Source: an optimization exercise on an open RTL-to-GDS flow (aim: small area). Production flows keep margins and buffers that such runs may drop.
Function was checked by simulation only, so behaviour that the tests miss may differ from the original.
The series may have gaps, and a smaller design here may also do less where the tests do not look.
Power is estimated from default activity; no workload was simulated.

**flow/config.mk**
```make
export PLATFORM = sky130hd
export DESIGN_NAME = soc_top
export DESIGN_NICKNAME = soc_top
export VERILOG_FILES = /design/flow/design.v
export SDC_FILE = /design/flow/constraint.sdc
export NUM_CORES = 4
export LEC_CHECK = 0
export CAP_MARGIN = 20
export CORE_MARGIN = 2
export CORE_UTILIZATION = 35
export PLACE_DENSITY = 0.5
export SLEW_MARGIN = 20
```
**flow/constraint.sdc**
```tcl
create_clock -name core_clock -period 10.0 [get_ports {clk}]
set_input_delay 2.0000 -clock core_clock [delete_from_list [all_inputs] [get_ports {clk}]]
set_output_delay 2.0000 -clock core_clock [all_outputs]
set_load 0.01 [all_outputs]
```
**flow/design.v**
```verilog
module timer_peripheral (
    input wire clk,
    input wire reset_n,
    input wire [15:0] addr,
    input wire [31:0] data_in,
    output reg [31:0] data_out,
    input wire write_enable,
    input wire read_enable,
    output reg interrupt,
    input wire interrupt_ack,
    output wire ready,
    output wire [7:0] timer_count
);
    reg [7:0] count_reg;
    reg [7:0] load_value;
    reg timer_enable;
    reg interrupt_enable;
    reg interrupt_flag;
    reg [15:0] prescaler;
    reg [15:0] prescaler_counter;
    localparam TIMER_COUNT_REG = 16'h0000;   
    localparam TIMER_LOAD_REG  = 16'h0004;   
    localparam TIMER_CTRL_REG  = 16'h0008;   
    localparam TIMER_CLEAR_REG = 16'h000C;   
    localparam TIMER_STATUS_REG = 16'h0010;  
    assign ready = 1'b1;
    assign timer_count = count_reg;
    always @(posedge clk or negedge reset_n) begin
        if (!reset_n) begin
            count_reg <= 8'h0F;            
            load_value <= 8'h0F;
            timer_enable <= 1'b1;          
            interrupt_enable <= 1'b1;      
            interrupt_flag <= 1'b0;
            prescaler <= 16'h00FF;         
            prescaler_counter <= 16'h0000;
            interrupt <= 1'b0;
            data_out <= 32'h00000000;
        end else begin
            if (timer_enable) begin
                if (prescaler_counter >= prescaler) begin
                    prescaler_counter <= 16'h0000;
                    if (count_reg == 8'h00) begin
                        interrupt_flag <= 1'b1;
                        if (interrupt_enable) begin
                            interrupt <= 1'b1;
                        end
                        count_reg <= load_value;  
                    end else begin
                        count_reg <= count_reg - 1'b1;
                    end
                end else begin
                    prescaler_counter <= prescaler_counter + 1'b1;
                end
            end
            if (interrupt_ack) begin
                interrupt <= 1'b0;
                interrupt_flag <= 1'b0;
            end
            if (read_enable) begin
                case (addr)
                    TIMER_COUNT_REG: begin
                        data_out <= {24'h000000, count_reg};
                    end
                    TIMER_LOAD_REG: begin
                        data_out <= {24'h000000, load_value};
                    end
                    TIMER_CTRL_REG: begin
                        data_out <= {30'h00000000, interrupt_enable, timer_enable};
                    end
                    TIMER_STATUS_REG: begin
                        data_out <= {31'h00000000, interrupt_flag};
                    end
                    default: begin
                        data_out <= 32'h00000000;
                    end
                endcase
            end else if (write_enable) begin
                case (addr)
                    TIMER_LOAD_REG: begin
                        load_value <= data_in[7:0];
                    end
                    TIMER_CTRL_REG: begin
                        timer_enable <= data_in[0];
                        interrupt_enable <= data_in[1];
                    end
                    TIMER_CLEAR_REG: begin
                        if (data_in[0]) begin
                            interrupt <= 1'b0;
                            interrupt_flag <= 1'b0;
                        end
                    end
                    default: begin
                    end
                endcase
                data_out <= 32'h00000000;
            end else begin
                data_out <= 32'h00000000;
            end
        end
    end
endmodule
module led_gpio_peripheral (
    input wire clk,
    input wire reset_n,
    input wire [15:0] addr,
    input wire [31:0] data_in,
    output reg [31:0] data_out,
    input wire write_enable,
    input wire read_enable,
    output reg [7:0] led_out,
    output wire ready
);
    reg [7:0] led_data_reg;
    reg [7:0] led_direction_reg;   
    reg [7:0] led_input_reg;       
    localparam LED_DATA_REG = 16'h0000;       
    localparam LED_DIR_REG  = 16'h0004;       
    localparam LED_INPUT_REG = 16'h0008;      
    assign ready = 1'b1;
    always @(posedge clk or negedge reset_n) begin
        if (!reset_n) begin
            led_data_reg <= 8'h00;
            led_direction_reg <= 8'hFF;     
            led_out <= 8'h00;
            data_out <= 32'h00000000;
            led_input_reg <= 8'h00;
        end else begin
            led_out <= led_data_reg & led_direction_reg;
            if (read_enable) begin
                case (addr)
                    LED_DATA_REG: begin
                        data_out <= {24'h000000, led_data_reg};
                    end
                    LED_DIR_REG: begin
                        data_out <= {24'h000000, led_direction_reg};
                    end
                    LED_INPUT_REG: begin
                        data_out <= {24'h000000, led_out};
                    end
                    default: begin
                        data_out <= 32'h00000000;
                    end
                endcase
            end else if (write_enable) begin
                case (addr)
                    LED_DATA_REG: begin
                        led_data_reg <= data_in[7:0];
                    end
                    LED_DIR_REG: begin
                        led_direction_reg <= data_in[7:0];
                    end
                    default: begin
                    end
                endcase
                data_out <= 32'h00000000;
            end else begin
                data_out <= 32'h00000000;
            end
        end
    end
endmodule
module memory_peripheral (
    input wire clk,
    input wire reset_n,
    input wire [15:0] addr,
    input wire [31:0] data_in,
    output reg [31:0] data_out,
    input wire write_enable,
    input wire read_enable,
    output wire ready
);
    reg [31:0] ram_memory [0:63];
    reg [5:0] ram_addr;
    integer i;   
    assign ready = 1'b1;
    always @(*) begin
        ram_addr = addr[7:2];   
    end
    always @(posedge clk or negedge reset_n) begin
        if (!reset_n) begin
            data_out <= 32'h00000000;
            for (i = 0; i < 64; i = i + 1) begin
                ram_memory[i] <= 32'h00000000;
            end
        end else begin
            if (write_enable) begin
                ram_memory[ram_addr] <= data_in;
                data_out <= 32'h00000000;   
            end else if (read_enable) begin
                data_out <= ram_memory[ram_addr];
            end else begin
                data_out <= 32'h00000000;
            end
        end
    end
    wire [31:0] mem_loc_0 = ram_memory[0];
    wire [31:0] mem_loc_1 = ram_memory[1];
    wire [31:0] mem_loc_2 = ram_memory[2];
    wire [31:0] mem_loc_3 = ram_memory[3];
endmodule
module soc_top (
    input wire clk,
    input wire reset_n,
    input wire [31:0] cpu_addr,
    input wire [31:0] cpu_data_out,
    input wire cpu_write_enable,
    input wire cpu_read_enable,
    input wire cpu_interrupt_ack,
    output wire [31:0] cpu_data_in,
    output wire [7:0] led_out,
    output wire timer_interrupt,
    output wire [7:0] timer_count,
    output wire [31:0] ram_data_out,
    output wire [7:0] ram_addr_debug
);
    wire timer_select;
    wire led_select;
    wire ram_select;
    wire [31:0] timer_data_out;
    wire timer_ready;
    wire [31:0] led_data_out;
    wire led_ready;
    wire [31:0] ram_data_out_int;
    wire ram_ready;
    assign timer_select = (cpu_addr[31:16] == 16'h4000);   
    assign led_select   = (cpu_addr[31:16] == 16'h4001);   
    assign ram_select   = (cpu_addr[31:16] == 16'h2000);   
    assign cpu_data_in = timer_select ? timer_data_out :
                        led_select   ? led_data_out :
                        ram_select   ? ram_data_out_int :
                        32'h00000000;
    timer_peripheral timer_inst (
        .clk(clk),
        .reset_n(reset_n),
        .addr(cpu_addr[15:0]),
        .data_in(cpu_data_out),
        .data_out(timer_data_out),
        .write_enable(cpu_write_enable & timer_select),
        .read_enable(cpu_read_enable & timer_select),
        .interrupt(timer_interrupt),
        .interrupt_ack(cpu_interrupt_ack),
        .ready(timer_ready),
        .timer_count(timer_count)
    );
    led_gpio_peripheral led_inst (
        .clk(clk),
        .reset_n(reset_n),
        .addr(cpu_addr[15:0]),
        .data_in(cpu_data_out),
        .data_out(led_data_out),
        .write_enable(cpu_write_enable & led_select),
        .read_enable(cpu_read_enable & led_select),
        .led_out(led_out),
        .ready(led_ready)
    );
    memory_peripheral ram_inst (
        .clk(clk),
        .reset_n(reset_n),
        .addr(cpu_addr[15:0]),
        .data_in(cpu_data_out),
        .data_out(ram_data_out_int),
        .write_enable(cpu_write_enable & ram_select),
        .read_enable(cpu_read_enable & ram_select),
        .ready(ram_ready)
    );
    assign ram_data_out = ram_data_out_int;
    assign ram_addr_debug = cpu_addr[7:0];
endmodule
```
**flow/run.sh**
```bash
#!/bin/bash
# synth_recipe.tcl (not shown) runs the flow's synth.tcl, then flattens the netlist and writes it again
# the make line also repeats each setting of config.mk as NAME=value (left out here)
make -C /OpenROAD-flow-scripts/flow DESIGN_CONFIG=/design/flow/config.mk WORK_HOME=/design/flow/orfs CLKGATE_MAP_FILE= SYNTH_SCRIPT=/design/flow/synth_recipe.tcl finish
```
==> results_tabular.tex, run 1 <==
\begin{tabular}{lr}
\hline
Metric & Value \\
\hline
\multicolumn{2}{l}{\textbf{Timing}} \\
\quad Setup repair after global routing missed its margin & no \\
\quad Final Max Tran Viols & 0 \\
\quad Max\_slew headroom & between 15 and 20\% \\
\quad Total setup violations reported at the end of the flow & 0 \\
\quad Post-layout minimum cycle time & 7250 ps \\
\quad Final hold vios & 0 \\
\quad Share of the clock period used by the worst path after layout & 72.5\% \\
\quad Timing-limited maximum frequency & 138 MHz \\
\quad Final sum of negative setup slack & 0 ps \\
\quad Post-route worst setup slack & 2750 ps \\
\quad Actual slew at the worst max-slew pin & 1240 ps \\
\multicolumn{2}{l}{\textbf{Synthesis}} \\
\quad Largest area contributor in the netlist & sky130\_fd\_sc\_hd\_\_dfrtp\_1 \\
\quad Most common cell in the synthesized netlist & sky130\_fd\_sc\_hd\_\_dfrtp\_1 \\
\quad Top cells by area, synth & sky130\_fd\_sc\_hd\_\_dfrtp\_1 (57\%), sky130\_fd\_sc\_hd\_\_mux2\_1 (22\%), sky130\_fd\_sc\_hd\_\_a22oi\_1 (6.3\%), sky130\_fd\_sc\_hd\_\_mux2\_2 (3.3\%), sky130\_fd\_sc\_hd\_\_clkbuf\_1 (1.4\%) \\
\quad Share of flip-flops with an asynchronous set or reset after synthesis & 100\% \\
\quad Count of mapped cells out of synthesis & 6860 \\
\quad Proportion of netlist area held by the largest area contributor & approximately 57\% \\
\quad Post-synth EDFFs & 0 \\
\quad Post-synthesis cell type count & 65 \\
\quad Flip-flop cell with the highest count after synthesis & sky130\_fd\_sc\_hd\_\_dfrtp\_1 \\
\quad Avg Inst Size Synth & between 10 and 15 um\^{}2 \\
\quad Combined area of all synthesized cells & 93600 um\^{}2 \\
\quad Post-synthesis register bit count & 2156 \\
\quad Fraction of the yosys area taken by sequential cells & 57.7\% \\
\quad Number of nets in the synthesized netlist & 6932 \\
\quad List of most frequent post-synthesis cells & sky130\_fd\_sc\_hd\_\_dfrtp\_1 (2138), sky130\_fd\_sc\_hd\_\_mux2\_1 (1800), sky130\_fd\_sc\_hd\_\_a22oi\_1 (790), sky130\_fd\_sc\_hd\_\_clkbuf\_1 (354), sky130\_fd\_sc\_hd\_\_mux2\_2 (275) \\
\quad Count of warnings emitted by yosys & 4 \\
\multicolumn{2}{l}{\textbf{Critical path}} \\
\quad Critical Path RT & 8000 ps \\
\quad Sort of element at the start of the critical path & primary input \\
\quad Start-to-end type of the worst setup path & in2out \\
\quad Maximum fanout along the worst path & 13 \\
\quad Type of element capturing the critical path & output port \\
\quad Number of cell instances on the worst register-to-register path & 5 \\
\quad Arrival time worst endpoint & 5250 ps \\
\multicolumn{2}{l}{\textbf{Power}} \\
\quad Switching portion of total power & 23.6\% \\
\quad Sequential power share & 48.1\% \\
\quad IR Drop Worst-Case VDD & 0.195 mV \\
\quad Internal cell power & 0.0139 W \\
\quad Portion of total power attributed to combinational logic & 2.9\% \\
\quad Clk pwr share & 49.0\% \\
\quad Total power divided by cell area & 170 nW/um\^{}2 \\
\quad P\_leak & $\sim$55 nW \\
\quad Net switching power figure & 0.00428 W \\
\multicolumn{2}{l}{\textbf{Hold path}} \\
\quad Hold crit path type & reg2reg \\
\quad Min-Delay Path Depth & 2 \\
\multicolumn{2}{l}{\textbf{GRT}} \\
\quad Largest net degree at the start of global routing & 163 \\
\quad GRT Resource Usage Total & 30.5\% \\
\quad Initial antenna violation count & 39 \\
\quad Via count of the first global-routing pass & 64004 \\
\quad First-pass GRT wire length & 568000 um \\
\quad Sum of overflow across all layers after global routing & 0 \\
\multicolumn{2}{l}{\textbf{Outcome}} \\
\quad Status & finished clean \\
\multicolumn{2}{l}{\textbf{Cells and area}} \\
\quad Regs by FF count & ram\_inst.ram\_memory x2048, ram\_inst.data\_out x32, timer\_inst.prescaler\_counter x16 \\
\quad Nets & 6830 \\
\quad Largest register FFs & 2048 \\
\quad Final cell count without fillers & about 10000 \\
\quad Share of cells above drive strength 1 & 15.0\% \\
\quad Signed area change from the synthesized netlist to the final layout & 14.1\% \\
\quad Fraction of the core area covered by cells at the end of the flow & 40.2\% \\
\quad Largest register by flop count & ram\_inst.ram\_memory \\
\multicolumn{2}{l}{\textbf{Routing}} \\
\quad Final Routed Wirelength & 420000 um \\
\quad Routed wire per std cell & between 40 and 50 um \\
\quad First-pass iteration count of the detailed router & 8 \\
\quad Detailed-route vias per instance & approximately 6.3 \\
\quad Met1 Wirelength & around 180000 um \\
\quad Wire length on met2 & between 150000 and 200000 um \\
\quad Topmost layer with routed signal wires & met5 \\
\quad Remaining DRCs & 0 \\
\quad Iteration-0 DRC count of the detailed router & 8397 \\
\quad Remaining number of nets flagged by the antenna check after routing & 0 \\
\quad Count of vias placed by the detailed router & $\sim$66000 \\
\quad Metal3 WL & 36000 um \\
\multicolumn{2}{l}{\textbf{Place}} \\
\quad Estimated wirelength of the detail-placed design & 234000 um \\
\quad Final RePlAce weighted congestion & 0.851 \\
\quad Worst setup timing slack at the placement stage & 2820 ps \\
\quad Buffers on Ports & 157 \\
\quad Number of placed cells counting well taps & 10056 \\
\multicolumn{2}{l}{\textbf{Clocking}} \\
\quad Number of levels in the clock H-tree & 4 \\
\quad Num CTS Buffers & roughly 230 \\
\quad Clock transition at path regs & 60 ps \\
\quad Clock tree from TritonCTS & yes \\
\quad Root cell of the clock tree & sky130\_fd\_sc\_hd\_\_clkbuf\_16 \\
\quad Number of buffers inserted by post-CTS setup repair & 0 \\
\quad Skew-Pair Late Insertion Delay & 920 ps \\
\quad Count of hold-fix buffers inserted at cts & 0 \\
\quad Clock Path Buffers & 3 \\
\quad Resized cells post-CTS & 0 \\
\multicolumn{2}{l}{\textbf{Die}} \\
\quad Horizontal die dimension & 521 um \\
\quad Die Outline Area & 272000 um\^{}2 \\
\quad Die Height & 521 um \\
\quad Ports placed on the boundary & 158 \\
\quad Placeable core area & about 270000 um\^{}2 \\
\quad Initial Util & a little over a third \\
\quad Placement row count & between 150 and 200 \\
\multicolumn{2}{l}{\textbf{Flow run}} \\
\quad Max-cap violations & 0 \\
\hline
\end{tabular}
run 1: routing by layer:
| layer | vias to the layer above | GRT usage, % |
|---|---|---|
| met5 | - | 0 |
| met4 | 6 | 14.8 |
| met3 | 952 | 6.75 |
| met2 | 3487 | 45.9 |
| met1 | 35911 | 41.6 |
| li1 | 25359 | - |
run 1: cell usage in the layout (no fill, tap or decap), drive strengths merged, types with 20 or more instances in the layout:
master / n
a22o: 22
nor3: 21
inv: 20
dfrtp: 2138
and3: 136
clkdlybuf4s50: 121
buf: 244
nand4: 170
a22oi: 790
nor4: 59
mux2: 2075
nor2: 56
o21ai: 42
and2: 90
a2111oi: 43
a21oi: 60
nand2: 103
a2bb2oi: 47
clkinv: 35
clkbuf: 364
nand3: 78
mux2i: 63
run 1: final timing paths:
check | slack (ps) | from | endpoint
hold / removal | 480 | timer_inst.load_value[0] | timer_inst.count_reg[0]
setup / recovery | 2750 | cpu_addr[22] | cpu_data_in[25]
min in group asynchronous | 1070 | reset_n | ram_inst.ram_memory[50][7]
setup reg to reg | 7260 | ram_inst.ram_memory[45][22] | ram_inst.data_out[22]
hold reg to reg | 480 | timer_inst.load_value[0] | timer_inst.count_reg[0]
max in group asynchronous | 6510 | reset_n | ram_inst.ram_memory[17][28]
run 1: logic make-up after synthesis:
kind of cell,share of synthesized area (%)
flip-flops,57.7
multiplexers,25.6
AO/OA/AOI/OAI,8.58
AND/OR/NAND/NOR,4.77
buffers and inverters,3.27
XOR/XNOR,0.0374
adder cells (fa/ha/maj),0.0401
run 1: critical path: stages:
cell,delay (ps)
sky130_fd_sc_hd__clkdlybuf4s50_1,410
sky130_fd_sc_hd__nor4_1,330
sky130_fd_sc_hd__nand4b_1,290
sky130_fd_sc_hd__nor4_4,920
sky130_fd_sc_hd__buf_4,530
sky130_fd_sc_hd__and2_1,200
sky130_fd_sc_hd__clkdlybuf4s50_1,530
run 1: power groups by stage:
stage / sequential [W] / combinational, W / clock, W
CTS: 0.00872 / 0.000526 / 0.00898
global placement: 0.00888 / 0.000517 / 0
finish: 0.00872 / 0.000531 / 0.00889
floorplan: 0.00889 / 0.000150 / 0
detailed placement: 0.00888 / 0.000525 / 0
global route: 0.00872 / 0.000567 / 0.00936
run 1: area by class of cell:
| type | count | area (um^2) |
|---|---|---|
| Sequential cell | 2156 | 54000 |
| Antenna cell | 16 | 40.0 |
| Tap cell | 3533 | 4420 |
| Multi-Input combinational cell | 3991 | 37300 |
| Clock inverter | 57 | 861 |
| Fill cell | 24718 | 159000 |
| Inverter | 13 | 48.8 |
| Timing Repair Buffer | 365 | 3200 |
| Clock buffer | 364 | 6980 |
run 1: stage by stage:
step | hold WS, ps | area [um^2] | total power [W]
3_3_place_gp | 465 | 98800 | 0.00940
5_1_grt | 490 | 107000 | 0.0186
2_1_floorplan | 456 | 93600 | 0.00904
6_report | 482 | 107000 | 0.0181
4_1_cts | 478 | 107000 | 0.0182
3_5_place_dp | 471 | 98900 | 0.00941
Run 1, flops by top-level scope:
Scale bar: 200 um.
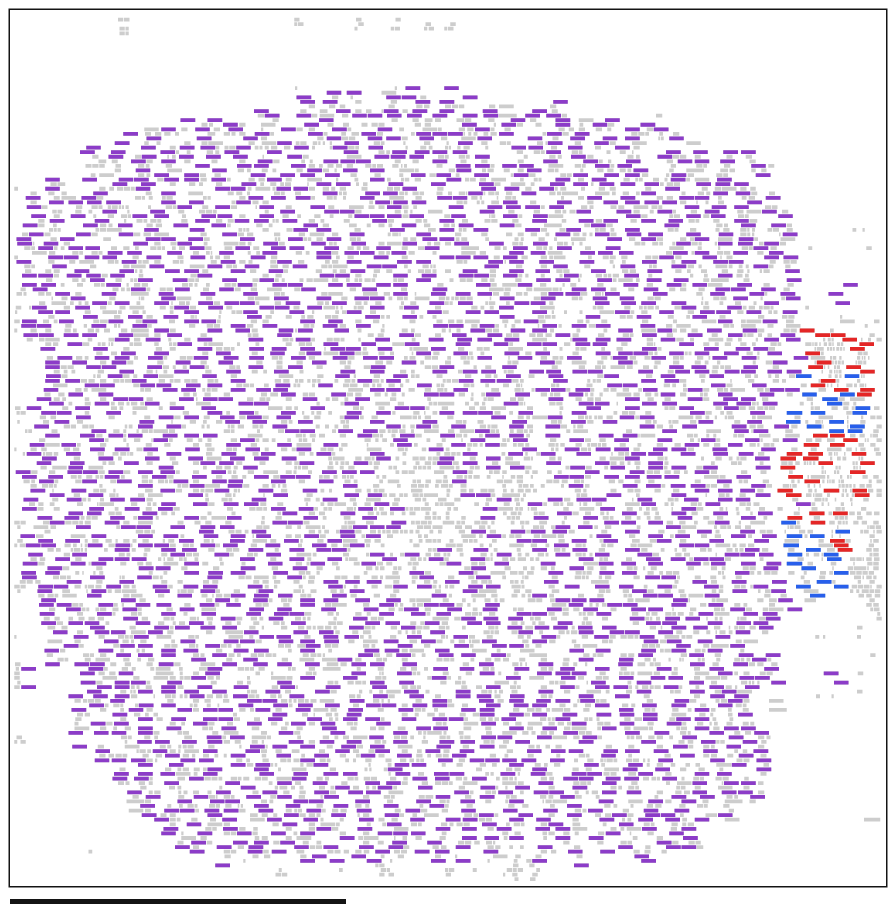
Key: led_inst = blue [flops 32, where middle right]; timer_inst = red [flops 44, where middle right]; ram_inst = purple [flops 2080, where all over the die]

Run 1, clock nets:
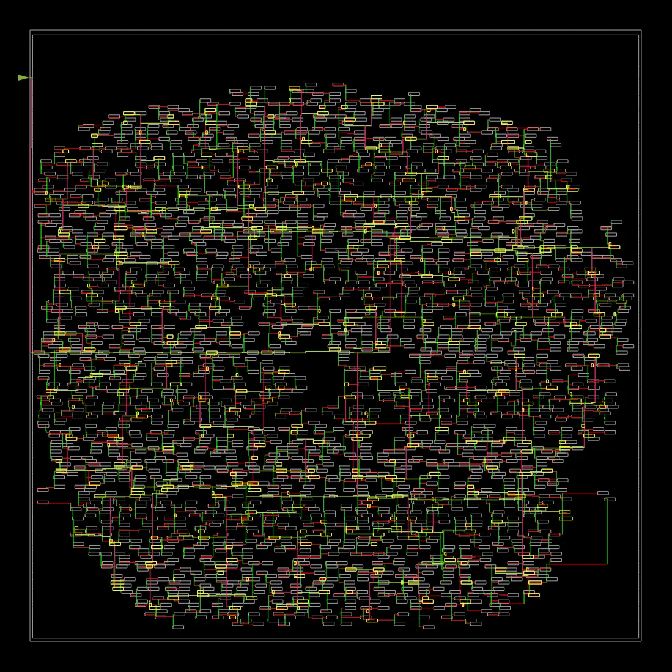
layout sequential cell count: 2156
Worst Skew: 72.6 ps
Sinks on Clock Net: 2156
final-layout clock buffer total: 364

Run 1, local utilization:
26 x 26 tiles, from dark purple (low) to yellow (high), 0 to 100% covered.
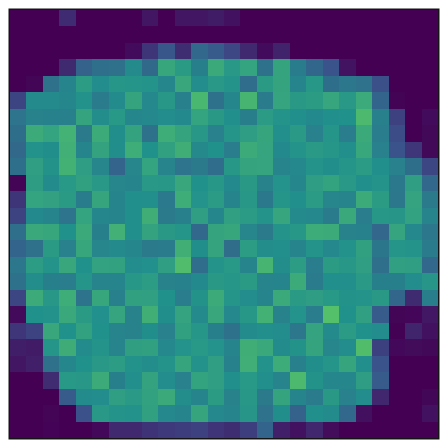
17% of the tiles are nearly empty. The mean over all tiles is 38%. The fullest tile reaches 71%. The emptiest ninth of the die: upper right.

## Run 2: files that changed since run 1, shown whole
removed: flow/run.sh
==> flow/design.v <==
module ram_rd_aoi3 (
    input wire [2:0] sel,
    input wire [2:0] d,
    output wire y
);
    assign y = ~|(sel & d);
endmodule
module soc_top (
    input wire clk,
    input wire reset_n,
    input wire [31:0] cpu_addr,
    input wire [31:0] cpu_data_out,
    input wire cpu_write_enable,
    input wire cpu_read_enable,
    input wire cpu_interrupt_ack,
    output wire [31:0] cpu_data_in,
    output wire [7:0] led_out,
    output wire timer_interrupt,
    output wire [7:0] timer_count,
    output wire [31:0] ram_data_out,
    output wire [7:0] ram_addr_debug
);
    integer i;
    genvar g;
    wire timer_select = (cpu_addr[31:16] == 16'h4000);
    wire led_select   = (cpu_addr[31:16] == 16'h4001);
    wire ram_select   = (cpu_addr[31:16] == 16'h2000);
    wire timer_rd = cpu_read_enable & timer_select;
    wire timer_wr = cpu_write_enable & timer_select;
    wire led_rd   = cpu_read_enable & led_select;
    wire led_wr   = cpu_write_enable & led_select;
    wire ram_rd   = cpu_read_enable & ram_select;
    wire ram_wr   = cpu_write_enable & ram_select;
    wire off_hi0 = (cpu_addr[15:5] == 11'd0) & (cpu_addr[1:0] == 2'd0);
    wire off_00 = off_hi0 & (cpu_addr[4:2] == 3'd0);
    wire off_04 = off_hi0 & (cpu_addr[4:2] == 3'd1);
    wire off_08 = off_hi0 & (cpu_addr[4:2] == 3'd2);
    wire off_0c = off_hi0 & (cpu_addr[4:2] == 3'd3);
    wire off_10 = off_hi0 & (cpu_addr[4:2] == 3'd4);
    reg [7:0] count_reg;
    reg [7:0] load_value;
    reg timer_enable;
    reg interrupt_enable;
    reg interrupt_flag;
    reg interrupt;
    reg [7:0] prescaler_counter;
    reg [7:0] timer_data_out;
    always @(posedge clk or negedge reset_n) begin
        if (!reset_n) begin
            count_reg <= 8'h0F;
            load_value <= 8'h0F;
            timer_enable <= 1'b1;
            interrupt_enable <= 1'b1;
            interrupt_flag <= 1'b0;
            prescaler_counter <= 8'h00;
            interrupt <= 1'b0;
            timer_data_out <= 8'h00;
        end else begin
            if (timer_enable) begin
                if (&prescaler_counter) begin
                    prescaler_counter <= 8'h00;
                    if (count_reg == 8'h00) begin
                        interrupt_flag <= 1'b1;
                        if (interrupt_enable)
                            interrupt <= 1'b1;
                        count_reg <= load_value;
                    end else begin
                        count_reg <= count_reg - 1'b1;
                    end
                end else begin
                    prescaler_counter <= prescaler_counter + 1'b1;
                end
            end
            if (cpu_interrupt_ack) begin
                interrupt <= 1'b0;
                interrupt_flag <= 1'b0;
            end
            if (timer_rd) begin
                timer_data_out <= ({8{off_00}} & count_reg) |
                                  ({8{off_04}} & load_value) |
                                  {6'd0, off_08 & interrupt_enable,
                                   (off_08 & timer_enable) | (off_10 & interrupt_flag)};
            end else begin
                if (timer_wr) begin
                    if (off_04)
                        load_value <= cpu_data_out[7:0];
                    if (off_08) begin
                        timer_enable <= cpu_data_out[0];
                        interrupt_enable <= cpu_data_out[1];
                    end
                    if (off_0c & cpu_data_out[0]) begin
                        interrupt <= 1'b0;
                        interrupt_flag <= 1'b0;
                    end
                end
                timer_data_out <= 8'h00;
            end
        end
    end
    assign timer_interrupt = interrupt;
    assign timer_count = count_reg;
    reg [7:0] led_data_reg;
    reg [7:0] led_direction_reg;   
    reg [7:0] led_out_reg;
    reg [7:0] led_data_out;
    always @(posedge clk or negedge reset_n) begin
        if (!reset_n) begin
            led_data_reg <= 8'h00;
            led_direction_reg <= 8'hFF;
            led_out_reg <= 8'h00;
            led_data_out <= 8'h00;
        end else begin
            led_out_reg <= led_data_reg & led_direction_reg;
            if (led_rd) begin
                led_data_out <= ({8{off_00}} & led_data_reg) |
                                ({8{off_04}} & led_direction_reg) |
                                ({8{off_08}} & led_out_reg);
            end else begin
                if (led_wr & off_00)
                    led_data_reg <= cpu_data_out[7:0];
                if (led_wr & off_04)
                    led_direction_reg <= cpu_data_out[7:0];
                led_data_out <= 8'h00;
            end
        end
    end
    assign led_out = led_out_reg;
    wire [5:0] ram_index = cpu_addr[7:2];
    reg [63:0] ram_valid;
    reg ram_read_flag;
    reg [5:0] ram_read_index;
    reg [31:0] ram_word [0:63];
    always @(posedge clk or negedge reset_n) begin
        if (!reset_n) begin
            ram_valid <= 64'd0;
            ram_read_flag <= 1'b0;
        end else begin
            ram_read_flag <= ram_rd & ~ram_wr;
            if (ram_wr)
                ram_valid[ram_index] <= 1'b1;
        end
    end
    always @(posedge clk)
        ram_read_index <= ram_index;
    generate
        for (g = 0; g < 64; g = g + 1) begin : ram_w
            always @(posedge clk)
                if (ram_wr && ram_index == g)
                    ram_word[g] <= cpu_data_out;
        end
    endgenerate
    reg [7:0] rsel_lo, rsel_hi;
    always @(*) begin
        for (i = 0; i < 8; i = i + 1) begin
            rsel_lo[i] = ram_read_index[2:0] == i;
            rsel_hi[i] = ram_read_flag & (ram_read_index[5:3] == i);
        end
    end
    wire [63:0] rsel;
    generate
        for (g = 0; g < 64; g = g + 1) begin : ram_s
            assign rsel[g] = ram_valid[g] & rsel_lo[g % 8] & rsel_hi[g / 8];
        end
    endgenerate
    wire [31:0] ram_read_data;
    generate
        for (g = 0; g < 32; g = g + 1) begin : ram_b
            wire [63:0] d;
            wire [21:0] t;
            genvar k;
            for (k = 0; k < 64; k = k + 1) begin : dk
                assign d[k] = ram_word[k][g];
            end
            for (k = 0; k < 21; k = k + 1) begin : tk
                ram_rd_aoi3 u (.sel(rsel[3*k+2:3*k]), .d(d[3*k+2:3*k]), .y(t[k]));
            end
            assign t[21] = ~(rsel[63] & d[63]);
            assign ram_read_data[g] = ~&t;
        end
    endgenerate
    assign ram_data_out = ram_read_data;
    assign ram_addr_debug = cpu_addr[7:0];
    assign cpu_data_in = {24'd0, ({8{timer_select}} & timer_data_out) |
                                 ({8{led_select}} & led_data_out)} |
                         ({32{ram_select}} & ram_read_data);
endmodule
==> flow/flow/run.sh <==
#!/bin/bash
# The standard layout (standard.sh, all steps, standard synthesis),
# with two changes to how cells are chosen:
#  - every input and output port still gets its own buffer, but a buf_1
#    rather than the larger default pick;
#  - clock tree synthesis uses clkbuf_8 sink clusters of at most 18 flops
#    within 45 um and inserts no dummy loads.
set -euo pipefail
P=sky130_fd_sc_hd__
export BUFFER_PORTS_ARGS="-buffer_cell ${P}buf_1"
export CTS_ARGS="-sink_clustering_enable -repair_clock_nets -dont_use_dummy_load -buf_list {${P}clkbuf_8} -sink_clustering_size 18 -sink_clustering_max_diameter 45"
bash standard.sh finish > flow_make.log 2>&1
==> flow/standard.sh <==
#!/bin/bash
# synth_recipe.tcl (not shown) runs the flow's synth.tcl, then flattens the netlist and writes it again
# the make line also repeats each setting of config.mk as NAME=value (left out here)
make -C /OpenROAD-flow-scripts/flow DESIGN_CONFIG=/design/flow/config.mk WORK_HOME=/design/flow/orfs CLKGATE_MAP_FILE= SYNTH_SCRIPT=/design/flow/synth_recipe.tcl "${@:-finish}"
==> flow/config.mk <==
export PLATFORM = sky130hd
export DESIGN_NAME = soc_top
export DESIGN_NICKNAME = soc_top
export VERILOG_FILES = /design/flow/design.v
export SDC_FILE = /design/flow/constraint.sdc
export NUM_CORES = 4
export LEC_CHECK = 0
export CAP_MARGIN = 0
export CORE_MARGIN = 2
export CORE_UTILIZATION = 55
export PLACE_DENSITY = 0.65
export SLEW_MARGIN = 0
export SYNTH_HIERARCHICAL = 1
Run 2, local utilization:
38 x 38 tiles, from dark purple (low) to yellow (high), 0 to 100% covered.
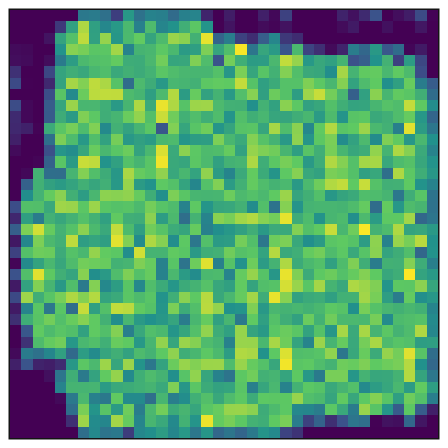
The fullest tile reaches 100%. The mean over all tiles is 57%. 22% of the tiles are over 75% full.

Run 2, clock nets:
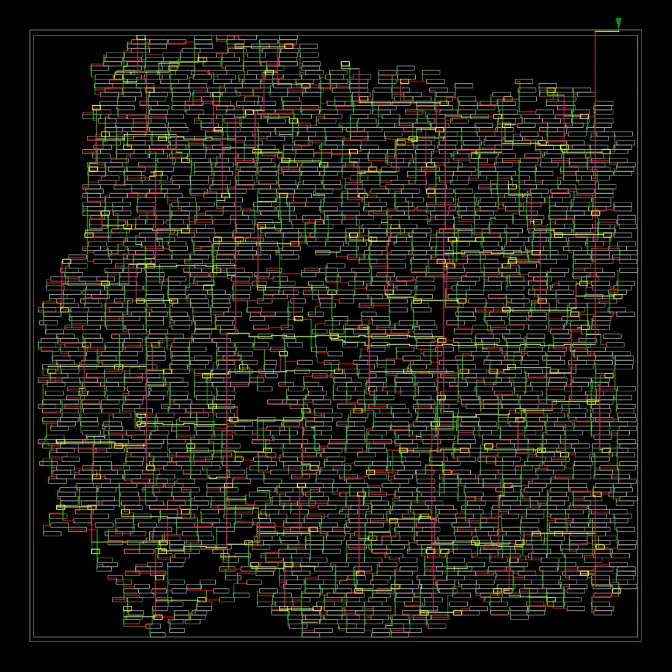
layout sequential cell count: 2187
Sinks on Clock Net: 2187
Worst Skew: 57.7 ps
Skew-Pair Late Insertion Delay: 940 ps

==> run 2 against run 1 <==
  * Area after synthesis fell by 18%
  * Critical path depth up 2
  * Worst setup slack better by 320 ps
  * Synthesized cell count down 46%
  * Maximum frequency rose by 4.6%
  * Flip-flop and latch count increased by 31
  * Still clean
  * Clock-buffer cell count is 181 lower
  * Via count fell by 34%
  * Sequential share of layout area is 27 points higher
  * Final cell count is 43% lower
  * Hold slack got worse by 32 ps
==> results_tabular.tex, run 2 <==
\begin{tabular}{lr}
\hline
Metric & Value \\
\hline
\multicolumn{2}{l}{\textbf{GRT}} \\
\quad Via count of the first global-routing pass & 41127 \\
\quad Sum of overflow across all layers after global routing & 0 \\
\quad Initial antenna violation count & 23 \\
\quad First-pass GRT wire length & 309000 um \\
\quad Largest net degree at the start of global routing & 71 \\
\quad GRT Resource Usage Total & 30.9\% \\
\multicolumn{2}{l}{\textbf{Timing}} \\
\quad Final Max Tran Viols & 0 \\
\quad Total setup violations reported at the end of the flow & 0 \\
\quad Timing-limited maximum frequency & 144 MHz \\
\quad Share of the clock period used by the worst path after layout & 69.3\% \\
\quad Setup repair after global routing missed its margin & no \\
\quad Post-layout minimum cycle time & 6930 ps \\
\quad Max\_slew headroom & 7.93\% \\
\quad Final sum of negative setup slack & 0 ps \\
\quad Actual slew at the worst max-slew pin & 1380 ps \\
\quad Final hold vios & 0 \\
\multicolumn{2}{l}{\textbf{Critical path}} \\
\quad Critical Path RT & 8000 ps \\
\quad Setup crit start & ram\_read\_flag \\
\quad Start-to-end type of the worst setup path & reg2out \\
\quad Capturing point of the worst reg2reg path & count\_reg[6] \\
\quad Maximum fanout along the worst path & 32 \\
\quad Sort of element at the start of the critical path & flop \\
\quad Number of cell instances on the worst register-to-register path & 4 \\
\quad Cell breakdown of the critical path & nand2\_1 > nor3\_1 > and3\_2 > a222oi\_1 > nand4\_1 > or4\_1 > a2111o\_1 > nor2b\_1 > buf\_1 \\
\quad Arrival time worst endpoint & 4930 ps \\
\quad Max incr delay on CP & 830 ps \\
\quad Type of element capturing the critical path & output port \\
\quad Register-to-register setup slack & 7890 ps \\
\quad Cell with the largest stage delay on the worst path & sky130\_fd\_sc\_hd\_\_or4\_1 \\
\quad Start of the worst register-to-register path & timer\_enable \\
\multicolumn{2}{l}{\textbf{Clocking}} \\
\quad Clock Path Buffers & 3 \\
\quad Clock transition at path regs & 80 ps \\
\quad Resized cells post-CTS & 0 \\
\quad Root cell of the clock tree & sky130\_fd\_sc\_hd\_\_clkbuf\_8 \\
\quad Number of levels in the clock H-tree & 4 \\
\quad Clock tree from TritonCTS & yes \\
\quad Count of hold-fix buffers inserted at cts & 0 \\
\quad Num CTS Buffers & 183 \\
\quad Number of buffers inserted by post-CTS setup repair & 0 \\
\multicolumn{2}{l}{\textbf{Routing}} \\
\quad Iteration-0 DRC count of the detailed router & 9707 \\
\quad Final Routed Wirelength & roughly 220000 um \\
\quad Count of vias placed by the detailed router & 43573 \\
\quad Remaining DRCs & 0 \\
\quad Detailed-route vias per instance & 7.23 \\
\quad First-pass iteration count of the detailed router & 9 \\
\quad Routed wire per std cell & between 30 and 40 um \\
\quad Remaining number of nets flagged by the antenna check after routing & 0 \\
\multicolumn{2}{l}{\textbf{Synthesis}} \\
\quad Number of nets in the synthesized netlist & 3789 \\
\quad Count of warnings emitted by yosys & 8 \\
\quad Avg Inst Size Synth & 20.8 um\^{}2 \\
\quad Post-synth EDFFs & 2048 \\
\quad Share of flip-flops with an asynchronous set or reset after synthesis & about 6.1\% \\
\quad Post-synthesis register bit count & 2187 \\
\quad Top cells by area, synth & sky130\_fd\_sc\_hd\_\_edfxtp\_1 (80\%), sky130\_fd\_sc\_hd\_\_a222oi\_1 (8.7\%), sky130\_fd\_sc\_hd\_\_dfrtp\_1 (3.7\%), sky130\_fd\_sc\_hd\_\_nand4\_1 (1.1\%), sky130\_fd\_sc\_hd\_\_dfstp\_2 (0.61\%) \\
\quad Fraction of the yosys area taken by sequential cells & 84.2\% \\
\quad Largest area contributor in the netlist & sky130\_fd\_sc\_hd\_\_edfxtp\_1 \\
\quad List of most frequent post-synthesis cells & sky130\_fd\_sc\_hd\_\_edfxtp\_1 (2048), sky130\_fd\_sc\_hd\_\_a222oi\_1 (673), sky130\_fd\_sc\_hd\_\_nand4\_1 (134), sky130\_fd\_sc\_hd\_\_dfrtp\_1 (115), sky130\_fd\_sc\_hd\_\_nor2\_1 (103) \\
\quad Flip-flop cell with the highest count after synthesis & sky130\_fd\_sc\_hd\_\_edfxtp\_1 \\
\quad Proportion of netlist area held by the largest area contributor & 79.7\% \\
\quad Count of mapped cells out of synthesis & roughly 3700 \\
\quad Most common cell in the synthesized netlist & sky130\_fd\_sc\_hd\_\_edfxtp\_1 \\
\quad Combined area of all synthesized cells & 77200 um\^{}2 \\
\quad Post-synthesis cell type count & 65 \\
\multicolumn{2}{l}{\textbf{Hold path}} \\
\quad Min-Delay Path Depth & 1 \\
\quad Worst hold start & ram\_valid[53] \\
\quad Endpoint of the worst hold-timing path & ram\_valid[53] \\
\quad Hold crit path type & reg2reg \\
\multicolumn{2}{l}{\textbf{Cells and area}} \\
\quad Signed area change from the synthesized netlist to the final layout & 8.85\% \\
\quad Share of cells above drive strength 1 & 12.6\% \\
\quad Largest register by flop count & ram\_word \\
\quad Most used cells in the layout excluding fill and tap cells & sky130\_fd\_sc\_hd\_\_edfxtp\_1 (2048), sky130\_fd\_sc\_hd\_\_a222oi\_1 (673), sky130\_fd\_sc\_hd\_\_clkbuf\_8 (183) \\
\quad Nets & between 4000 and 5000 \\
\quad Regs by FF count & ram\_word x2048, ram\_valid x64 \\
\quad Fraction of the core area covered by cells at the end of the flow & 60.3\% \\
\quad Number of fill cells in the layout & 9995 \\
\quad Commonest non-fill, non-tap cell in the layout & sky130\_fd\_sc\_hd\_\_edfxtp\_1 \\
\quad Final cell count without fillers & 6023 \\
\quad Largest register FFs & 2048 \\
\multicolumn{2}{l}{\textbf{Power}} \\
\quad Final Power & 0.0146 W \\
\quad IR Drop Worst-Case VDD & 0.116 mV \\
\quad Total power divided by cell area & 173 nW/um\^{}2 \\
\quad P\_leak & around 27 nW \\
\multicolumn{2}{l}{\textbf{Place}} \\
\quad Buffers on Ports & about 160 \\
\quad Number of placed cells counting well taps & 5832 \\
\quad Final RePlAce weighted congestion & between 0.9 and 1 \\
\quad Estimated wirelength of the detail-placed design & 123000 um \\
\multicolumn{2}{l}{\textbf{Outcome}} \\
\quad Status & finished clean \\
\multicolumn{2}{l}{\textbf{Die}} \\
\quad Horizontal die dimension & approximately 380 um \\
\quad Placeable core area & 139000 um\^{}2 \\
\quad Die Height & about 380 um \\
\quad Placement row count & 137 \\
\quad Ports placed on the boundary & 158 \\
\quad Initial Util & a little under three fifths \\
\quad Die Outline Area & 143000 um\^{}2 \\
\multicolumn{2}{l}{\textbf{Flow run}} \\
\quad Max-cap violations & 0 \\
\hline
\end{tabular}
run 2: cell types whose count changed in the layout (fill, tap and decap cells not counted), moves of 231 or more:
cell	delta
sky130_fd_sc_hd__a222oi_1	+656
sky130_fd_sc_hd__mux2_1	-1800
sky130_fd_sc_hd__mux2_2	-246
sky130_fd_sc_hd__dfrtp_1	-2023
sky130_fd_sc_hd__a22oi_1	-775
sky130_fd_sc_hd__edfxtp_1	+2048
sky130_fd_sc_hd__clkbuf_16	-231
run 2: layout make-up:
class / count / area (um^2) / area share, %
well taps: 1876 / 2350 / 2.79
clock buffers: 183 / 2520 / 3.00
repair buffers: 292 / 1650 / 1.96
inverters: 17 / 63.8 / 0.0759
diodes: 8 / 20.0 / 0.0238
flip-flops and latches: 2187 / 65000 / 77.3
multi-input cells: 1460 / 12500 / 14.8
run 2: worst max-delay path by stage:
stage / endpoint / slack [ps] / cells after the start
finish: cpu_data_in[26] / 3070 / 9
global route: cpu_data_in[21] / 2950 / 8
CTS: cpu_data_in[0] / 3070 / 9
detailed placement: cpu_data_in[6] / 3780 / 6
global placement: cpu_data_in[1] / 3850 / 6
floorplan: cpu_data_in[0] / 4510 / 5
run 2: through the flow:
stage                     hold slack (ps)  setup WS (ps)  cell area, um^2
final                                 450           3070            84000
after global routing                  467           2950            84000
after CTS                             452           3070            84000
after detailed placement              436           3780            81500
after global placement                430           3850            81500
after floorplan                       420           4510            77200
run 2: worst max-delay path: cells and delay by family, from the launching register on:
family                 cells  cell delay [ps]
AO/OA/AOI/OAI              2             1160
buffers and inverters      1              160
flip-flops                 1              400
AND/OR/NAND/NOR            6             2240
run 2: logic make-up after synthesis:
group                    synth area share, %
AO/OA/AOI/OAI                           10.5
XOR/XNOR                              0.0908
adder cells (fa/ha/maj)                0.130
buffers and inverters                  0.370
flip-flops                              84.2
multiplexers                           0.436
AND/OR/NAND/NOR                         4.32
run 2: where the power goes:
group          internal (W)  total, W  switching, W
sequential          0.00999    0.0100    0.00000184
clock               0.00163   0.00431       0.00268
combinational     0.0000281  0.000254      0.000226
run 2: modules after synthesis (local to each module, per instance):
module | copies in the design | cell area (um^2) | cells inside | flops+latches
soc_top | 1 | 70500 | 3040 | 2187
ram_rd_aoi3 | 672 | 10.0 | 1 | 0
run 2: metal layers:
layer | GRT usage [%] | up-vias | wire length, um
met5 | 0 | - | 86
met4 | 13.0 | 14 | 9860
met3 | 6.23 | 414 | 26500
met2 | 47.8 | 3029 | 104000
met1 | 43.2 | 22484 | 82700
li1 | - | 17632 | -
==> run 3: changes to the inputs <==
==> flow/run.sh (new file) <==
#!/bin/bash
# synth_recipe.tcl (not shown) runs the flow's synth.tcl, then flattens the netlist and writes it again
# the make line also repeats each setting of config.mk as NAME=value (left out here)
make -C /OpenROAD-flow-scripts/flow DESIGN_CONFIG=/design/flow/config.mk WORK_HOME=/design/flow/orfs CLKGATE_MAP_FILE= SYNTH_SCRIPT=/design/flow/synth_recipe.tcl finish
--- a/flow/config.mk
+++ b/flow/config.mk
@@ -9,4 +9,7 @@
 export CORE_MARGIN = 2
 export CORE_UTILIZATION = 55
+export CTS_BUF_LIST = sky130_fd_sc_hd__clkbuf_16
+export CTS_CLUSTER_DIAMETER = 60
+export CTS_CLUSTER_SIZE = 30
 export PLACE_DENSITY = 0.65
 export SLEW_MARGIN = 0
removed: flow/flow/run.sh
removed: flow/standard.sh
Run 3, congestion heat map:
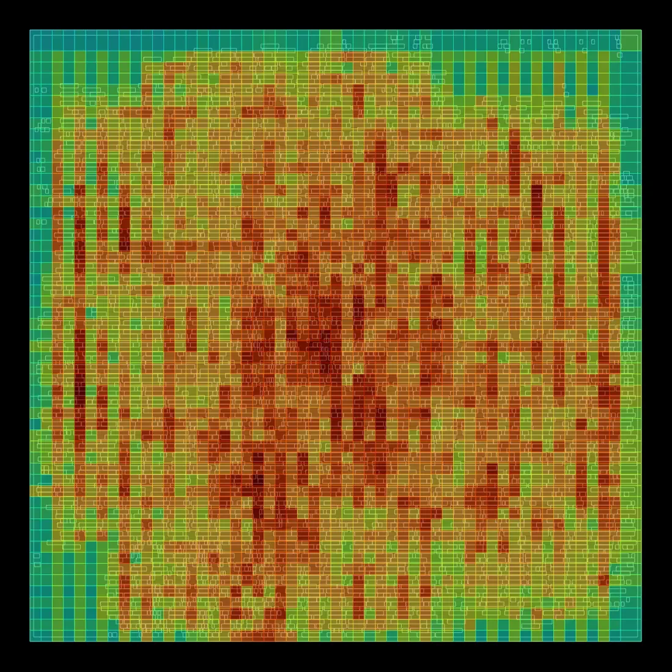
fraction of the core area covered by cells at the end of the flow: 62.4%
GR Layer Usage met3: 6.81%

==> run 3 against run 2 <==
  * Sequential power is essentially flat
  * Clock-buffer cell count shrank 44
  * Final cell count grew 1.1%
  * Largest cell class unchanged
==> results_tabular.tex, run 3 <==
\begin{tabular}{lr}
\hline
Metric & Value \\
\hline
\multicolumn{2}{l}{\textbf{Outcome}} \\
\quad Status & finished clean \\
\multicolumn{2}{l}{\textbf{Cells and area}} \\
\quad Area of the multi-input gates & 12500 um\^{}2 \\
\quad Most used cells in the layout excluding fill and tap cells & sky130\_fd\_sc\_hd\_\_edfxtp\_1 (2048), sky130\_fd\_sc\_hd\_\_a222oi\_1 (673), sky130\_fd\_sc\_hd\_\_buf\_4 (146) \\
\quad Sequential standard cell area & 65000 um\^{}2 \\
\quad Signed area change from the synthesized netlist to the final layout & 12.7\% \\
\quad Number of fill cells in the layout & between 9000 and 10000 \\
\quad Largest register by flop count & ram\_word \\
\quad Commonest non-fill, non-tap cell in the layout & sky130\_fd\_sc\_hd\_\_edfxtp\_1 \\
\quad Largest register FFs & slightly above 2000 \\
\quad Share of cells above drive strength 1 & 13.6\% \\
\multicolumn{2}{l}{\textbf{Synthesis}} \\
\quad Post-synth EDFFs & around 2000 \\
\quad Top cells by area, synth & sky130\_fd\_sc\_hd\_\_edfxtp\_1 (80\%), sky130\_fd\_sc\_hd\_\_a222oi\_1 (8.7\%), sky130\_fd\_sc\_hd\_\_dfrtp\_1 (3.7\%), sky130\_fd\_sc\_hd\_\_nand4\_1 (1.1\%), sky130\_fd\_sc\_hd\_\_dfstp\_2 (0.61\%) \\
\quad Number of nets in the synthesized netlist & 3789 \\
\quad Proportion of netlist area held by the largest area contributor & 79.7\% \\
\quad Post-synthesis cell type count & 65 \\
\quad Count of mapped cells out of synthesis & 3712 \\
\quad Avg Inst Size Synth & 20.8 um\^{}2 \\
\quad Combined area of all synthesized cells & 77200 um\^{}2 \\
\quad List of most frequent post-synthesis cells & sky130\_fd\_sc\_hd\_\_edfxtp\_1 (2048), sky130\_fd\_sc\_hd\_\_a222oi\_1 (673), sky130\_fd\_sc\_hd\_\_nand4\_1 (134), sky130\_fd\_sc\_hd\_\_dfrtp\_1 (115), sky130\_fd\_sc\_hd\_\_nor2\_1 (103) \\
\quad Post-synthesis register bit count & 2187 \\
\quad Most common cell in the synthesized netlist & sky130\_fd\_sc\_hd\_\_edfxtp\_1 \\
\quad Flip-flop cell with the highest count after synthesis & sky130\_fd\_sc\_hd\_\_edfxtp\_1 \\
\quad Share of flip-flops with an asynchronous set or reset after synthesis & 6.08\% \\
\multicolumn{2}{l}{\textbf{Critical path}} \\
\quad Maximum fanout along the worst path & 20 \\
\quad Capturing point of the worst reg2reg path & count\_reg[6] \\
\quad Number of cell instances on the worst register-to-register path & 5 \\
\quad Register-to-register setup slack & slightly below 8000 ps \\
\quad Start-to-end type of the worst setup path & reg2out \\
\quad Arrival time worst endpoint & approximately 5400 ps \\
\quad Type of element capturing the critical path & output port \\
\multicolumn{2}{l}{\textbf{Power}} \\
\quad IR Drop Worst-Case VDD & 0.179 mV \\
\quad Total power divided by cell area & approximately 190 nW/um\^{}2 \\
\quad Switching portion of total power & 20.8\% \\
\quad Clk pwr share & $\sim$37\% \\
\quad Internal cell power & about 0.013 W \\
\quad Net switching power figure & about 0.0034 W \\
\quad Sequential power share & approximately three fifths \\
\multicolumn{2}{l}{\textbf{Routing}} \\
\quad Final Routed Wirelength & roughly 230000 um \\
\quad Routed wire per std cell & 37.1 um \\
\quad Remaining DRCs & 0 \\
\quad First-pass iteration count of the detailed router & 10 \\
\quad Count of vias placed by the detailed router & 43968 \\
\quad Iteration-0 DRC count of the detailed router & 9808 \\
\multicolumn{2}{l}{\textbf{GRT}} \\
\quad GRT Resource Usage Total & 31.5\% \\
\quad Met1 track demand over resource in global routing & 43.6\% \\
\quad Via count of the first global-routing pass & 41039 \\
\quad Routing usage on met2 & 49.1\% \\
\quad Largest net degree at the start of global routing & 70 \\
\quad GRT Max-Usage Layer & met2 \\
\quad Initial antenna violation count & 21 \\
\quad Sum of overflow across all layers after global routing & 0 \\
\quad First-pass GRT wire length & about 310000 um \\
\multicolumn{2}{l}{\textbf{Die}} \\
\quad Initial Util & 55.4\% \\
\quad Horizontal die dimension & 379 um \\
\quad Die Height & 379 um \\
\quad Placement row count & between 100 and 150 \\
\quad Placeable core area & 139000 um\^{}2 \\
\quad Ports placed on the boundary & 158 \\
\multicolumn{2}{l}{\textbf{Timing}} \\
\quad Timing-limited maximum frequency & about 140 MHz \\
\quad Actual slew at the worst max-slew pin & 1370 ps \\
\quad Share of the clock period used by the worst path after layout & between 70\% and 80\% \\
\quad Final hold vios & 0 \\
\quad Worst Skew & 15.3 ps \\
\quad Final sum of negative setup slack & 0 ps \\
\quad Setup repair after global routing missed its margin & no \\
\quad Max\_slew headroom & 8.87\% \\
\quad Total setup violations reported at the end of the flow & 0 \\
\quad Post-layout minimum cycle time & about 7400 ps \\
\multicolumn{2}{l}{\textbf{Clocking}} \\
\quad Num CTS Buffers & 135 \\
\quad Number of buffers inserted by post-CTS setup repair & 0 \\
\quad Clock transition at path regs & $\sim$80 ps \\
\quad Resized cells post-CTS & 0 \\
\quad Clock Path Buffers & 3 \\
\quad Root cell of the clock tree & sky130\_fd\_sc\_hd\_\_clkbuf\_16 \\
\quad Clock tree from TritonCTS & yes \\
\quad Sinks on Clock Net & 2187 \\
\multicolumn{2}{l}{\textbf{Hold path}} \\
\quad Min-Delay Path Depth & 1 \\
\quad Endpoint of the worst hold-timing path & ram\_valid[56] \\
\quad Worst hold start & ram\_valid[56] \\
\multicolumn{2}{l}{\textbf{Flow run}} \\
\quad Max-cap violations & 0 \\
\multicolumn{2}{l}{\textbf{Place}} \\
\quad Buffers on Ports & 157 \\
\quad Estimated wirelength of the detail-placed design & 124000 um \\
\quad Placed inst area & 82300 um\^{}2 \\
\hline
\end{tabular}
Run 3, port wiring:
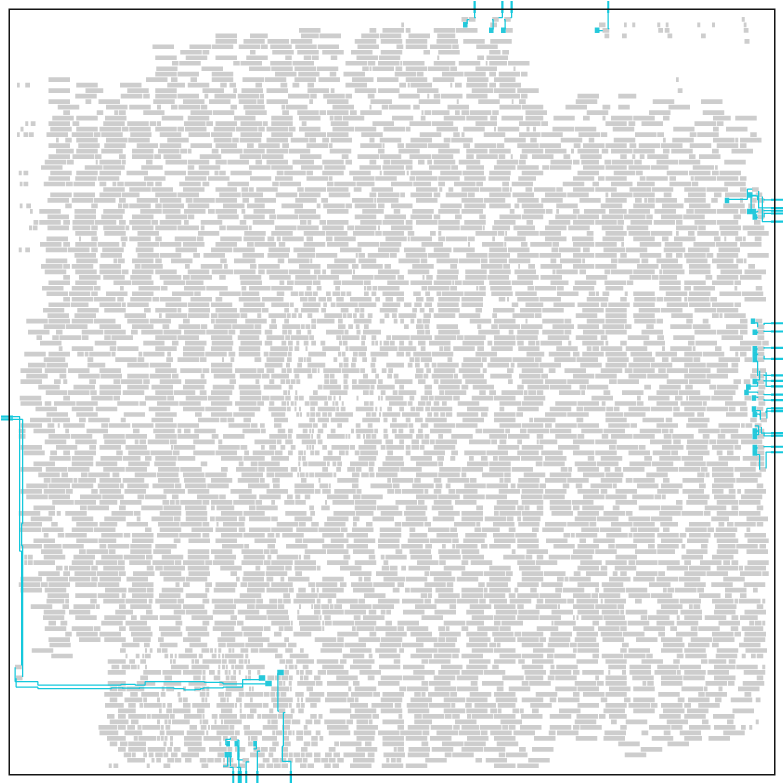
Key: cpu_data_in = cyan [bits 32, direction output, end cells 32, buffers 32, wire 939 um]

[run 3: cell counts after synthesis]
Identical to the previous run, type by type.
[run 3: metal layers]
metal  vias up  part of all wire, %
met5         -                0.064
li1      17745                    -
met1     22813                   37
met4        22                  4.3
met2      2953                   47
met3       435                   12
[run 3: per-module statistics from Yosys, one instance, submodules excluded]
module	cell area, um^2	times used	cells inside
ram_rd_aoi3	10.0	672	1
soc_top	70500	1	3040
[run 3: cell families (layout without fill, tap and decap cells)]
family	count (synthesis)	count (layout)	synth area share, %
mux	30	30	0.436
compound gates	839	839	10.5
buf+inv	65	561	0.370
xor+xnor	8	8	0.0908
other cells	0	6	0
fa+ha+maj	8	8	0.130
flops	2187	2187	84.2
simple gates	575	575	4.32
[run 3: final cells by class]
class	count	share of cell area (%)
antenna	6	0.0173
sequential	2187	74.7
clock buffer	139	4.00
multi-input combinational	1460	14.3
timing repair buffer	303	2.88
inverter	17	0.0734
tap	1876	2.70
clock inverter	102	1.29
[run 3: metrics by stage]
stage | instances | util, % | hold WS, ps | total power [W] | setup slack [ps]
6_report | 6090 | 62.4 | 457 | 0.0163 | 2600
2_1_floorplan | 3712 | - | 420 | 0.0102 | 4510
3_3_place_gp | 5843 | 59.1 | 430 | 0.0105 | 3090
5_1_grt | 6084 | 62.4 | 468 | 0.0167 | 2460
4_1_cts | 6084 | 62.4 | 455 | 0.0164 | 2710
3_5_place_dp | 5843 | 59.1 | 437 | 0.0105 | 3070
[run 3: worst max-delay path, cell delays in order, from the launching register on]
cell and delay, ps:
sky130_fd_sc_hd__dfrtp_1 400, sky130_fd_sc_hd__nand2b_1 140, sky130_fd_sc_hd__nor2_1 170, sky130_fd_sc_hd__and3_1 690
sky130_fd_sc_hd__buf_4 440, sky130_fd_sc_hd__a222oi_1 410, sky130_fd_sc_hd__nand4_1 520, sky130_fd_sc_hd__or4_1 730
sky130_fd_sc_hd__a2111o_1 440, sky130_fd_sc_hd__nor2b_1 140, sky130_fd_sc_hd__clkdlybuf4s50_1 510
[run 3: worst max path at each step]
stage / cells after the start / startpoint / to / slack, ps
3_5_place_dp: 6 / cpu_addr[23] / cpu_data_in[2] / 3070
2_1_floorplan: 5 / cpu_addr[23] / cpu_data_in[0] / 4510
6_report: 10 / ram_read_flag / cpu_data_in[12] / 2600
4_1_cts: 10 / ram_read_flag / cpu_data_in[31] / 2710
5_1_grt: 10 / ram_read_index[4] / cpu_data_in[31] / 2460
3_3_place_gp: 6 / cpu_addr[27] / cpu_data_in[3] / 3090
[run 3: power groups by stage]
| stage | clock network [W] | registers (W) | logic, W |
|---|---|---|---|
| 6_report | 0.00606 | 0.00999 | 0.000261 |
| 5_1_grt | 0.00641 | 0.00999 | 0.000276 |
| 4_1_cts | 0.00610 | 0.00999 | 0.000259 |
| 3_5_place_dp | 0 | 0.0102 | 0.000259 |
| 3_3_place_gp | 0 | 0.0102 | 0.000252 |
| 2_1_floorplan | 0 | 0.0102 | 0.0000331 |
Run 3, clock nets:
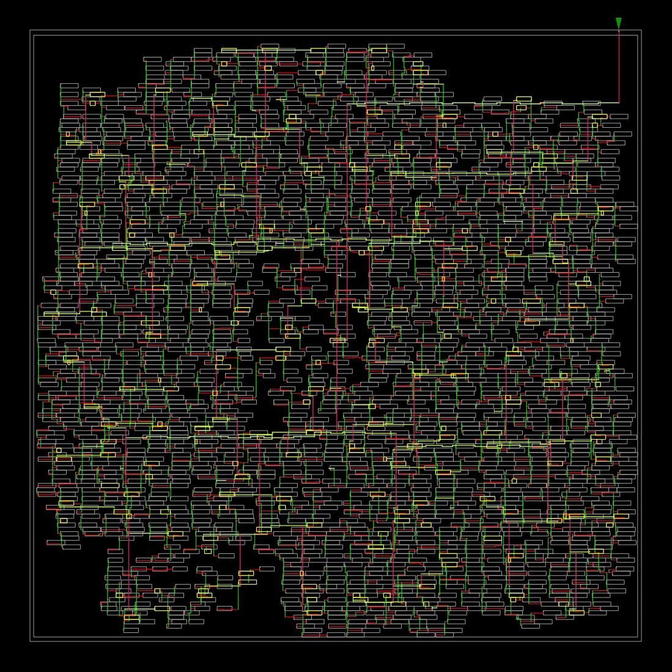

==> run 4: changes to the inputs <==
--- a/flow/design.v
+++ b/flow/design.v
@@ -45,5 +45,4 @@
     reg interrupt;
     reg [7:0] prescaler_counter;
-    reg [7:0] timer_data_out;
     always @(posedge clk or negedge reset_n) begin
         if (!reset_n) begin
@@ -55,5 +54,4 @@
             prescaler_counter <= 8'h00;
             interrupt <= 1'b0;
-            timer_data_out <= 8'h00;
         end else begin
             if (timer_enable) begin
@@ -76,10 +74,5 @@
                 interrupt_flag <= 1'b0;
             end
-            if (timer_rd) begin
-                timer_data_out <= ({8{off_00}} & count_reg) |
-                                  ({8{off_04}} & load_value) |
-                                  {6'd0, off_08 & interrupt_enable,
-                                   (off_08 & timer_enable) | (off_10 & interrupt_flag)};
-            end else begin
+            if (!timer_rd) begin
                 if (timer_wr) begin
                     if (off_04)
@@ -94,8 +87,11 @@
                     end
                 end
-                timer_data_out <= 8'h00;
             end
         end
     end
+    wire [7:0] timer_read_value = ({8{off_00}} & count_reg) |
+                                  ({8{off_04}} & load_value) |
+                                  {6'd0, off_08 & interrupt_enable,
+                                   (off_08 & timer_enable) | (off_10 & interrupt_flag)};
     assign timer_interrupt = interrupt;
     assign timer_count = count_reg;
@@ -103,5 +99,4 @@
     reg [7:0] led_direction_reg;   
     reg [7:0] led_out_reg;
-    reg [7:0] led_data_out;
     always @(posedge clk or negedge reset_n) begin
         if (!reset_n) begin
@@ -109,18 +104,30 @@
             led_direction_reg <= 8'hFF;
             led_out_reg <= 8'h00;
-            led_data_out <= 8'h00;
         end else begin
             led_out_reg <= led_data_reg & led_direction_reg;
-            if (led_rd) begin
-                led_data_out <= ({8{off_00}} & led_data_reg) |
-                                ({8{off_04}} & led_direction_reg) |
-                                ({8{off_08}} & led_out_reg);
-            end else begin
+            if (!led_rd) begin
                 if (led_wr & off_00)
                     led_data_reg <= cpu_data_out[7:0];
                 if (led_wr & off_04)
                     led_direction_reg <= cpu_data_out[7:0];
-                led_data_out <= 8'h00;
             end
+        end
+    end
+    wire [7:0] led_read_value = ({8{off_00}} & led_data_reg) |
+                                ({8{off_04}} & led_direction_reg) |
+                                ({8{off_08}} & led_out_reg);
+    reg [7:0] tl_read_data;
+    reg timer_read_flag;
+    reg led_read_flag;
+    always @(posedge clk or negedge reset_n) begin
+        if (!reset_n) begin
+            tl_read_data <= 8'h00;
+            timer_read_flag <= 1'b0;
+            led_read_flag <= 1'b0;
+        end else begin
+            tl_read_data <= ({8{timer_rd}} & timer_read_value) |
+                            ({8{led_rd}} & led_read_value);
+            timer_read_flag <= timer_rd;
+            led_read_flag <= led_rd;
         end
     end
@@ -181,6 +188,6 @@
     assign ram_data_out = ram_read_data;
     assign ram_addr_debug = cpu_addr[7:0];
-    assign cpu_data_in = {24'd0, ({8{timer_select}} & timer_data_out) |
-                                 ({8{led_select}} & led_data_out)} |
+    wire tl_read_sel = (timer_select & timer_read_flag) | (led_select & led_read_flag);
+    assign cpu_data_in = {24'd0, {8{tl_read_sel}} & tl_read_data} |
                          ({32{ram_select}} & ram_read_data);
 endmodule
==> flow/flow/run.sh (new file) <==
#!/bin/bash
# The standard layout (standard.sh, all steps, standard synthesis),
# with two changes to how cells are chosen:
#  - every input and output port still gets its own buffer, but a buf_1
#    rather than the larger default pick;
#  - clock tree synthesis uses clkbuf_8 sink clusters of at most 18 flops
#    within 45 um and inserts no dummy loads.
set -euo pipefail
P=sky130_fd_sc_hd__
export BUFFER_PORTS_ARGS="-buffer_cell ${P}buf_1"
export CTS_ARGS="-sink_clustering_enable -repair_clock_nets -dont_use_dummy_load -buf_list {${P}clkbuf_8} -sink_clustering_size 18 -sink_clustering_max_diameter 45"
bash standard.sh finish > flow_make.log 2>&1
==> flow/standard.sh (new file) <==
#!/bin/bash
# synth_recipe.tcl (not shown) runs the flow's synth.tcl, then flattens the netlist and writes it again
# the make line also repeats each setting of config.mk as NAME=value (left out here)
make -C /OpenROAD-flow-scripts/flow DESIGN_CONFIG=/design/flow/config.mk WORK_HOME=/design/flow/orfs CLKGATE_MAP_FILE= SYNTH_SCRIPT=/design/flow/synth_recipe.tcl "${@:-finish}"
--- a/flow/config.mk
+++ b/flow/config.mk
@@ -9,7 +9,4 @@
 export CORE_MARGIN = 2
 export CORE_UTILIZATION = 55
-export CTS_BUF_LIST = sky130_fd_sc_hd__clkbuf_16
-export CTS_CLUSTER_DIAMETER = 60
-export CTS_CLUSTER_SIZE = 30
 export PLACE_DENSITY = 0.65
 export SLEW_MARGIN = 0
removed: flow/run.sh
Run 4, clock nets:
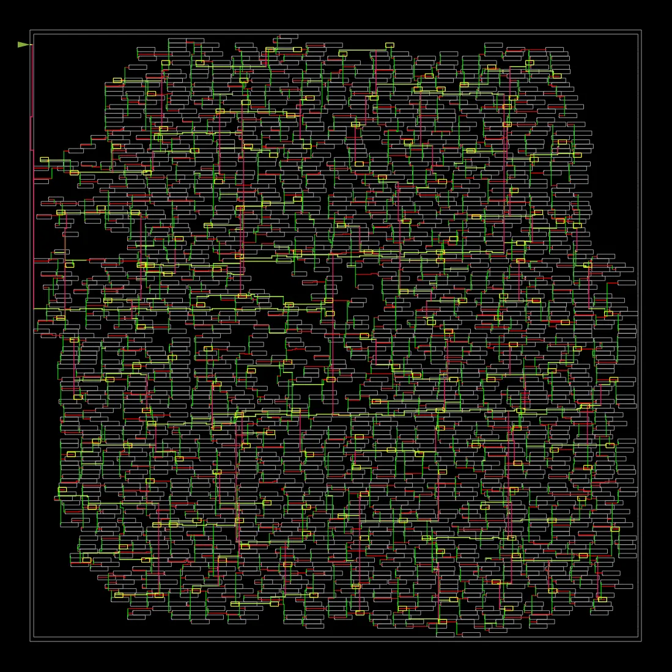
Skew-Pair Late Insertion Delay: 960 ps
Sinks on Clock Net: 2181
Num CTS Buffers: 183
clock network power: 0.00429 W

==> run 4 against run 3 <==
  * Largest cell class unchanged
  * Global-route usage grew 0.30 points
  * Maximum frequency grew 1.8%
  * Synthesized cell count fell by 1.1%
  * Critical endpoint is now cpu_data_in[14]
==> results_tabular.tex, run 4 <==
\begin{tabular}{lr}
\hline
Metric & Value \\
\hline
\multicolumn{2}{l}{\textbf{Routing}} \\
\quad Remaining DRCs & 0 \\
\quad Detailed-route vias per instance & 7.32 \\
\quad Final Routed Wirelength & 228000 um \\
\quad Iteration-0 DRC count of the detailed router & 9854 \\
\quad Routed wire per std cell & 38.1 um \\
\quad Count of vias placed by the detailed router & 43834 \\
\quad First-pass iteration count of the detailed router & 10 \\
\quad Remaining number of nets flagged by the antenna check after routing & 0 \\
\multicolumn{2}{l}{\textbf{Synthesis}} \\
\quad Fraction of the yosys area taken by sequential cells & roughly 84\% \\
\quad Flip-flop cell with the highest count after synthesis & sky130\_fd\_sc\_hd\_\_edfxtp\_1 \\
\quad Combined area of all synthesized cells & around 77000 um\^{}2 \\
\quad Most common cell in the synthesized netlist & sky130\_fd\_sc\_hd\_\_edfxtp\_1 \\
\quad List of most frequent post-synthesis cells & sky130\_fd\_sc\_hd\_\_edfxtp\_1 (2048), sky130\_fd\_sc\_hd\_\_a222oi\_1 (681), sky130\_fd\_sc\_hd\_\_nand4\_1 (132), sky130\_fd\_sc\_hd\_\_dfrtp\_1 (109), sky130\_fd\_sc\_hd\_\_nor2\_1 (82) \\
\quad Number of nets in the synthesized netlist & 3750 \\
\quad Post-synth EDFFs & 2048 \\
\quad Count of mapped cells out of synthesis & 3672 \\
\quad Post-synthesis register bit count & 2181 \\
\quad Post-synthesis cell type count & 62 \\
\quad Top cells by area, synth & sky130\_fd\_sc\_hd\_\_edfxtp\_1 (80\%), sky130\_fd\_sc\_hd\_\_a222oi\_1 (8.9\%), sky130\_fd\_sc\_hd\_\_dfrtp\_1 (3.5\%), sky130\_fd\_sc\_hd\_\_nand4\_1 (1.1\%), sky130\_fd\_sc\_hd\_\_and3\_1 (0.62\%) \\
\quad Count of warnings emitted by yosys & 8 \\
\quad Avg Inst Size Synth & 20.9 um\^{}2 \\
\quad Share of flip-flops with an asynchronous set or reset after synthesis & 5.82\% \\
\quad Proportion of netlist area held by the largest area contributor & about 80\% \\
\quad Largest area contributor in the netlist & sky130\_fd\_sc\_hd\_\_edfxtp\_1 \\
\multicolumn{2}{l}{\textbf{Timing}} \\
\quad Share of the clock period used by the worst path after layout & between 70\% and 80\% \\
\quad Worst Skew & 94.5 ps \\
\quad Actual slew at the worst max-slew pin & approximately 1300 ps \\
\quad Final worst hold slack & 457 ps \\
\quad Setup repair after global routing missed its margin & no \\
\quad Final sum of negative setup slack & 0 ps \\
\quad Max\_slew headroom & between 10\% and 20\% \\
\quad Timing-limited maximum frequency & 138 MHz \\
\quad Post-layout minimum cycle time & 7270 ps \\
\quad Total setup violations reported at the end of the flow & 0 \\
\quad Final Max Tran Viols & 0 \\
\quad Final hold vios & 0 \\
\multicolumn{2}{l}{\textbf{Clocking}} \\
\quad Count of hold-fix buffers inserted at cts & 0 \\
\quad Root cell of the clock tree & sky130\_fd\_sc\_hd\_\_clkbuf\_8 \\
\quad Number of buffers inserted by post-CTS setup repair & 0 \\
\quad Clock tree from TritonCTS & yes \\
\quad Clock Path Buffers & 3 \\
\quad Resized cells post-CTS & 0 \\
\quad Clock transition at path regs & roughly 80 ps \\
\quad Number of levels in the clock H-tree & 4 \\
\multicolumn{2}{l}{\textbf{Cells and area}} \\
\quad Regs by FF count & ram\_word x2048, ram\_valid x64 \\
\quad Signed area change from the synthesized netlist to the final layout & 8.94\% \\
\quad Most used cells in the layout excluding fill and tap cells & sky130\_fd\_sc\_hd\_\_edfxtp\_1 (2048), sky130\_fd\_sc\_hd\_\_a222oi\_1 (681), sky130\_fd\_sc\_hd\_\_clkbuf\_8 (183) \\
\quad Nets & 4180 \\
\quad Largest register FFs & about 2000 \\
\quad Commonest non-fill, non-tap cell in the layout & sky130\_fd\_sc\_hd\_\_edfxtp\_1 \\
\quad Largest register by flop count & ram\_word \\
\quad Share of cells above drive strength 1 & between 10\% and 20\% \\
\quad Number of fill cells in the layout & $\sim$10000 \\
\multicolumn{2}{l}{\textbf{Outcome}} \\
\quad Status & finished clean \\
\multicolumn{2}{l}{\textbf{Place}} \\
\quad Final RePlAce weighted congestion & 0.959 \\
\quad Buffers on Ports & around 160 \\
\quad Estimated wirelength of the detail-placed design & 124000 um \\
\multicolumn{2}{l}{\textbf{Critical path}} \\
\quad Capturing point of the worst reg2reg path & count\_reg[6] \\
\quad Start-to-end type of the worst setup path & reg2out \\
\quad Sort of element at the start of the critical path & flop \\
\quad Start of the worst register-to-register path & timer\_enable \\
\quad Type of element capturing the critical path & output port \\
\quad Number of cell instances on the worst register-to-register path & 4 \\
\quad Arrival time worst endpoint & around 5300 ps \\
\quad Critical Path RT & 8000 ps \\
\quad Maximum fanout along the worst path & 32 \\
\quad Register-to-register setup slack & 7810 ps \\
\multicolumn{2}{l}{\textbf{Hold path}} \\
\quad Endpoint of the worst hold-timing path & ram\_valid[59] \\
\quad Hold crit path type & reg2reg \\
\quad Min-Delay Path Depth & 1 \\
\quad Worst hold start & ram\_valid[59] \\
\multicolumn{2}{l}{\textbf{Power}} \\
\quad Total power divided by cell area & 173 nW/um\^{}2 \\
\quad IR Drop Worst-Case VDD & between 0.1 and 0.15 mV \\
\quad P\_leak & 26.6 nW \\
\multicolumn{2}{l}{\textbf{GRT}} \\
\quad Via count of the first global-routing pass & 40886 \\
\quad GRT Resource Usage Total & 31.8\% \\
\quad Largest net degree at the start of global routing & 70 \\
\quad Initial antenna violation count & 28 \\
\quad Sum of overflow across all layers after global routing & 0 \\
\quad First-pass GRT wire length & between 300000 and 400000 um \\
\multicolumn{2}{l}{\textbf{Die}} \\
\quad Placeable core area & 139000 um\^{}2 \\
\quad Die Outline Area & 143000 um\^{}2 \\
\quad Placement row count & between 100 and 150 \\
\quad Die Height & 378 um \\
\quad Ports placed on the boundary & 158 \\
\quad Initial Util & 55.3\% \\
\quad Horizontal die dimension & 378 um \\
\multicolumn{2}{l}{\textbf{Flow run}} \\
\quad Max-cap violations & 0 \\
\hline
\end{tabular}
Run 4, port wiring:
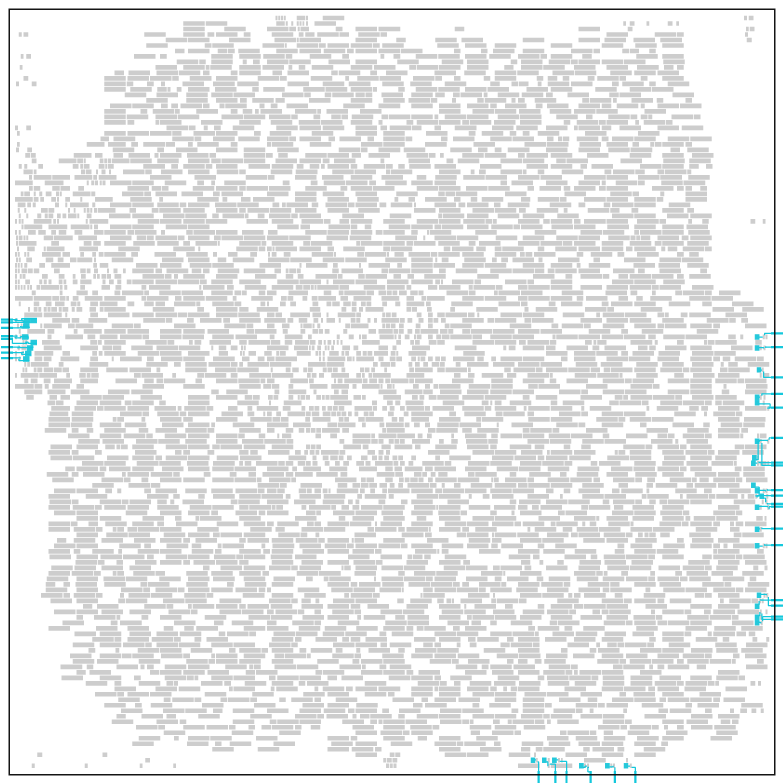
Key: cpu_data_in = cyan [bits 32, direction output, end cells 32, buffers 32, wire 318 um]

## run 4: cell count changes after synthesis, moves of 13 or more
cell,previous run,this run
sky130_fd_sc_hd__nor2b_1,26,5
sky130_fd_sc_hd__a22oi_1,15,2
sky130_fd_sc_hd__a21o_1,24,10
sky130_fd_sc_hd__nor2_1,103,82
sky130_fd_sc_hd__and2_1,10,35
## run 4: power by group
part           switching, W  internal, W
combinational      0.000228    0.0000276
sequential       0.00000176      0.00997
clock               0.00267      0.00163
total               0.00290       0.0116
## run 4: worst max-delay path by stage
| stage | from | to | slack, ps | depth (start not counted) |
|---|---|---|---|---|
| after global routing | ram_read_flag | cpu_data_in[14] | 2740 | 9 |
| after global placement | cpu_addr[17] | cpu_data_in[31] | 3310 | 6 |
| after floorplan | cpu_addr[17] | cpu_data_in[2] | 4490 | 7 |
| after detailed placement | cpu_addr[17] | cpu_data_in[28] | 3230 | 6 |
| after CTS | ram_read_index[0] | cpu_data_in[14] | 2850 | 8 |
| final | ram_read_index[0] | cpu_data_in[14] | 2730 | 8 |
## run 4: kinds of logic (layout without fill, tap and decap cells)
logic type	count (synthesis)	after routing	synth area share (%)
other cells	0	12	0
buf+inv	62	490	0.374
mux	32	32	0.464
flops	2181	2181	84.3
simple gates	554	554	4.15
fa+ha+maj	9	9	0.146
compound gates	827	827	10.5
xor+xnor	7	7	0.0797
## run 4: per-stage QoR
step	area, um^2	utilization (%)	worst slack [ps]	instances	power [W]
detailed placement	81200	58.4	3230	5793	0.0104
global route	83800	60.2	2740	5978	0.0149
global placement	81200	58.4	3310	5793	0.0104
floorplan	76900	-	4490	3672	0.0102
CTS	83800	60.2	2850	5976	0.0146
finish	83800	60.2	2730	5988	0.0145
## run 4: final cells by class
| cell class | count | area [um^2] | area share [%] |
|---|---|---|---|
| multi-input combinational | 1429 | 12300 | 14.7 |
| timing repair buffer | 299 | 1700 | 2.03 |
| tap | 1876 | 2350 | 2.80 |
| antenna | 12 | 30.0 | 0.0358 |
| sequential | 2181 | 64800 | 77.4 |
| clock buffer | 183 | 2520 | 3.01 |
| inverter | 8 | 30.0 | 0.0358 |
## run 4: critical path: stages, from the launching register on
cell and delay (ps):
sky130_fd_sc_hd__dfxtp_1 440, sky130_fd_sc_hd__and3b_1 370, sky130_fd_sc_hd__and3_2 590, sky130_fd_sc_hd__a222oi_1 470, sky130_fd_sc_hd__nand4_1 650, sky130_fd_sc_hd__or4_1 900, sky130_fd_sc_hd__a2111o_1 530, sky130_fd_sc_hd__and2_1 190
sky130_fd_sc_hd__buf_1 120
## run 4: per-layer routing
metal  vias to the layer above  part of all wire (%)  track usage, %
met5                         -                 0.038               0
met2                      3261                    46            48.8
li1                      17510                     -               -
met1                     22609                    37            44.4
met4                        14                   3.6            11.1
met3                       440                    14            8.47
## run 4: modules after synthesis, one instance, submodules excluded
module       flip-flops and latches  area [um^2]  copies in the design
ram_rd_aoi3                       0         10.0                   672
soc_top                        2181        70200                     1
Run 4, I/O pins on the die edge:
Pins as bars across the die edge, other pins in grey.
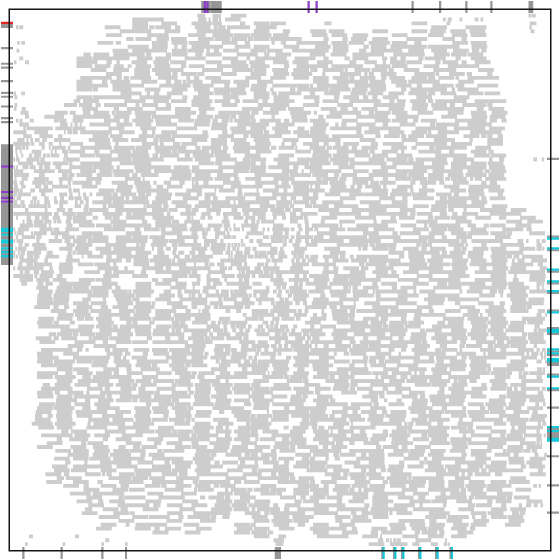

==> run 5: changes to the inputs <==
==> flow/flow/run.sh (replaced) <==
#!/bin/bash
# The standard layout (standard.sh, all steps, standard synthesis),
# with two changes to how cells are chosen:
#  - every input and output port still gets its own buffer, but a buf_1
#    rather than the larger default pick;
#  - clock tree synthesis uses clkbuf_8 sink clusters of at most 18 flops
#    within 65 um and inserts no dummy loads.
set -euo pipefail
P=sky130_fd_sc_hd__
export BUFFER_PORTS_ARGS="-buffer_cell ${P}buf_1"
export CTS_ARGS="-sink_clustering_enable -repair_clock_nets -dont_use_dummy_load -buf_list {${P}clkbuf_8} -sink_clustering_size 18 -sink_clustering_max_diameter 65"
bash standard.sh finish > flow_make.log 2>&1
Run 5, I/O pins on the die edge:
Pins as bars across the die edge, other pins in grey.
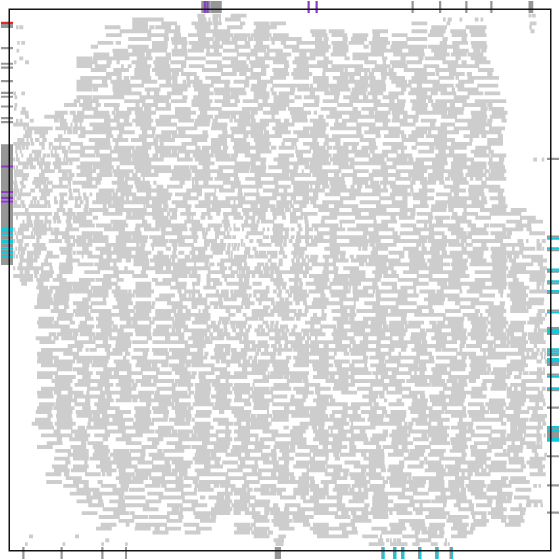
Key: ram_addr_debug = purple [pins 8, direction output, edge 4 top, 4 left]; cpu_data_in = cyan [pins 32, direction output, edge 18 right, 8 left, 6 bottom]; clk = red [pins 1, direction input, edge left]
All pins by edge: 74 left, 41 right, 23 top, 20 bottom.

==> run 5 against run 4 <==
  * Wire length down 0.27%
  * Critical path depth up 1
  * Synthesized cell count unchanged
  * Core utilization down 0.38 points
  * Sequential power about the same
  * Clock skew up 2.7 ps
  * Still clean
  * Combinational power about the same
  * Sequential share of layout area up 0.49 points
  * Clock power down 9.6%
==> results_tabular.tex, run 5 <==
\begin{tabular}{lr}
\hline
Metric & Value \\
\hline
\multicolumn{2}{l}{\textbf{Cells and area}} \\
\quad Final non-filler cell area & 83300 um\^{}2 \\
\quad Number of fill cells in the layout & 10108 \\
\quad Largest register FFs & a little over 2000 \\
\quad Most used cells in the layout excluding fill and tap cells & sky130\_fd\_sc\_hd\_\_edfxtp\_1 (2048), sky130\_fd\_sc\_hd\_\_a222oi\_1 (681), sky130\_fd\_sc\_hd\_\_clkbuf\_8 (144) \\
\quad Signed area change from the synthesized netlist to the final layout & 8.25\% \\
\quad Commonest non-fill, non-tap cell in the layout & sky130\_fd\_sc\_hd\_\_edfxtp\_1 \\
\multicolumn{2}{l}{\textbf{Synthesis}} \\
\quad Fraction of the yosys area taken by sequential cells & 84.3\% \\
\quad Compound-Gate Fraction of Synth Area & a little over a tenth \\
\quad Adder-cell area share of the yosys netlist & 0.146\% \\
\quad Flip-flop cell with the highest count after synthesis & sky130\_fd\_sc\_hd\_\_edfxtp\_1 \\
\quad Largest area contributor in the netlist & sky130\_fd\_sc\_hd\_\_edfxtp\_1 \\
\quad Post-synthesis cell type count & 62 \\
\quad Avg Inst Size Synth & 20.9 um\^{}2 \\
\quad Count of warnings emitted by yosys & 8 \\
\quad Combined area of all synthesized cells & 76900 um\^{}2 \\
\quad Proportion of netlist area held by the largest area contributor & 80.0\% \\
\quad Count of mapped cells out of synthesis & 3672 \\
\quad Post-synthesis register bit count & 2181 \\
\quad Most common cell in the synthesized netlist & sky130\_fd\_sc\_hd\_\_edfxtp\_1 \\
\quad Area fraction in and, or, nand and nor cells after synthesis & under 10\% \\
\quad Post-synth EDFFs & 2048 \\
\quad Mux share of post-synthesis cell area & 0.464\% \\
\quad List of most frequent post-synthesis cells & sky130\_fd\_sc\_hd\_\_edfxtp\_1 (2048), sky130\_fd\_sc\_hd\_\_a222oi\_1 (681), sky130\_fd\_sc\_hd\_\_nand4\_1 (132), sky130\_fd\_sc\_hd\_\_dfrtp\_1 (109), sky130\_fd\_sc\_hd\_\_nor2\_1 (82) \\
\multicolumn{2}{l}{\textbf{Routing}} \\
\quad Routed wire per std cell & 38.2 um \\
\quad Detailed-route vias per instance & 7.32 \\
\quad Iteration-0 DRC count of the detailed router & between 9000 and 10000 \\
\quad Wire length on met2 & 105000 um \\
\quad Met1 Wirelength & 83900 um \\
\multicolumn{2}{l}{\textbf{Clocking}} \\
\quad Number of levels in the clock H-tree & 4 \\
\quad Clock tree from TritonCTS & yes \\
\quad Clock transition at path regs & roughly 80 ps \\
\quad Sinks on Clock Net & $\sim$2200 \\
\quad Number of buffers inserted by post-CTS setup repair & 0 \\
\multicolumn{2}{l}{\textbf{GRT}} \\
\quad Largest net degree at the start of global routing & 70 \\
\quad GRT Resource Usage Total & approximately a third \\
\quad Initial antenna violation count & 25 \\
\quad First-pass GRT wire length & 313000 um \\
\multicolumn{2}{l}{\textbf{Timing}} \\
\quad Final sum of negative setup slack & 0 ps \\
\quad Setup repair after global routing missed its margin & no \\
\quad Share of the clock period used by the worst path after layout & 71.6\% \\
\quad Final Max Tran Viols & 0 \\
\quad Post-layout minimum cycle time & 7160 ps \\
\quad Timing-limited maximum frequency & between 100 and 150 MHz \\
\multicolumn{2}{l}{\textbf{Power}} \\
\quad Total power divided by cell area & about 170 nW/um\^{}2 \\
\quad IR Drop Worst-Case VDD & 0.141 mV \\
\multicolumn{2}{l}{\textbf{Die}} \\
\quad Placeable core area & 139000 um\^{}2 \\
\quad Horizontal die dimension & 378 um \\
\quad Placement row count & 137 \\
\multicolumn{2}{l}{\textbf{Critical path}} \\
\quad CP Depth & 9 \\
\quad Cell with the largest stage delay on the worst path & sky130\_fd\_sc\_hd\_\_or4\_1 \\
\quad Max incr delay on CP & around 890 ps \\
\quad Sort of element at the start of the critical path & flop \\
\quad Buffering stage count on the worst path with inverters included & 1 \\
\quad Maximum fanout along the worst path & 32 \\
\quad Arrival time worst endpoint & 5160 ps \\
\multicolumn{2}{l}{\textbf{Hold path}} \\
\quad Hold crit path type & reg2reg \\
\multicolumn{2}{l}{\textbf{Place}} \\
\quad Buffers on Ports & 157 \\
\quad Placed inst area & around 80000 um\^{}2 \\
\quad Estimated wirelength of the detail-placed design & $\sim$120000 um \\
\quad Final RePlAce weighted congestion & between 0.9 and 1 \\
\multicolumn{2}{l}{\textbf{Outcome}} \\
\quad Status & finished clean \\
\hline
\end{tabular}
Run 5, clock nets:
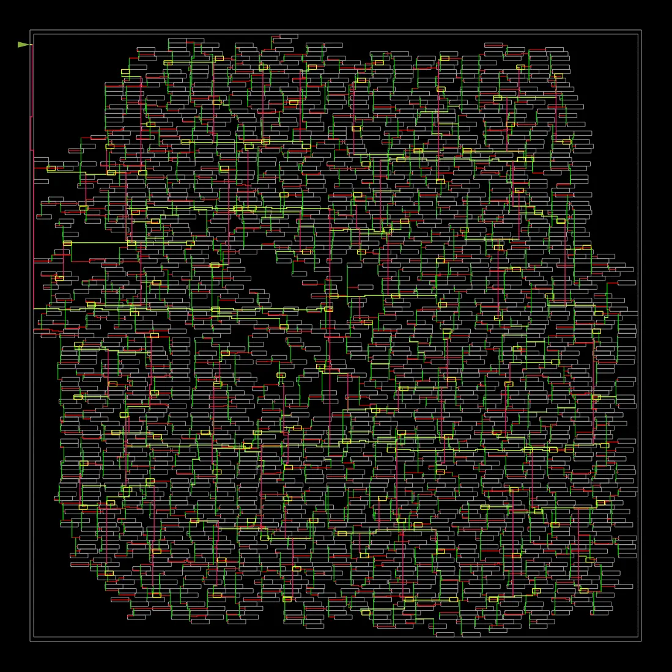
clock network power: 0.00388 W
Skew-Pair Late Insertion Delay: 910 ps
layout sequential cell count: 2181
final-layout clock buffer total: 144
Num CTS Buffers: 144

-- run 5: cell count changes in the layout (fill, tap and decap cells not counted), sizes merged --
cell,change
diode,+2
clkbuf,-39
-- run 5: kinds of logic (layout without fill, tap and decap cells) --
| logic type | count (synthesis) | in the layout |
|---|---|---|
| and+or+nand+nor | 554 | 554 |
| DFF | 2181 | 2181 |
| adders and majority gates | 9 | 9 |
| other | 0 | 14 |
| AOI/OAI and AO/OA | 827 | 827 |
| buffers and inverters | 62 | 451 |
| muxes | 32 | 32 |
| xor gates and xnor gates | 7 | 7 |
-- run 5: area by class of cell --
cell class	count	area, um^2	area share [%]
flip-flops and latches	2181	64800	77.9
clock buffers	144	1980	2.38
diodes	14	35.0	0.0421
inverters	8	30.0	0.0361
multi-input cells	1429	12300	14.8
well taps	1876	2350	2.82
repair buffers	299	1700	2.04
-- run 5: final timing paths --
check	startpoint	slack, ps	to
setup / recovery	ram_read_flag	2840	cpu_data_in[14]
hold / removal	ram_valid[52]	460	ram_valid[52]
setup reg to reg	timer_enable	7780	count_reg[6]
hold reg to reg	ram_valid[52]	460	ram_valid[52]
max in group asynchronous	reset_n	7320	ram_valid[53]
min in group asynchronous	reset_n	1240	tl_read_data[5]
-- run 5: metal layers --
layer / global-route usage (%) / vias to the layer above
met3: 7.12 / 396
met4: 11.5 / 12
met5: 0 / -
met2: 48.4 / 3311
met1: 45.3 / 22387
li1: - / 17439
-- run 5: metrics by stage --
stage	power (W)	cells	hold WS (ps)	util [%]
2_1_floorplan	0.0102	3672	420	-
3_3_place_gp	0.0104	5793	429	58.4
3_5_place_dp	0.0104	5793	439	58.4
4_1_cts	0.0141	5937	457	59.8
5_1_grt	0.0144	5940	475	59.8
6_report	0.0141	5951	458	59.8
-- run 5: report_power, final --
group,internal (W),switching [W]
sequential,0.00997,0.00000178
combinational,0.0000276,0.000227
clock,0.00130,0.00258
total,0.0113,0.00281
-- run 5: modules after synthesis (local to each module, per instance) --
module / cells inside / times used
ram_rd_aoi3: 1 / 672
soc_top: 3000 / 1
Run 5, port wiring:
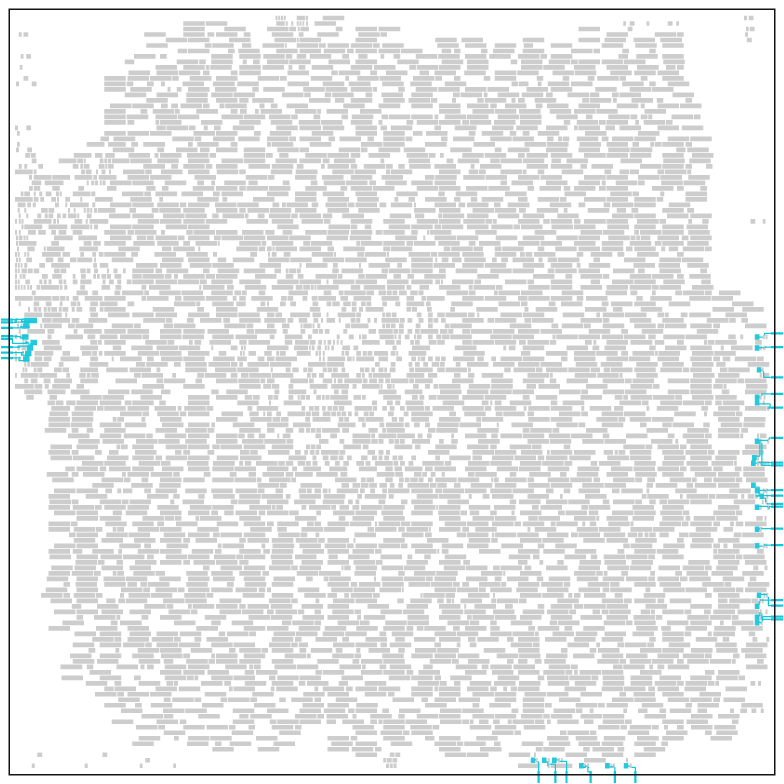

==> run 6: changes to the inputs <==
--- a/flow/design.v
+++ b/flow/design.v
@@ -55,7 +55,7 @@
             interrupt <= 1'b0;
         end else begin
+            prescaler_counter <= prescaler_counter + {7'd0, timer_enable};
             if (timer_enable) begin
                 if (&prescaler_counter) begin
-                    prescaler_counter <= 8'h00;
                     if (count_reg == 8'h00) begin
                         interrupt_flag <= 1'b1;
@@ -66,6 +66,4 @@
                         count_reg <= count_reg - 1'b1;
                     end
-                end else begin
-                    prescaler_counter <= prescaler_counter + 1'b1;
                 end
             end
@@ -144,14 +142,22 @@
         end else begin
             ram_read_flag <= ram_rd & ~ram_wr;
-            if (ram_wr)
-                ram_valid[ram_index] <= 1'b1;
+            for (i = 0; i < 64; i = i + 1)
+                if (wsel_lo[i % 8] & wsel_hi[i / 8])
+                    ram_valid[i] <= 1'b1;
         end
     end
     always @(posedge clk)
         ram_read_index <= ram_index;
+    reg [7:0] wsel_lo, wsel_hi;
+    always @(*) begin
+        for (i = 0; i < 8; i = i + 1) begin
+            wsel_lo[i] = ram_wr & (ram_index[2:0] == i);
+            wsel_hi[i] = ram_index[5:3] == i;
+        end
+    end
     generate
         for (g = 0; g < 64; g = g + 1) begin : ram_w
             always @(posedge clk)
-                if (ram_wr && ram_index == g)
+                if (wsel_lo[g % 8] & wsel_hi[g / 8])
                     ram_word[g] <= cpu_data_out;
         end
Run 6, port wiring:
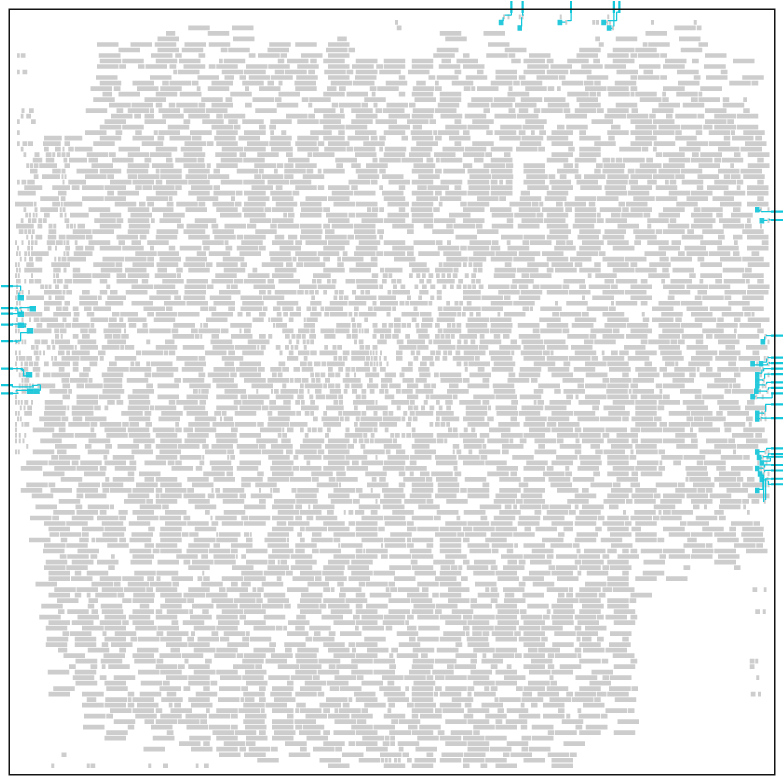
Key: cpu_data_in = cyan [bits 32, direction output, end cells 32, buffers 32, wire 316 um]

==> run 6 against run 5 <==
  * Still clean on timing, DRC and antenna
  * Hold slack improved by 5.9 ps
  * Sequential share of layout area increased by 0.19 points
  * Register-to-register slack gained 180 ps
  * Core utilization shrank 0.073 points
  * Critical endpoint is now cpu_data_in[23]
==> results_tabular.tex, run 6 <==
\begin{tabular}{lr}
\hline
Metric & Value \\
\hline
\multicolumn{2}{l}{\textbf{Routing}} \\
\quad Routed wire per std cell & 36.9 um \\
\quad Iteration-0 DRC count of the detailed router & $\sim$9000 \\
\quad Met1 Wirelength & 81500 um \\
\quad Remaining DRCs & 0 \\
\quad Wire length on met2 & 101000 um \\
\quad Topmost layer with routed signal wires & met5 \\
\quad Remaining number of nets flagged by the antenna check after routing & 0 \\
\quad Metal3 WL & 26800 um \\
\quad Final Routed Wirelength & 219000 um \\
\quad Count of vias placed by the detailed router & 42539 \\
\quad Detailed-route vias per instance & $\sim$7 \\
\quad First-pass iteration count of the detailed router & 10 \\
\multicolumn{2}{l}{\textbf{Synthesis}} \\
\quad Post-synthesis register bit count & approximately 2200 \\
\quad Fraction of the yosys area taken by sequential cells & 84.5\% \\
\quad Proportion of netlist area held by the largest area contributor & 80.2\% \\
\quad Combined area of all synthesized cells & 76700 um\^{}2 \\
\quad Post-synthesis cell type count & 53 \\
\quad Share of flip-flops with an asynchronous set or reset after synthesis & 5.82\% \\
\quad Most common cell in the synthesized netlist & sky130\_fd\_sc\_hd\_\_edfxtp\_1 \\
\quad Avg Inst Size Synth & roughly 21 um\^{}2 \\
\quad Largest area contributor in the netlist & sky130\_fd\_sc\_hd\_\_edfxtp\_1 \\
\quad Flip-flop cell with the highest count after synthesis & sky130\_fd\_sc\_hd\_\_edfxtp\_1 \\
\quad Post-synth EDFFs & 2048 \\
\quad Top cells by area, synth & sky130\_fd\_sc\_hd\_\_edfxtp\_1 (80\%), sky130\_fd\_sc\_hd\_\_a222oi\_1 (8.8\%), sky130\_fd\_sc\_hd\_\_dfrtp\_1 (3.6\%), sky130\_fd\_sc\_hd\_\_nand4\_1 (1.1\%), sky130\_fd\_sc\_hd\_\_dfstp\_2 (0.62\%) \\
\quad Count of warnings emitted by yosys & 8 \\
\quad List of most frequent post-synthesis cells & sky130\_fd\_sc\_hd\_\_edfxtp\_1 (2048), sky130\_fd\_sc\_hd\_\_a222oi\_1 (672), sky130\_fd\_sc\_hd\_\_nand4\_1 (137), sky130\_fd\_sc\_hd\_\_dfrtp\_1 (109), sky130\_fd\_sc\_hd\_\_and3\_1 (65) \\
\quad Count of mapped cells out of synthesis & 3617 \\
\quad Number of nets in the synthesized netlist & 3691 \\
\multicolumn{2}{l}{\textbf{Timing}} \\
\quad Post-route worst setup slack & 2860 ps \\
\quad Total setup violations reported at the end of the flow & 0 \\
\quad Post-layout minimum cycle time & 7140 ps \\
\quad Setup repair after global routing missed its margin & no \\
\quad Share of the clock period used by the worst path after layout & 71.4\% \\
\quad Final Max Tran Viols & 0 \\
\quad Final hold vios & 0 \\
\quad Timing-limited maximum frequency & 140 MHz \\
\quad Actual slew at the worst max-slew pin & 1320 ps \\
\quad Final sum of negative setup slack & 0 ps \\
\quad Max\_slew headroom & a little under an eighth \\
\quad Worst Skew & between 50 and 60 ps \\
\multicolumn{2}{l}{\textbf{Place}} \\
\quad Worst setup timing slack at the placement stage & 3280 ps \\
\quad Final RePlAce weighted congestion & 0.890 \\
\quad Buffers on Ports & 157 \\
\quad Estimated wirelength of the detail-placed design & 116000 um \\
\multicolumn{2}{l}{\textbf{Critical path}} \\
\quad Arrival time worst endpoint & 5140 ps \\
\quad Type of element capturing the critical path & output port \\
\quad Start-to-end type of the worst setup path & reg2out \\
\quad Sort of element at the start of the critical path & flop \\
\quad Maximum fanout along the worst path & 32 \\
\quad Critical Path RT & 8000 ps \\
\multicolumn{2}{l}{\textbf{Clocking}} \\
\quad Root cell of the clock tree & sky130\_fd\_sc\_hd\_\_clkbuf\_8 \\
\quad Sinks on Clock Net & between 2000 and 2500 \\
\quad Num CTS Buffers & 142 \\
\quad Count of hold-fix buffers inserted at cts & 0 \\
\quad Clock Path Buffers & 3 \\
\quad Resized cells post-CTS & 0 \\
\quad Number of buffers inserted by post-CTS setup repair & 0 \\
\quad Clock transition at path regs & 110 ps \\
\quad Clock tree from TritonCTS & yes \\
\quad Skew-Pair Late Insertion Delay & $\sim$890 ps \\
\quad Number of levels in the clock H-tree & 4 \\
\multicolumn{2}{l}{\textbf{Power}} \\
\quad Net switching power figure & roughly 0.0028 W \\
\quad P\_leak & 26.9 nW \\
\quad Internal cell power & approximately 0.011 W \\
\quad Switching portion of total power & 19.7\% \\
\quad Sequential power share & 71.0\% \\
\quad IR Drop Worst-Case VDD & between 0.1 and 0.15 mV \\
\quad Total power divided by cell area & 169 nW/um\^{}2 \\
\quad Portion of total power attributed to combinational logic & between 1.5 and 2\% \\
\quad Clk pwr share & 27.4\% \\
\multicolumn{2}{l}{\textbf{Hold path}} \\
\quad Hold crit path type & reg2reg \\
\multicolumn{2}{l}{\textbf{Flow run}} \\
\quad Max-cap violations & 0 \\
\multicolumn{2}{l}{\textbf{GRT}} \\
\quad Sum of overflow across all layers after global routing & 0 \\
\quad Initial antenna violation count & 20 \\
\quad Largest net degree at the start of global routing & 70 \\
\quad Via count of the first global-routing pass & 40127 \\
\quad First-pass GRT wire length & 303000 um \\
\multicolumn{2}{l}{\textbf{Die}} \\
\quad Placeable core area & roughly 140000 um\^{}2 \\
\quad Die Outline Area & 142000 um\^{}2 \\
\quad Initial Util & 55.2\% \\
\quad Ports placed on the boundary & 158 \\
\quad Placement row count & 137 \\
\quad Horizontal die dimension & 377 um \\
\quad Die Height & 377 um \\
\multicolumn{2}{l}{\textbf{Cells and area}} \\
\quad Share of cells above drive strength 1 & roughly 12\% \\
\quad Regs by FF count & ram\_word x2048, ram\_valid x64 \\
\quad Largest register by flop count & ram\_word \\
\quad Most used cells in the layout excluding fill and tap cells & sky130\_fd\_sc\_hd\_\_edfxtp\_1 (2048), sky130\_fd\_sc\_hd\_\_a222oi\_1 (672), sky130\_fd\_sc\_hd\_\_buf\_4 (169) \\
\quad Commonest non-fill, non-tap cell in the layout & sky130\_fd\_sc\_hd\_\_edfxtp\_1 \\
\quad Nets & 4113 \\
\quad Largest register FFs & 2048 \\
\quad Number of fill cells in the layout & 9968 \\
\quad Signed area change from the synthesized netlist to the final layout & 8.28\% \\
\multicolumn{2}{l}{\textbf{Outcome}} \\
\quad Status & finished clean \\
\hline
\end{tabular}
Run 6, congestion heat map:
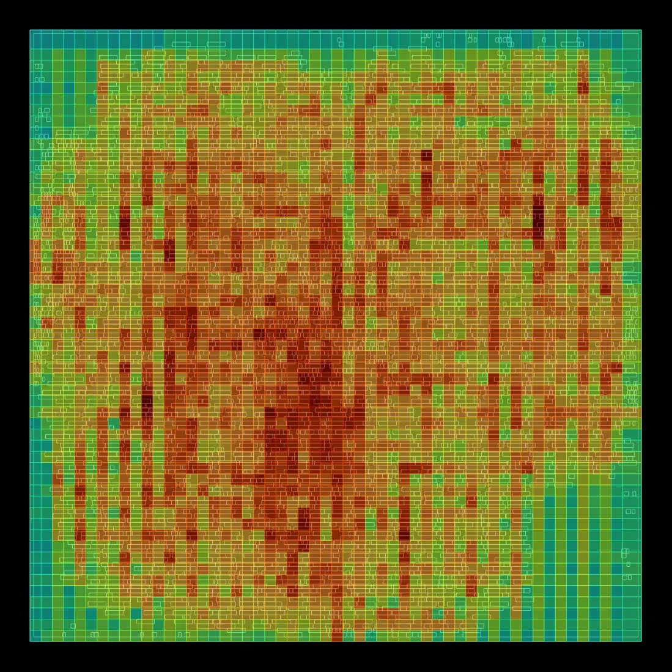
GRT Resource Usage Total: 30.6%
met1 track demand over resource in global routing: 42.4%

## run 6: cell types whose count changed after synthesis, sizes merged, moves of 9 or more
cell | previous run | this run
o21bai | 33 | 0
and3 | 76 | 65
clkbuf | 37 | 25
a222oi | 681 | 672
nand4b | 12 | 0
a21o | 10 | 0
nand3 | 60 | 51
nand2 | 63 | 51
nor3 | 12 | 73
a31o | 16 | 0
a32oi | 0 | 9
or2 | 3 | 70
nor2 | 82 | 15
## run 6: modules after synthesis, one instance, submodules excluded
module       cell area, um^2  copies in the design  flops+latches
ram_rd_aoi3             10.0                   672              0
soc_top                70000                     1           2181
## run 6: final cells by class
| type | instances | area, um^2 | share of cell area, % |
|---|---|---|---|
| sequential | 2181 | 64800 | 78.0 |
| multi-input combinational | 1379 | 12000 | 14.4 |
| tap | 1876 | 2350 | 2.83 |
| clock buffer | 142 | 1950 | 2.35 |
| timing repair buffer | 326 | 1900 | 2.29 |
| inverter | 9 | 33.8 | 0.0407 |
| antenna | 7 | 17.5 | 0.0211 |
## run 6: path summary, 6_finish.rpt
check                                        from              end  slack, ps  cells past startpoint
worst max-delay path            ram_read_index[0]  cpu_data_in[23]       2860                      8
worst min-delay path                 ram_valid[1]     ram_valid[1]        460                      1
worst max register to register       count_reg[3]     count_reg[4]       7960                      4
worst min register to register       ram_valid[1]     ram_valid[1]        460                      1
max in group asynchronous                 reset_n     ram_valid[7]       7330                      2
min in group asynchronous                 reset_n     count_reg[5]       1230                      1
## run 6: logic make-up (layout without fill, tap and decap cells)
group / Yosys count / after routing / synth area share [%]
multiplexers: 42 / 42 / 0.605
AO/OA/AOI/OAI: 755 / 755 / 9.72
XOR/XNOR: 5 / 5 / 0.0571
adder cells (fa/ha/maj): 5 / 5 / 0.0816
buffers and inverters: 57 / 477 / 0.370
AND/OR/NAND/NOR: 572 / 572 / 4.66
flip-flops: 2181 / 2181 / 84.5
other: 0 / 7 / 0
## run 6: metal layers
metal	vias to the layer above	global-route usage [%]
met4	12	12.1
met1	21887	42.4
met2	2970	47.7
met5	-	0
met3	413	6.94
li1	17257	-
## run 6: critical path, cell delays in order (launching register included)
cell and delay [ps]:
sky130_fd_sc_hd__dfxtp_1 440, sky130_fd_sc_hd__nor3b_1 1070, sky130_fd_sc_hd__and3_2 1150, sky130_fd_sc_hd__a222oi_1 220, sky130_fd_sc_hd__nand4_1 470, sky130_fd_sc_hd__or4_1 370
sky130_fd_sc_hd__a2111o_1 200, sky130_fd_sc_hd__and2_1 130, sky130_fd_sc_hd__buf_1 150
## run 6: power groups by stage
stage / clock, W / combinational (W) / sequential [W]
floorplan: 0 / 0.0000213 / 0.0102
global placement: 0 / 0.000216 / 0.0102
detailed placement: 0 / 0.000224 / 0.0102
CTS: 0.00389 / 0.000224 / 0.00997
global route: 0.00420 / 0.000239 / 0.00997
finish: 0.00385 / 0.000226 / 0.00997
## run 6: per-stage QoR
stage | util (%) | std cells | cell area [um^2] | hold slack [ps] | power, W
global placement | 58.3 | 5771 | 81100 | 438 | 0.0104
CTS | 59.7 | 5913 | 83000 | 465 | 0.0141
floorplan | - | 3617 | 76700 | 424 | 0.0102
finish | 59.7 | 5920 | 83100 | 464 | 0.0140
detailed placement | 58.3 | 5771 | 81100 | 442 | 0.0104
global route | 59.7 | 5914 | 83000 | 481 | 0.0144
==> run 7: changes to the inputs <==
--- a/flow/design.v
+++ b/flow/design.v
@@ -132,4 +132,11 @@
     assign led_out = led_out_reg;
     wire [5:0] ram_index = cpu_addr[7:2];
+    reg [7:0] wsel_lo, wsel_hi;
+    always @(*) begin
+        for (i = 0; i < 8; i = i + 1) begin
+            wsel_lo[i] = ram_wr & (ram_index[2:0] == i);
+            wsel_hi[i] = ram_index[5:3] == i;
+        end
+    end
     reg [63:0] ram_valid;
     reg ram_read_flag;
@@ -149,11 +156,4 @@
     always @(posedge clk)
         ram_read_index <= ram_index;
-    reg [7:0] wsel_lo, wsel_hi;
-    always @(*) begin
-        for (i = 0; i < 8; i = i + 1) begin
-            wsel_lo[i] = ram_wr & (ram_index[2:0] == i);
-            wsel_hi[i] = ram_index[5:3] == i;
-        end
-    end
     generate
         for (g = 0; g < 64; g = g + 1) begin : ram_w
Run 7, local utilization:
38 x 38 tiles, from dark purple (low) to yellow (high), 0 to 100% covered.
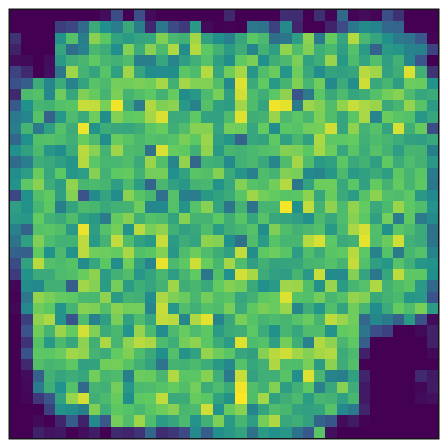
8.5% of the tiles are nearly empty. The emptiest ninth of the die: lower right. The mean over all tiles is 57%. 22% of the tiles are over 75% full.

Run 7, clock nets:
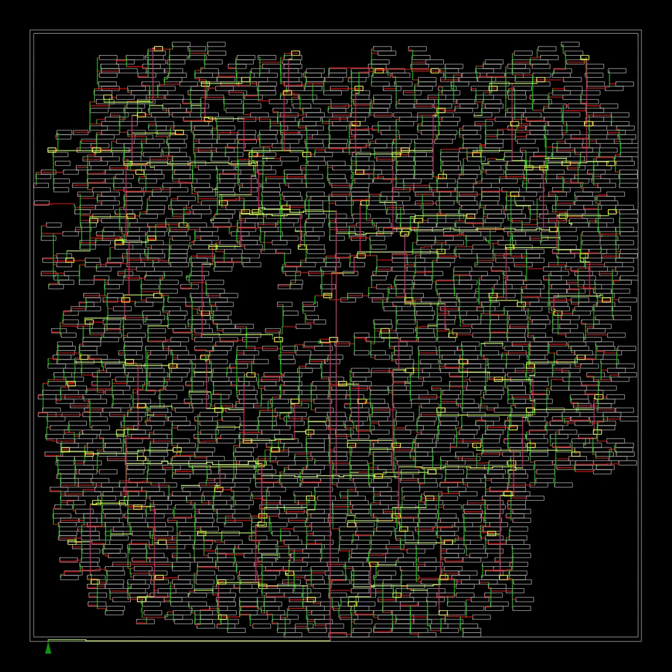
final-layout clock buffer total: 142
Skew-Pair Late Insertion Delay: 890 ps
clock network power: 0.00385 W
Num CTS Buffers: 142
Worst Skew: 56.5 ps

==> run 7 against run 6 <==
  * Cell area unchanged
  * Combinational power about the same
  * Worst setup slack unchanged
  * Clock-buffer cell count unchanged
  * Total power unchanged
  * Sequential power about the same
  * Wire length unchanged
  * Highest routed layer unchanged
==> results_tabular.tex, run 7 <==
\begin{tabular}{lr}
\hline
Metric & Value \\
\hline
\multicolumn{2}{l}{\textbf{Outcome}} \\
\quad Status & finished clean \\
\multicolumn{2}{l}{\textbf{Routing}} \\
\quad First-pass iteration count of the detailed router & 10 \\
\quad Iteration-0 DRC count of the detailed router & between 9000 and 10000 \\
\quad Detailed-route vias per instance & 7.19 \\
\quad Remaining DRCs & 0 \\
\quad Final Routed Wirelength & $\sim$220000 um \\
\quad Count of vias placed by the detailed router & $\sim$43000 \\
\quad Remaining number of nets flagged by the antenna check after routing & 0 \\
\quad Routed wire per std cell & 36.9 um \\
\multicolumn{2}{l}{\textbf{GRT}} \\
\quad First-pass GRT wire length & 303000 um \\
\quad Initial antenna violation count & 20 \\
\quad Via count of the first global-routing pass & around 40000 \\
\quad Sum of overflow across all layers after global routing & 0 \\
\quad GRT Resource Usage Total & a little under a third \\
\quad Largest net degree at the start of global routing & 70 \\
\multicolumn{2}{l}{\textbf{Synthesis}} \\
\quad Number of nets in the synthesized netlist & 3691 \\
\quad Fraction of the yosys area taken by sequential cells & 84.5\% \\
\quad Avg Inst Size Synth & $\sim$21 um\^{}2 \\
\quad Largest area contributor in the netlist & sky130\_fd\_sc\_hd\_\_edfxtp\_1 \\
\quad Flip-flop cell with the highest count after synthesis & sky130\_fd\_sc\_hd\_\_edfxtp\_1 \\
\quad Proportion of netlist area held by the largest area contributor & 80.2\% \\
\quad Top cells by area, synth & sky130\_fd\_sc\_hd\_\_edfxtp\_1 (80\%), sky130\_fd\_sc\_hd\_\_a222oi\_1 (8.8\%), sky130\_fd\_sc\_hd\_\_dfrtp\_1 (3.6\%), sky130\_fd\_sc\_hd\_\_nand4\_1 (1.1\%), sky130\_fd\_sc\_hd\_\_dfstp\_2 (0.62\%) \\
\quad Most common cell in the synthesized netlist & sky130\_fd\_sc\_hd\_\_edfxtp\_1 \\
\quad List of most frequent post-synthesis cells & sky130\_fd\_sc\_hd\_\_edfxtp\_1 (2048), sky130\_fd\_sc\_hd\_\_a222oi\_1 (672), sky130\_fd\_sc\_hd\_\_nand4\_1 (137), sky130\_fd\_sc\_hd\_\_dfrtp\_1 (109), sky130\_fd\_sc\_hd\_\_and3\_1 (65) \\
\quad Count of mapped cells out of synthesis & 3617 \\
\quad Share of flip-flops with an asynchronous set or reset after synthesis & 5.82\% \\
\quad Post-synthesis register bit count & about 2200 \\
\quad Post-synthesis cell type count & 53 \\
\quad Post-synth EDFFs & 2048 \\
\quad Count of warnings emitted by yosys & 8 \\
\quad Combined area of all synthesized cells & around 77000 um\^{}2 \\
\multicolumn{2}{l}{\textbf{Power}} \\
\quad Net switching power figure & between 0.002 and 0.003 W \\
\quad Switching portion of total power & 19.7\% \\
\quad Internal cell power & 0.0113 W \\
\quad IR Drop Worst-Case VDD & 0.111 mV \\
\quad Clk pwr share & 27.4\% \\
\quad P\_leak & between 20 and 30 nW \\
\quad Portion of total power attributed to combinational logic & 1.6\% \\
\quad Sequential power share & around 71\% \\
\quad Total power divided by cell area & 169 nW/um\^{}2 \\
\multicolumn{2}{l}{\textbf{Cells and area}} \\
\quad Commonest non-fill, non-tap cell in the layout & sky130\_fd\_sc\_hd\_\_edfxtp\_1 \\
\quad Signed area change from the synthesized netlist to the final layout & 8.28\% \\
\quad Most used cells in the layout excluding fill and tap cells & sky130\_fd\_sc\_hd\_\_edfxtp\_1 (2048), sky130\_fd\_sc\_hd\_\_a222oi\_1 (672), sky130\_fd\_sc\_hd\_\_buf\_4 (169) \\
\quad Number of fill cells in the layout & 9968 \\
\quad Nets & 4113 \\
\quad Share of cells above drive strength 1 & 12.4\% \\
\quad Regs by FF count & ram\_word x2048, ram\_valid x64 \\
\quad Largest register by flop count & ram\_word \\
\quad Largest register FFs & between 2000 and 2500 \\
\quad Final cell count without fillers & 5920 \\
\multicolumn{2}{l}{\textbf{Die}} \\
\quad Die Outline Area & 142000 um\^{}2 \\
\quad Ports placed on the boundary & $\sim$160 \\
\quad Horizontal die dimension & 377 um \\
\quad Die Height & $\sim$380 um \\
\quad Initial Util & a little under three fifths \\
\quad Placeable core area & 139000 um\^{}2 \\
\quad Placement row count & 137 \\
\multicolumn{2}{l}{\textbf{Flow run}} \\
\quad Max-cap violations & 0 \\
\multicolumn{2}{l}{\textbf{Clocking}} \\
\quad Number of levels in the clock H-tree & 4 \\
\quad Clock tree from TritonCTS & yes \\
\quad Count of hold-fix buffers inserted at cts & 0 \\
\quad Clock transition at path regs & 110 ps \\
\quad Number of buffers inserted by post-CTS setup repair & 0 \\
\quad Sinks on Clock Net & 2181 \\
\quad Clock Path Buffers & 3 \\
\quad Root cell of the clock tree & sky130\_fd\_sc\_hd\_\_clkbuf\_8 \\
\quad Resized cells post-CTS & 0 \\
\multicolumn{2}{l}{\textbf{Hold path}} \\
\quad Hold crit path type & reg2reg \\
\quad Min-Delay Path Depth & 1 \\
\multicolumn{2}{l}{\textbf{Critical path}} \\
\quad Start-to-end type of the worst setup path & reg2out \\
\quad Cell with the largest stage delay on the worst path & sky130\_fd\_sc\_hd\_\_and3\_2 \\
\quad Register-to-register setup slack & about 8000 ps \\
\quad Termination of the worst setup path & cpu\_data\_in[23] \\
\quad Arrival time worst endpoint & 5140 ps \\
\quad Cell breakdown of the critical path & nor3b\_1 > and3\_2 > a222oi\_1 > nand4\_1 > or4\_1 > a2111o\_1 > and2\_1 > buf\_1 \\
\quad Setup crit start & ram\_read\_index[0] \\
\quad Number of cell instances on the worst register-to-register path & 4 \\
\quad Max incr delay on CP & 1150 ps \\
\quad Maximum fanout along the worst path & 32 \\
\quad Sort of element at the start of the critical path & flop \\
\quad Critical Path RT & 8000 ps \\
\quad Capturing point of the worst reg2reg path & count\_reg[4] \\
\quad Start of the worst register-to-register path & count\_reg[3] \\
\quad Type of element capturing the critical path & output port \\
\multicolumn{2}{l}{\textbf{Place}} \\
\quad Final RePlAce weighted congestion & 0.890 \\
\quad Estimated wirelength of the detail-placed design & 116000 um \\
\quad Number of placed cells counting well taps & 5771 \\
\quad Buffers on Ports & 157 \\
\multicolumn{2}{l}{\textbf{Timing}} \\
\quad Final Max Tran Viols & 0 \\
\quad Timing-limited maximum frequency & 140 MHz \\
\quad Max\_slew headroom & 11.9\% \\
\quad Final hold vios & 0 \\
\quad Actual slew at the worst max-slew pin & between 1000 and 1500 ps \\
\quad Total setup violations reported at the end of the flow & 0 \\
\quad Setup repair after global routing missed its margin & no \\
\quad Share of the clock period used by the worst path after layout & a little under three quarters \\
\quad Final sum of negative setup slack & 0 ps \\
\quad Post-layout minimum cycle time & 7140 ps \\
\hline
\end{tabular}
-- run 7: modules after synthesis, one instance, submodules excluded --
module / cells / times used / area [um^2] / flip-flops and latches
soc_top: 2945 / 1 / 70000 / 2181
ram_rd_aoi3: 1 / 672 / 10.0 / 0
-- run 7: worst max-delay path: cells and delay by family (launching register included) --
family,cells,cell delay (ps)
AOI/OAI and AO/OA,2,420
DFF,1,440
and+or+nand+nor,5,3190
buffers and inverters,1,150
-- run 7: power by group through the flow --
| stage | Combinational [W] | Sequential (W) | Clock [W] |
|---|---|---|---|
| 3_3_place_gp | 0.000216 | 0.0102 | 0 |
| 4_1_cts | 0.000224 | 0.00997 | 0.00389 |
| 6_report | 0.000226 | 0.00997 | 0.00385 |
| 3_5_place_dp | 0.000224 | 0.0102 | 0 |
| 2_1_floorplan | 0.0000213 | 0.0102 | 0 |
| 5_1_grt | 0.000239 | 0.00997 | 0.00420 |
-- run 7: final cells by class --
cell class | count | area (um^2) | share of cell area (%)
multi-input combinational | 1379 | 12000 | 14.4
clock buffer | 142 | 1950 | 2.35
timing repair buffer | 326 | 1900 | 2.29
antenna | 7 | 17.5 | 0.0211
sequential | 2181 | 64800 | 78.0
tap | 1876 | 2350 | 2.83
inverter | 9 | 33.8 | 0.0407
-- run 7: cell families after synthesis --
group,Yosys count,share of synthesized area (%)
flip-flops,2181,84.5
XOR/XNOR,5,0.0571
multiplexers,42,0.605
AO/OA/AOI/OAI,755,9.72
buffers and inverters,57,0.370
adder cells (fa/ha/maj),5,0.0816
AND/OR/NAND/NOR,572,4.66
-- run 7: worst min-delay path by stage --
stage | startpoint | to | slack, ps
floorplan | ram_valid[0] | ram_valid[0] | 420
global placement | ram_valid[9] | ram_valid[9] | 440
detailed placement | ram_valid[31] | ram_valid[31] | 440
CTS | ram_valid[11] | ram_valid[11] | 470
global route | ram_valid[46] | ram_valid[46] | 480
finish | ram_valid[1] | ram_valid[1] | 460
-- run 7: metal layers --
| layer | up-vias | track usage, % | wire (um) |
|---|---|---|---|
| met3 | 413 | 6.94 | 26800 |
| met1 | 21887 | 42.4 | 81500 |
| met4 | 12 | 12.1 | 9190 |
| li1 | 17257 | - | - |
| met2 | 2970 | 47.7 | 101000 |
| met5 | - | 0 | 84 |
-- run 7: through the flow --
stage               instance area, um^2  utilization, %  hold slack (ps)  power, W  setup WS, ps
finish                            83100            59.7              464    0.0140          2860
global route                      83000            59.7              481    0.0144          2710
CTS                               83000            59.7              465    0.0141          2910
detailed placement                81100            58.3              442    0.0104          3280
global placement                  81100            58.3              438    0.0104          3340
floorplan                         76700               -              424    0.0102          3740

==> layout pictures side by side <==
Congestion heat map.
image #1
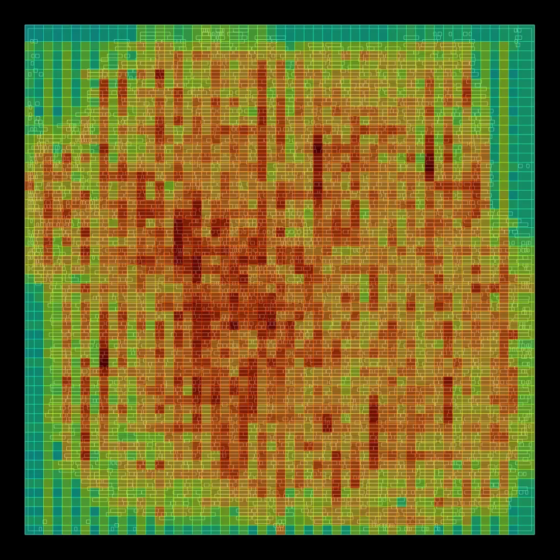
image #2
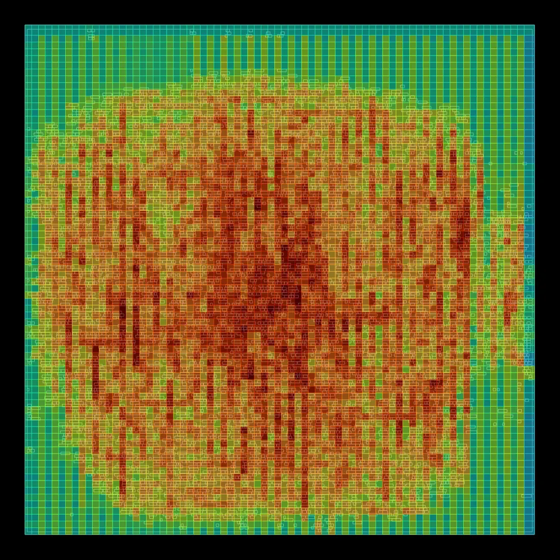
image #3
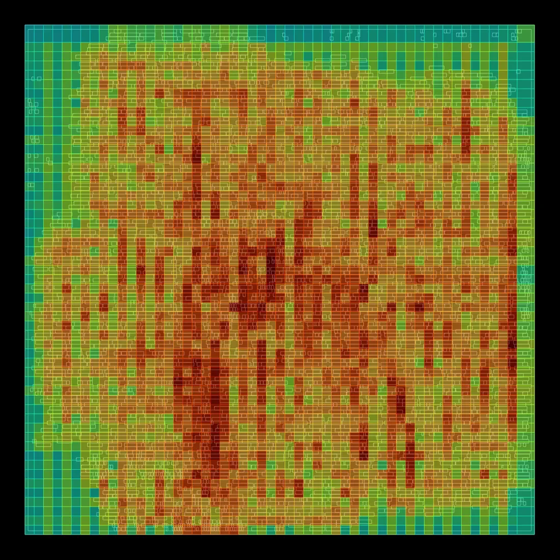
The one with the lowest utilization is image #2.
- run 2 = image #3
- run 1 = image #2
- run 5 = image #1

-- what the ideal ports hide --
No port has a modelled driver above. Below, the same layouts with a new extraction and two added sets of constraints.
Step 1 (the two cells are an assumption about what drives the block):
set clk [get_ports {clk}]
set_driving_cell -lib_cell sky130_fd_sc_hd__clkbuf_16 $clk
set_driving_cell -lib_cell sky130_fd_sc_hd__buf_2 [delete_from_list [all_inputs] $clk]
Step 2 adds t to the input delays and takes it off the output delays; t is the mean of the earliest and latest rising clock arrival at the registers after step 1. Input paths then give back, and output paths get back, about the clock's delay inside the block.
Three values: ideal ports, drivers, drivers and shift; two values: the first two.
| run | t (ns) | slack for setup (ns) | worst setup path after step 2 | worst register clock-pin slew, ns | worst slew at a driven data input, ns |
|---|---|---|---|---|---|
| run 1 | 0.979 | 2.753 / 2.729 / 2.635 | input to register | 0.07 / 0.07 | 0.10 |
| run 2 | 1.006 | 3.069 / 2.980 / 3.748 | input to output | 0.11 / 0.11 | 0.05 |
| run 3 | 0.877 | 2.604 / 2.519 / 3.084 | input to output | 0.10 / 0.10 | 0.06 |
| run 4 | 1.012 | 2.733 / 2.653 / 3.164 | input to output | 0.12 / 0.12 | 0.11 |
| run 5 | 0.958 | 2.843 / 2.763 / 3.174 | input to output | 0.12 / 0.12 | 0.11 |
| run 6 | 0.947 | 2.861 / 2.785 / 3.273 | input to output | 0.12 / 0.12 | 0.04 |
| run 7 | 0.947 | 2.861 / 2.785 / 3.273 | input to output | 0.12 / 0.12 | 0.04 |
After both steps every run listed still meets setup and hold. For run 1, which loses most, drivers alone change the setup slack by -0.024 ns; drivers and shift together by -0.118 ns.
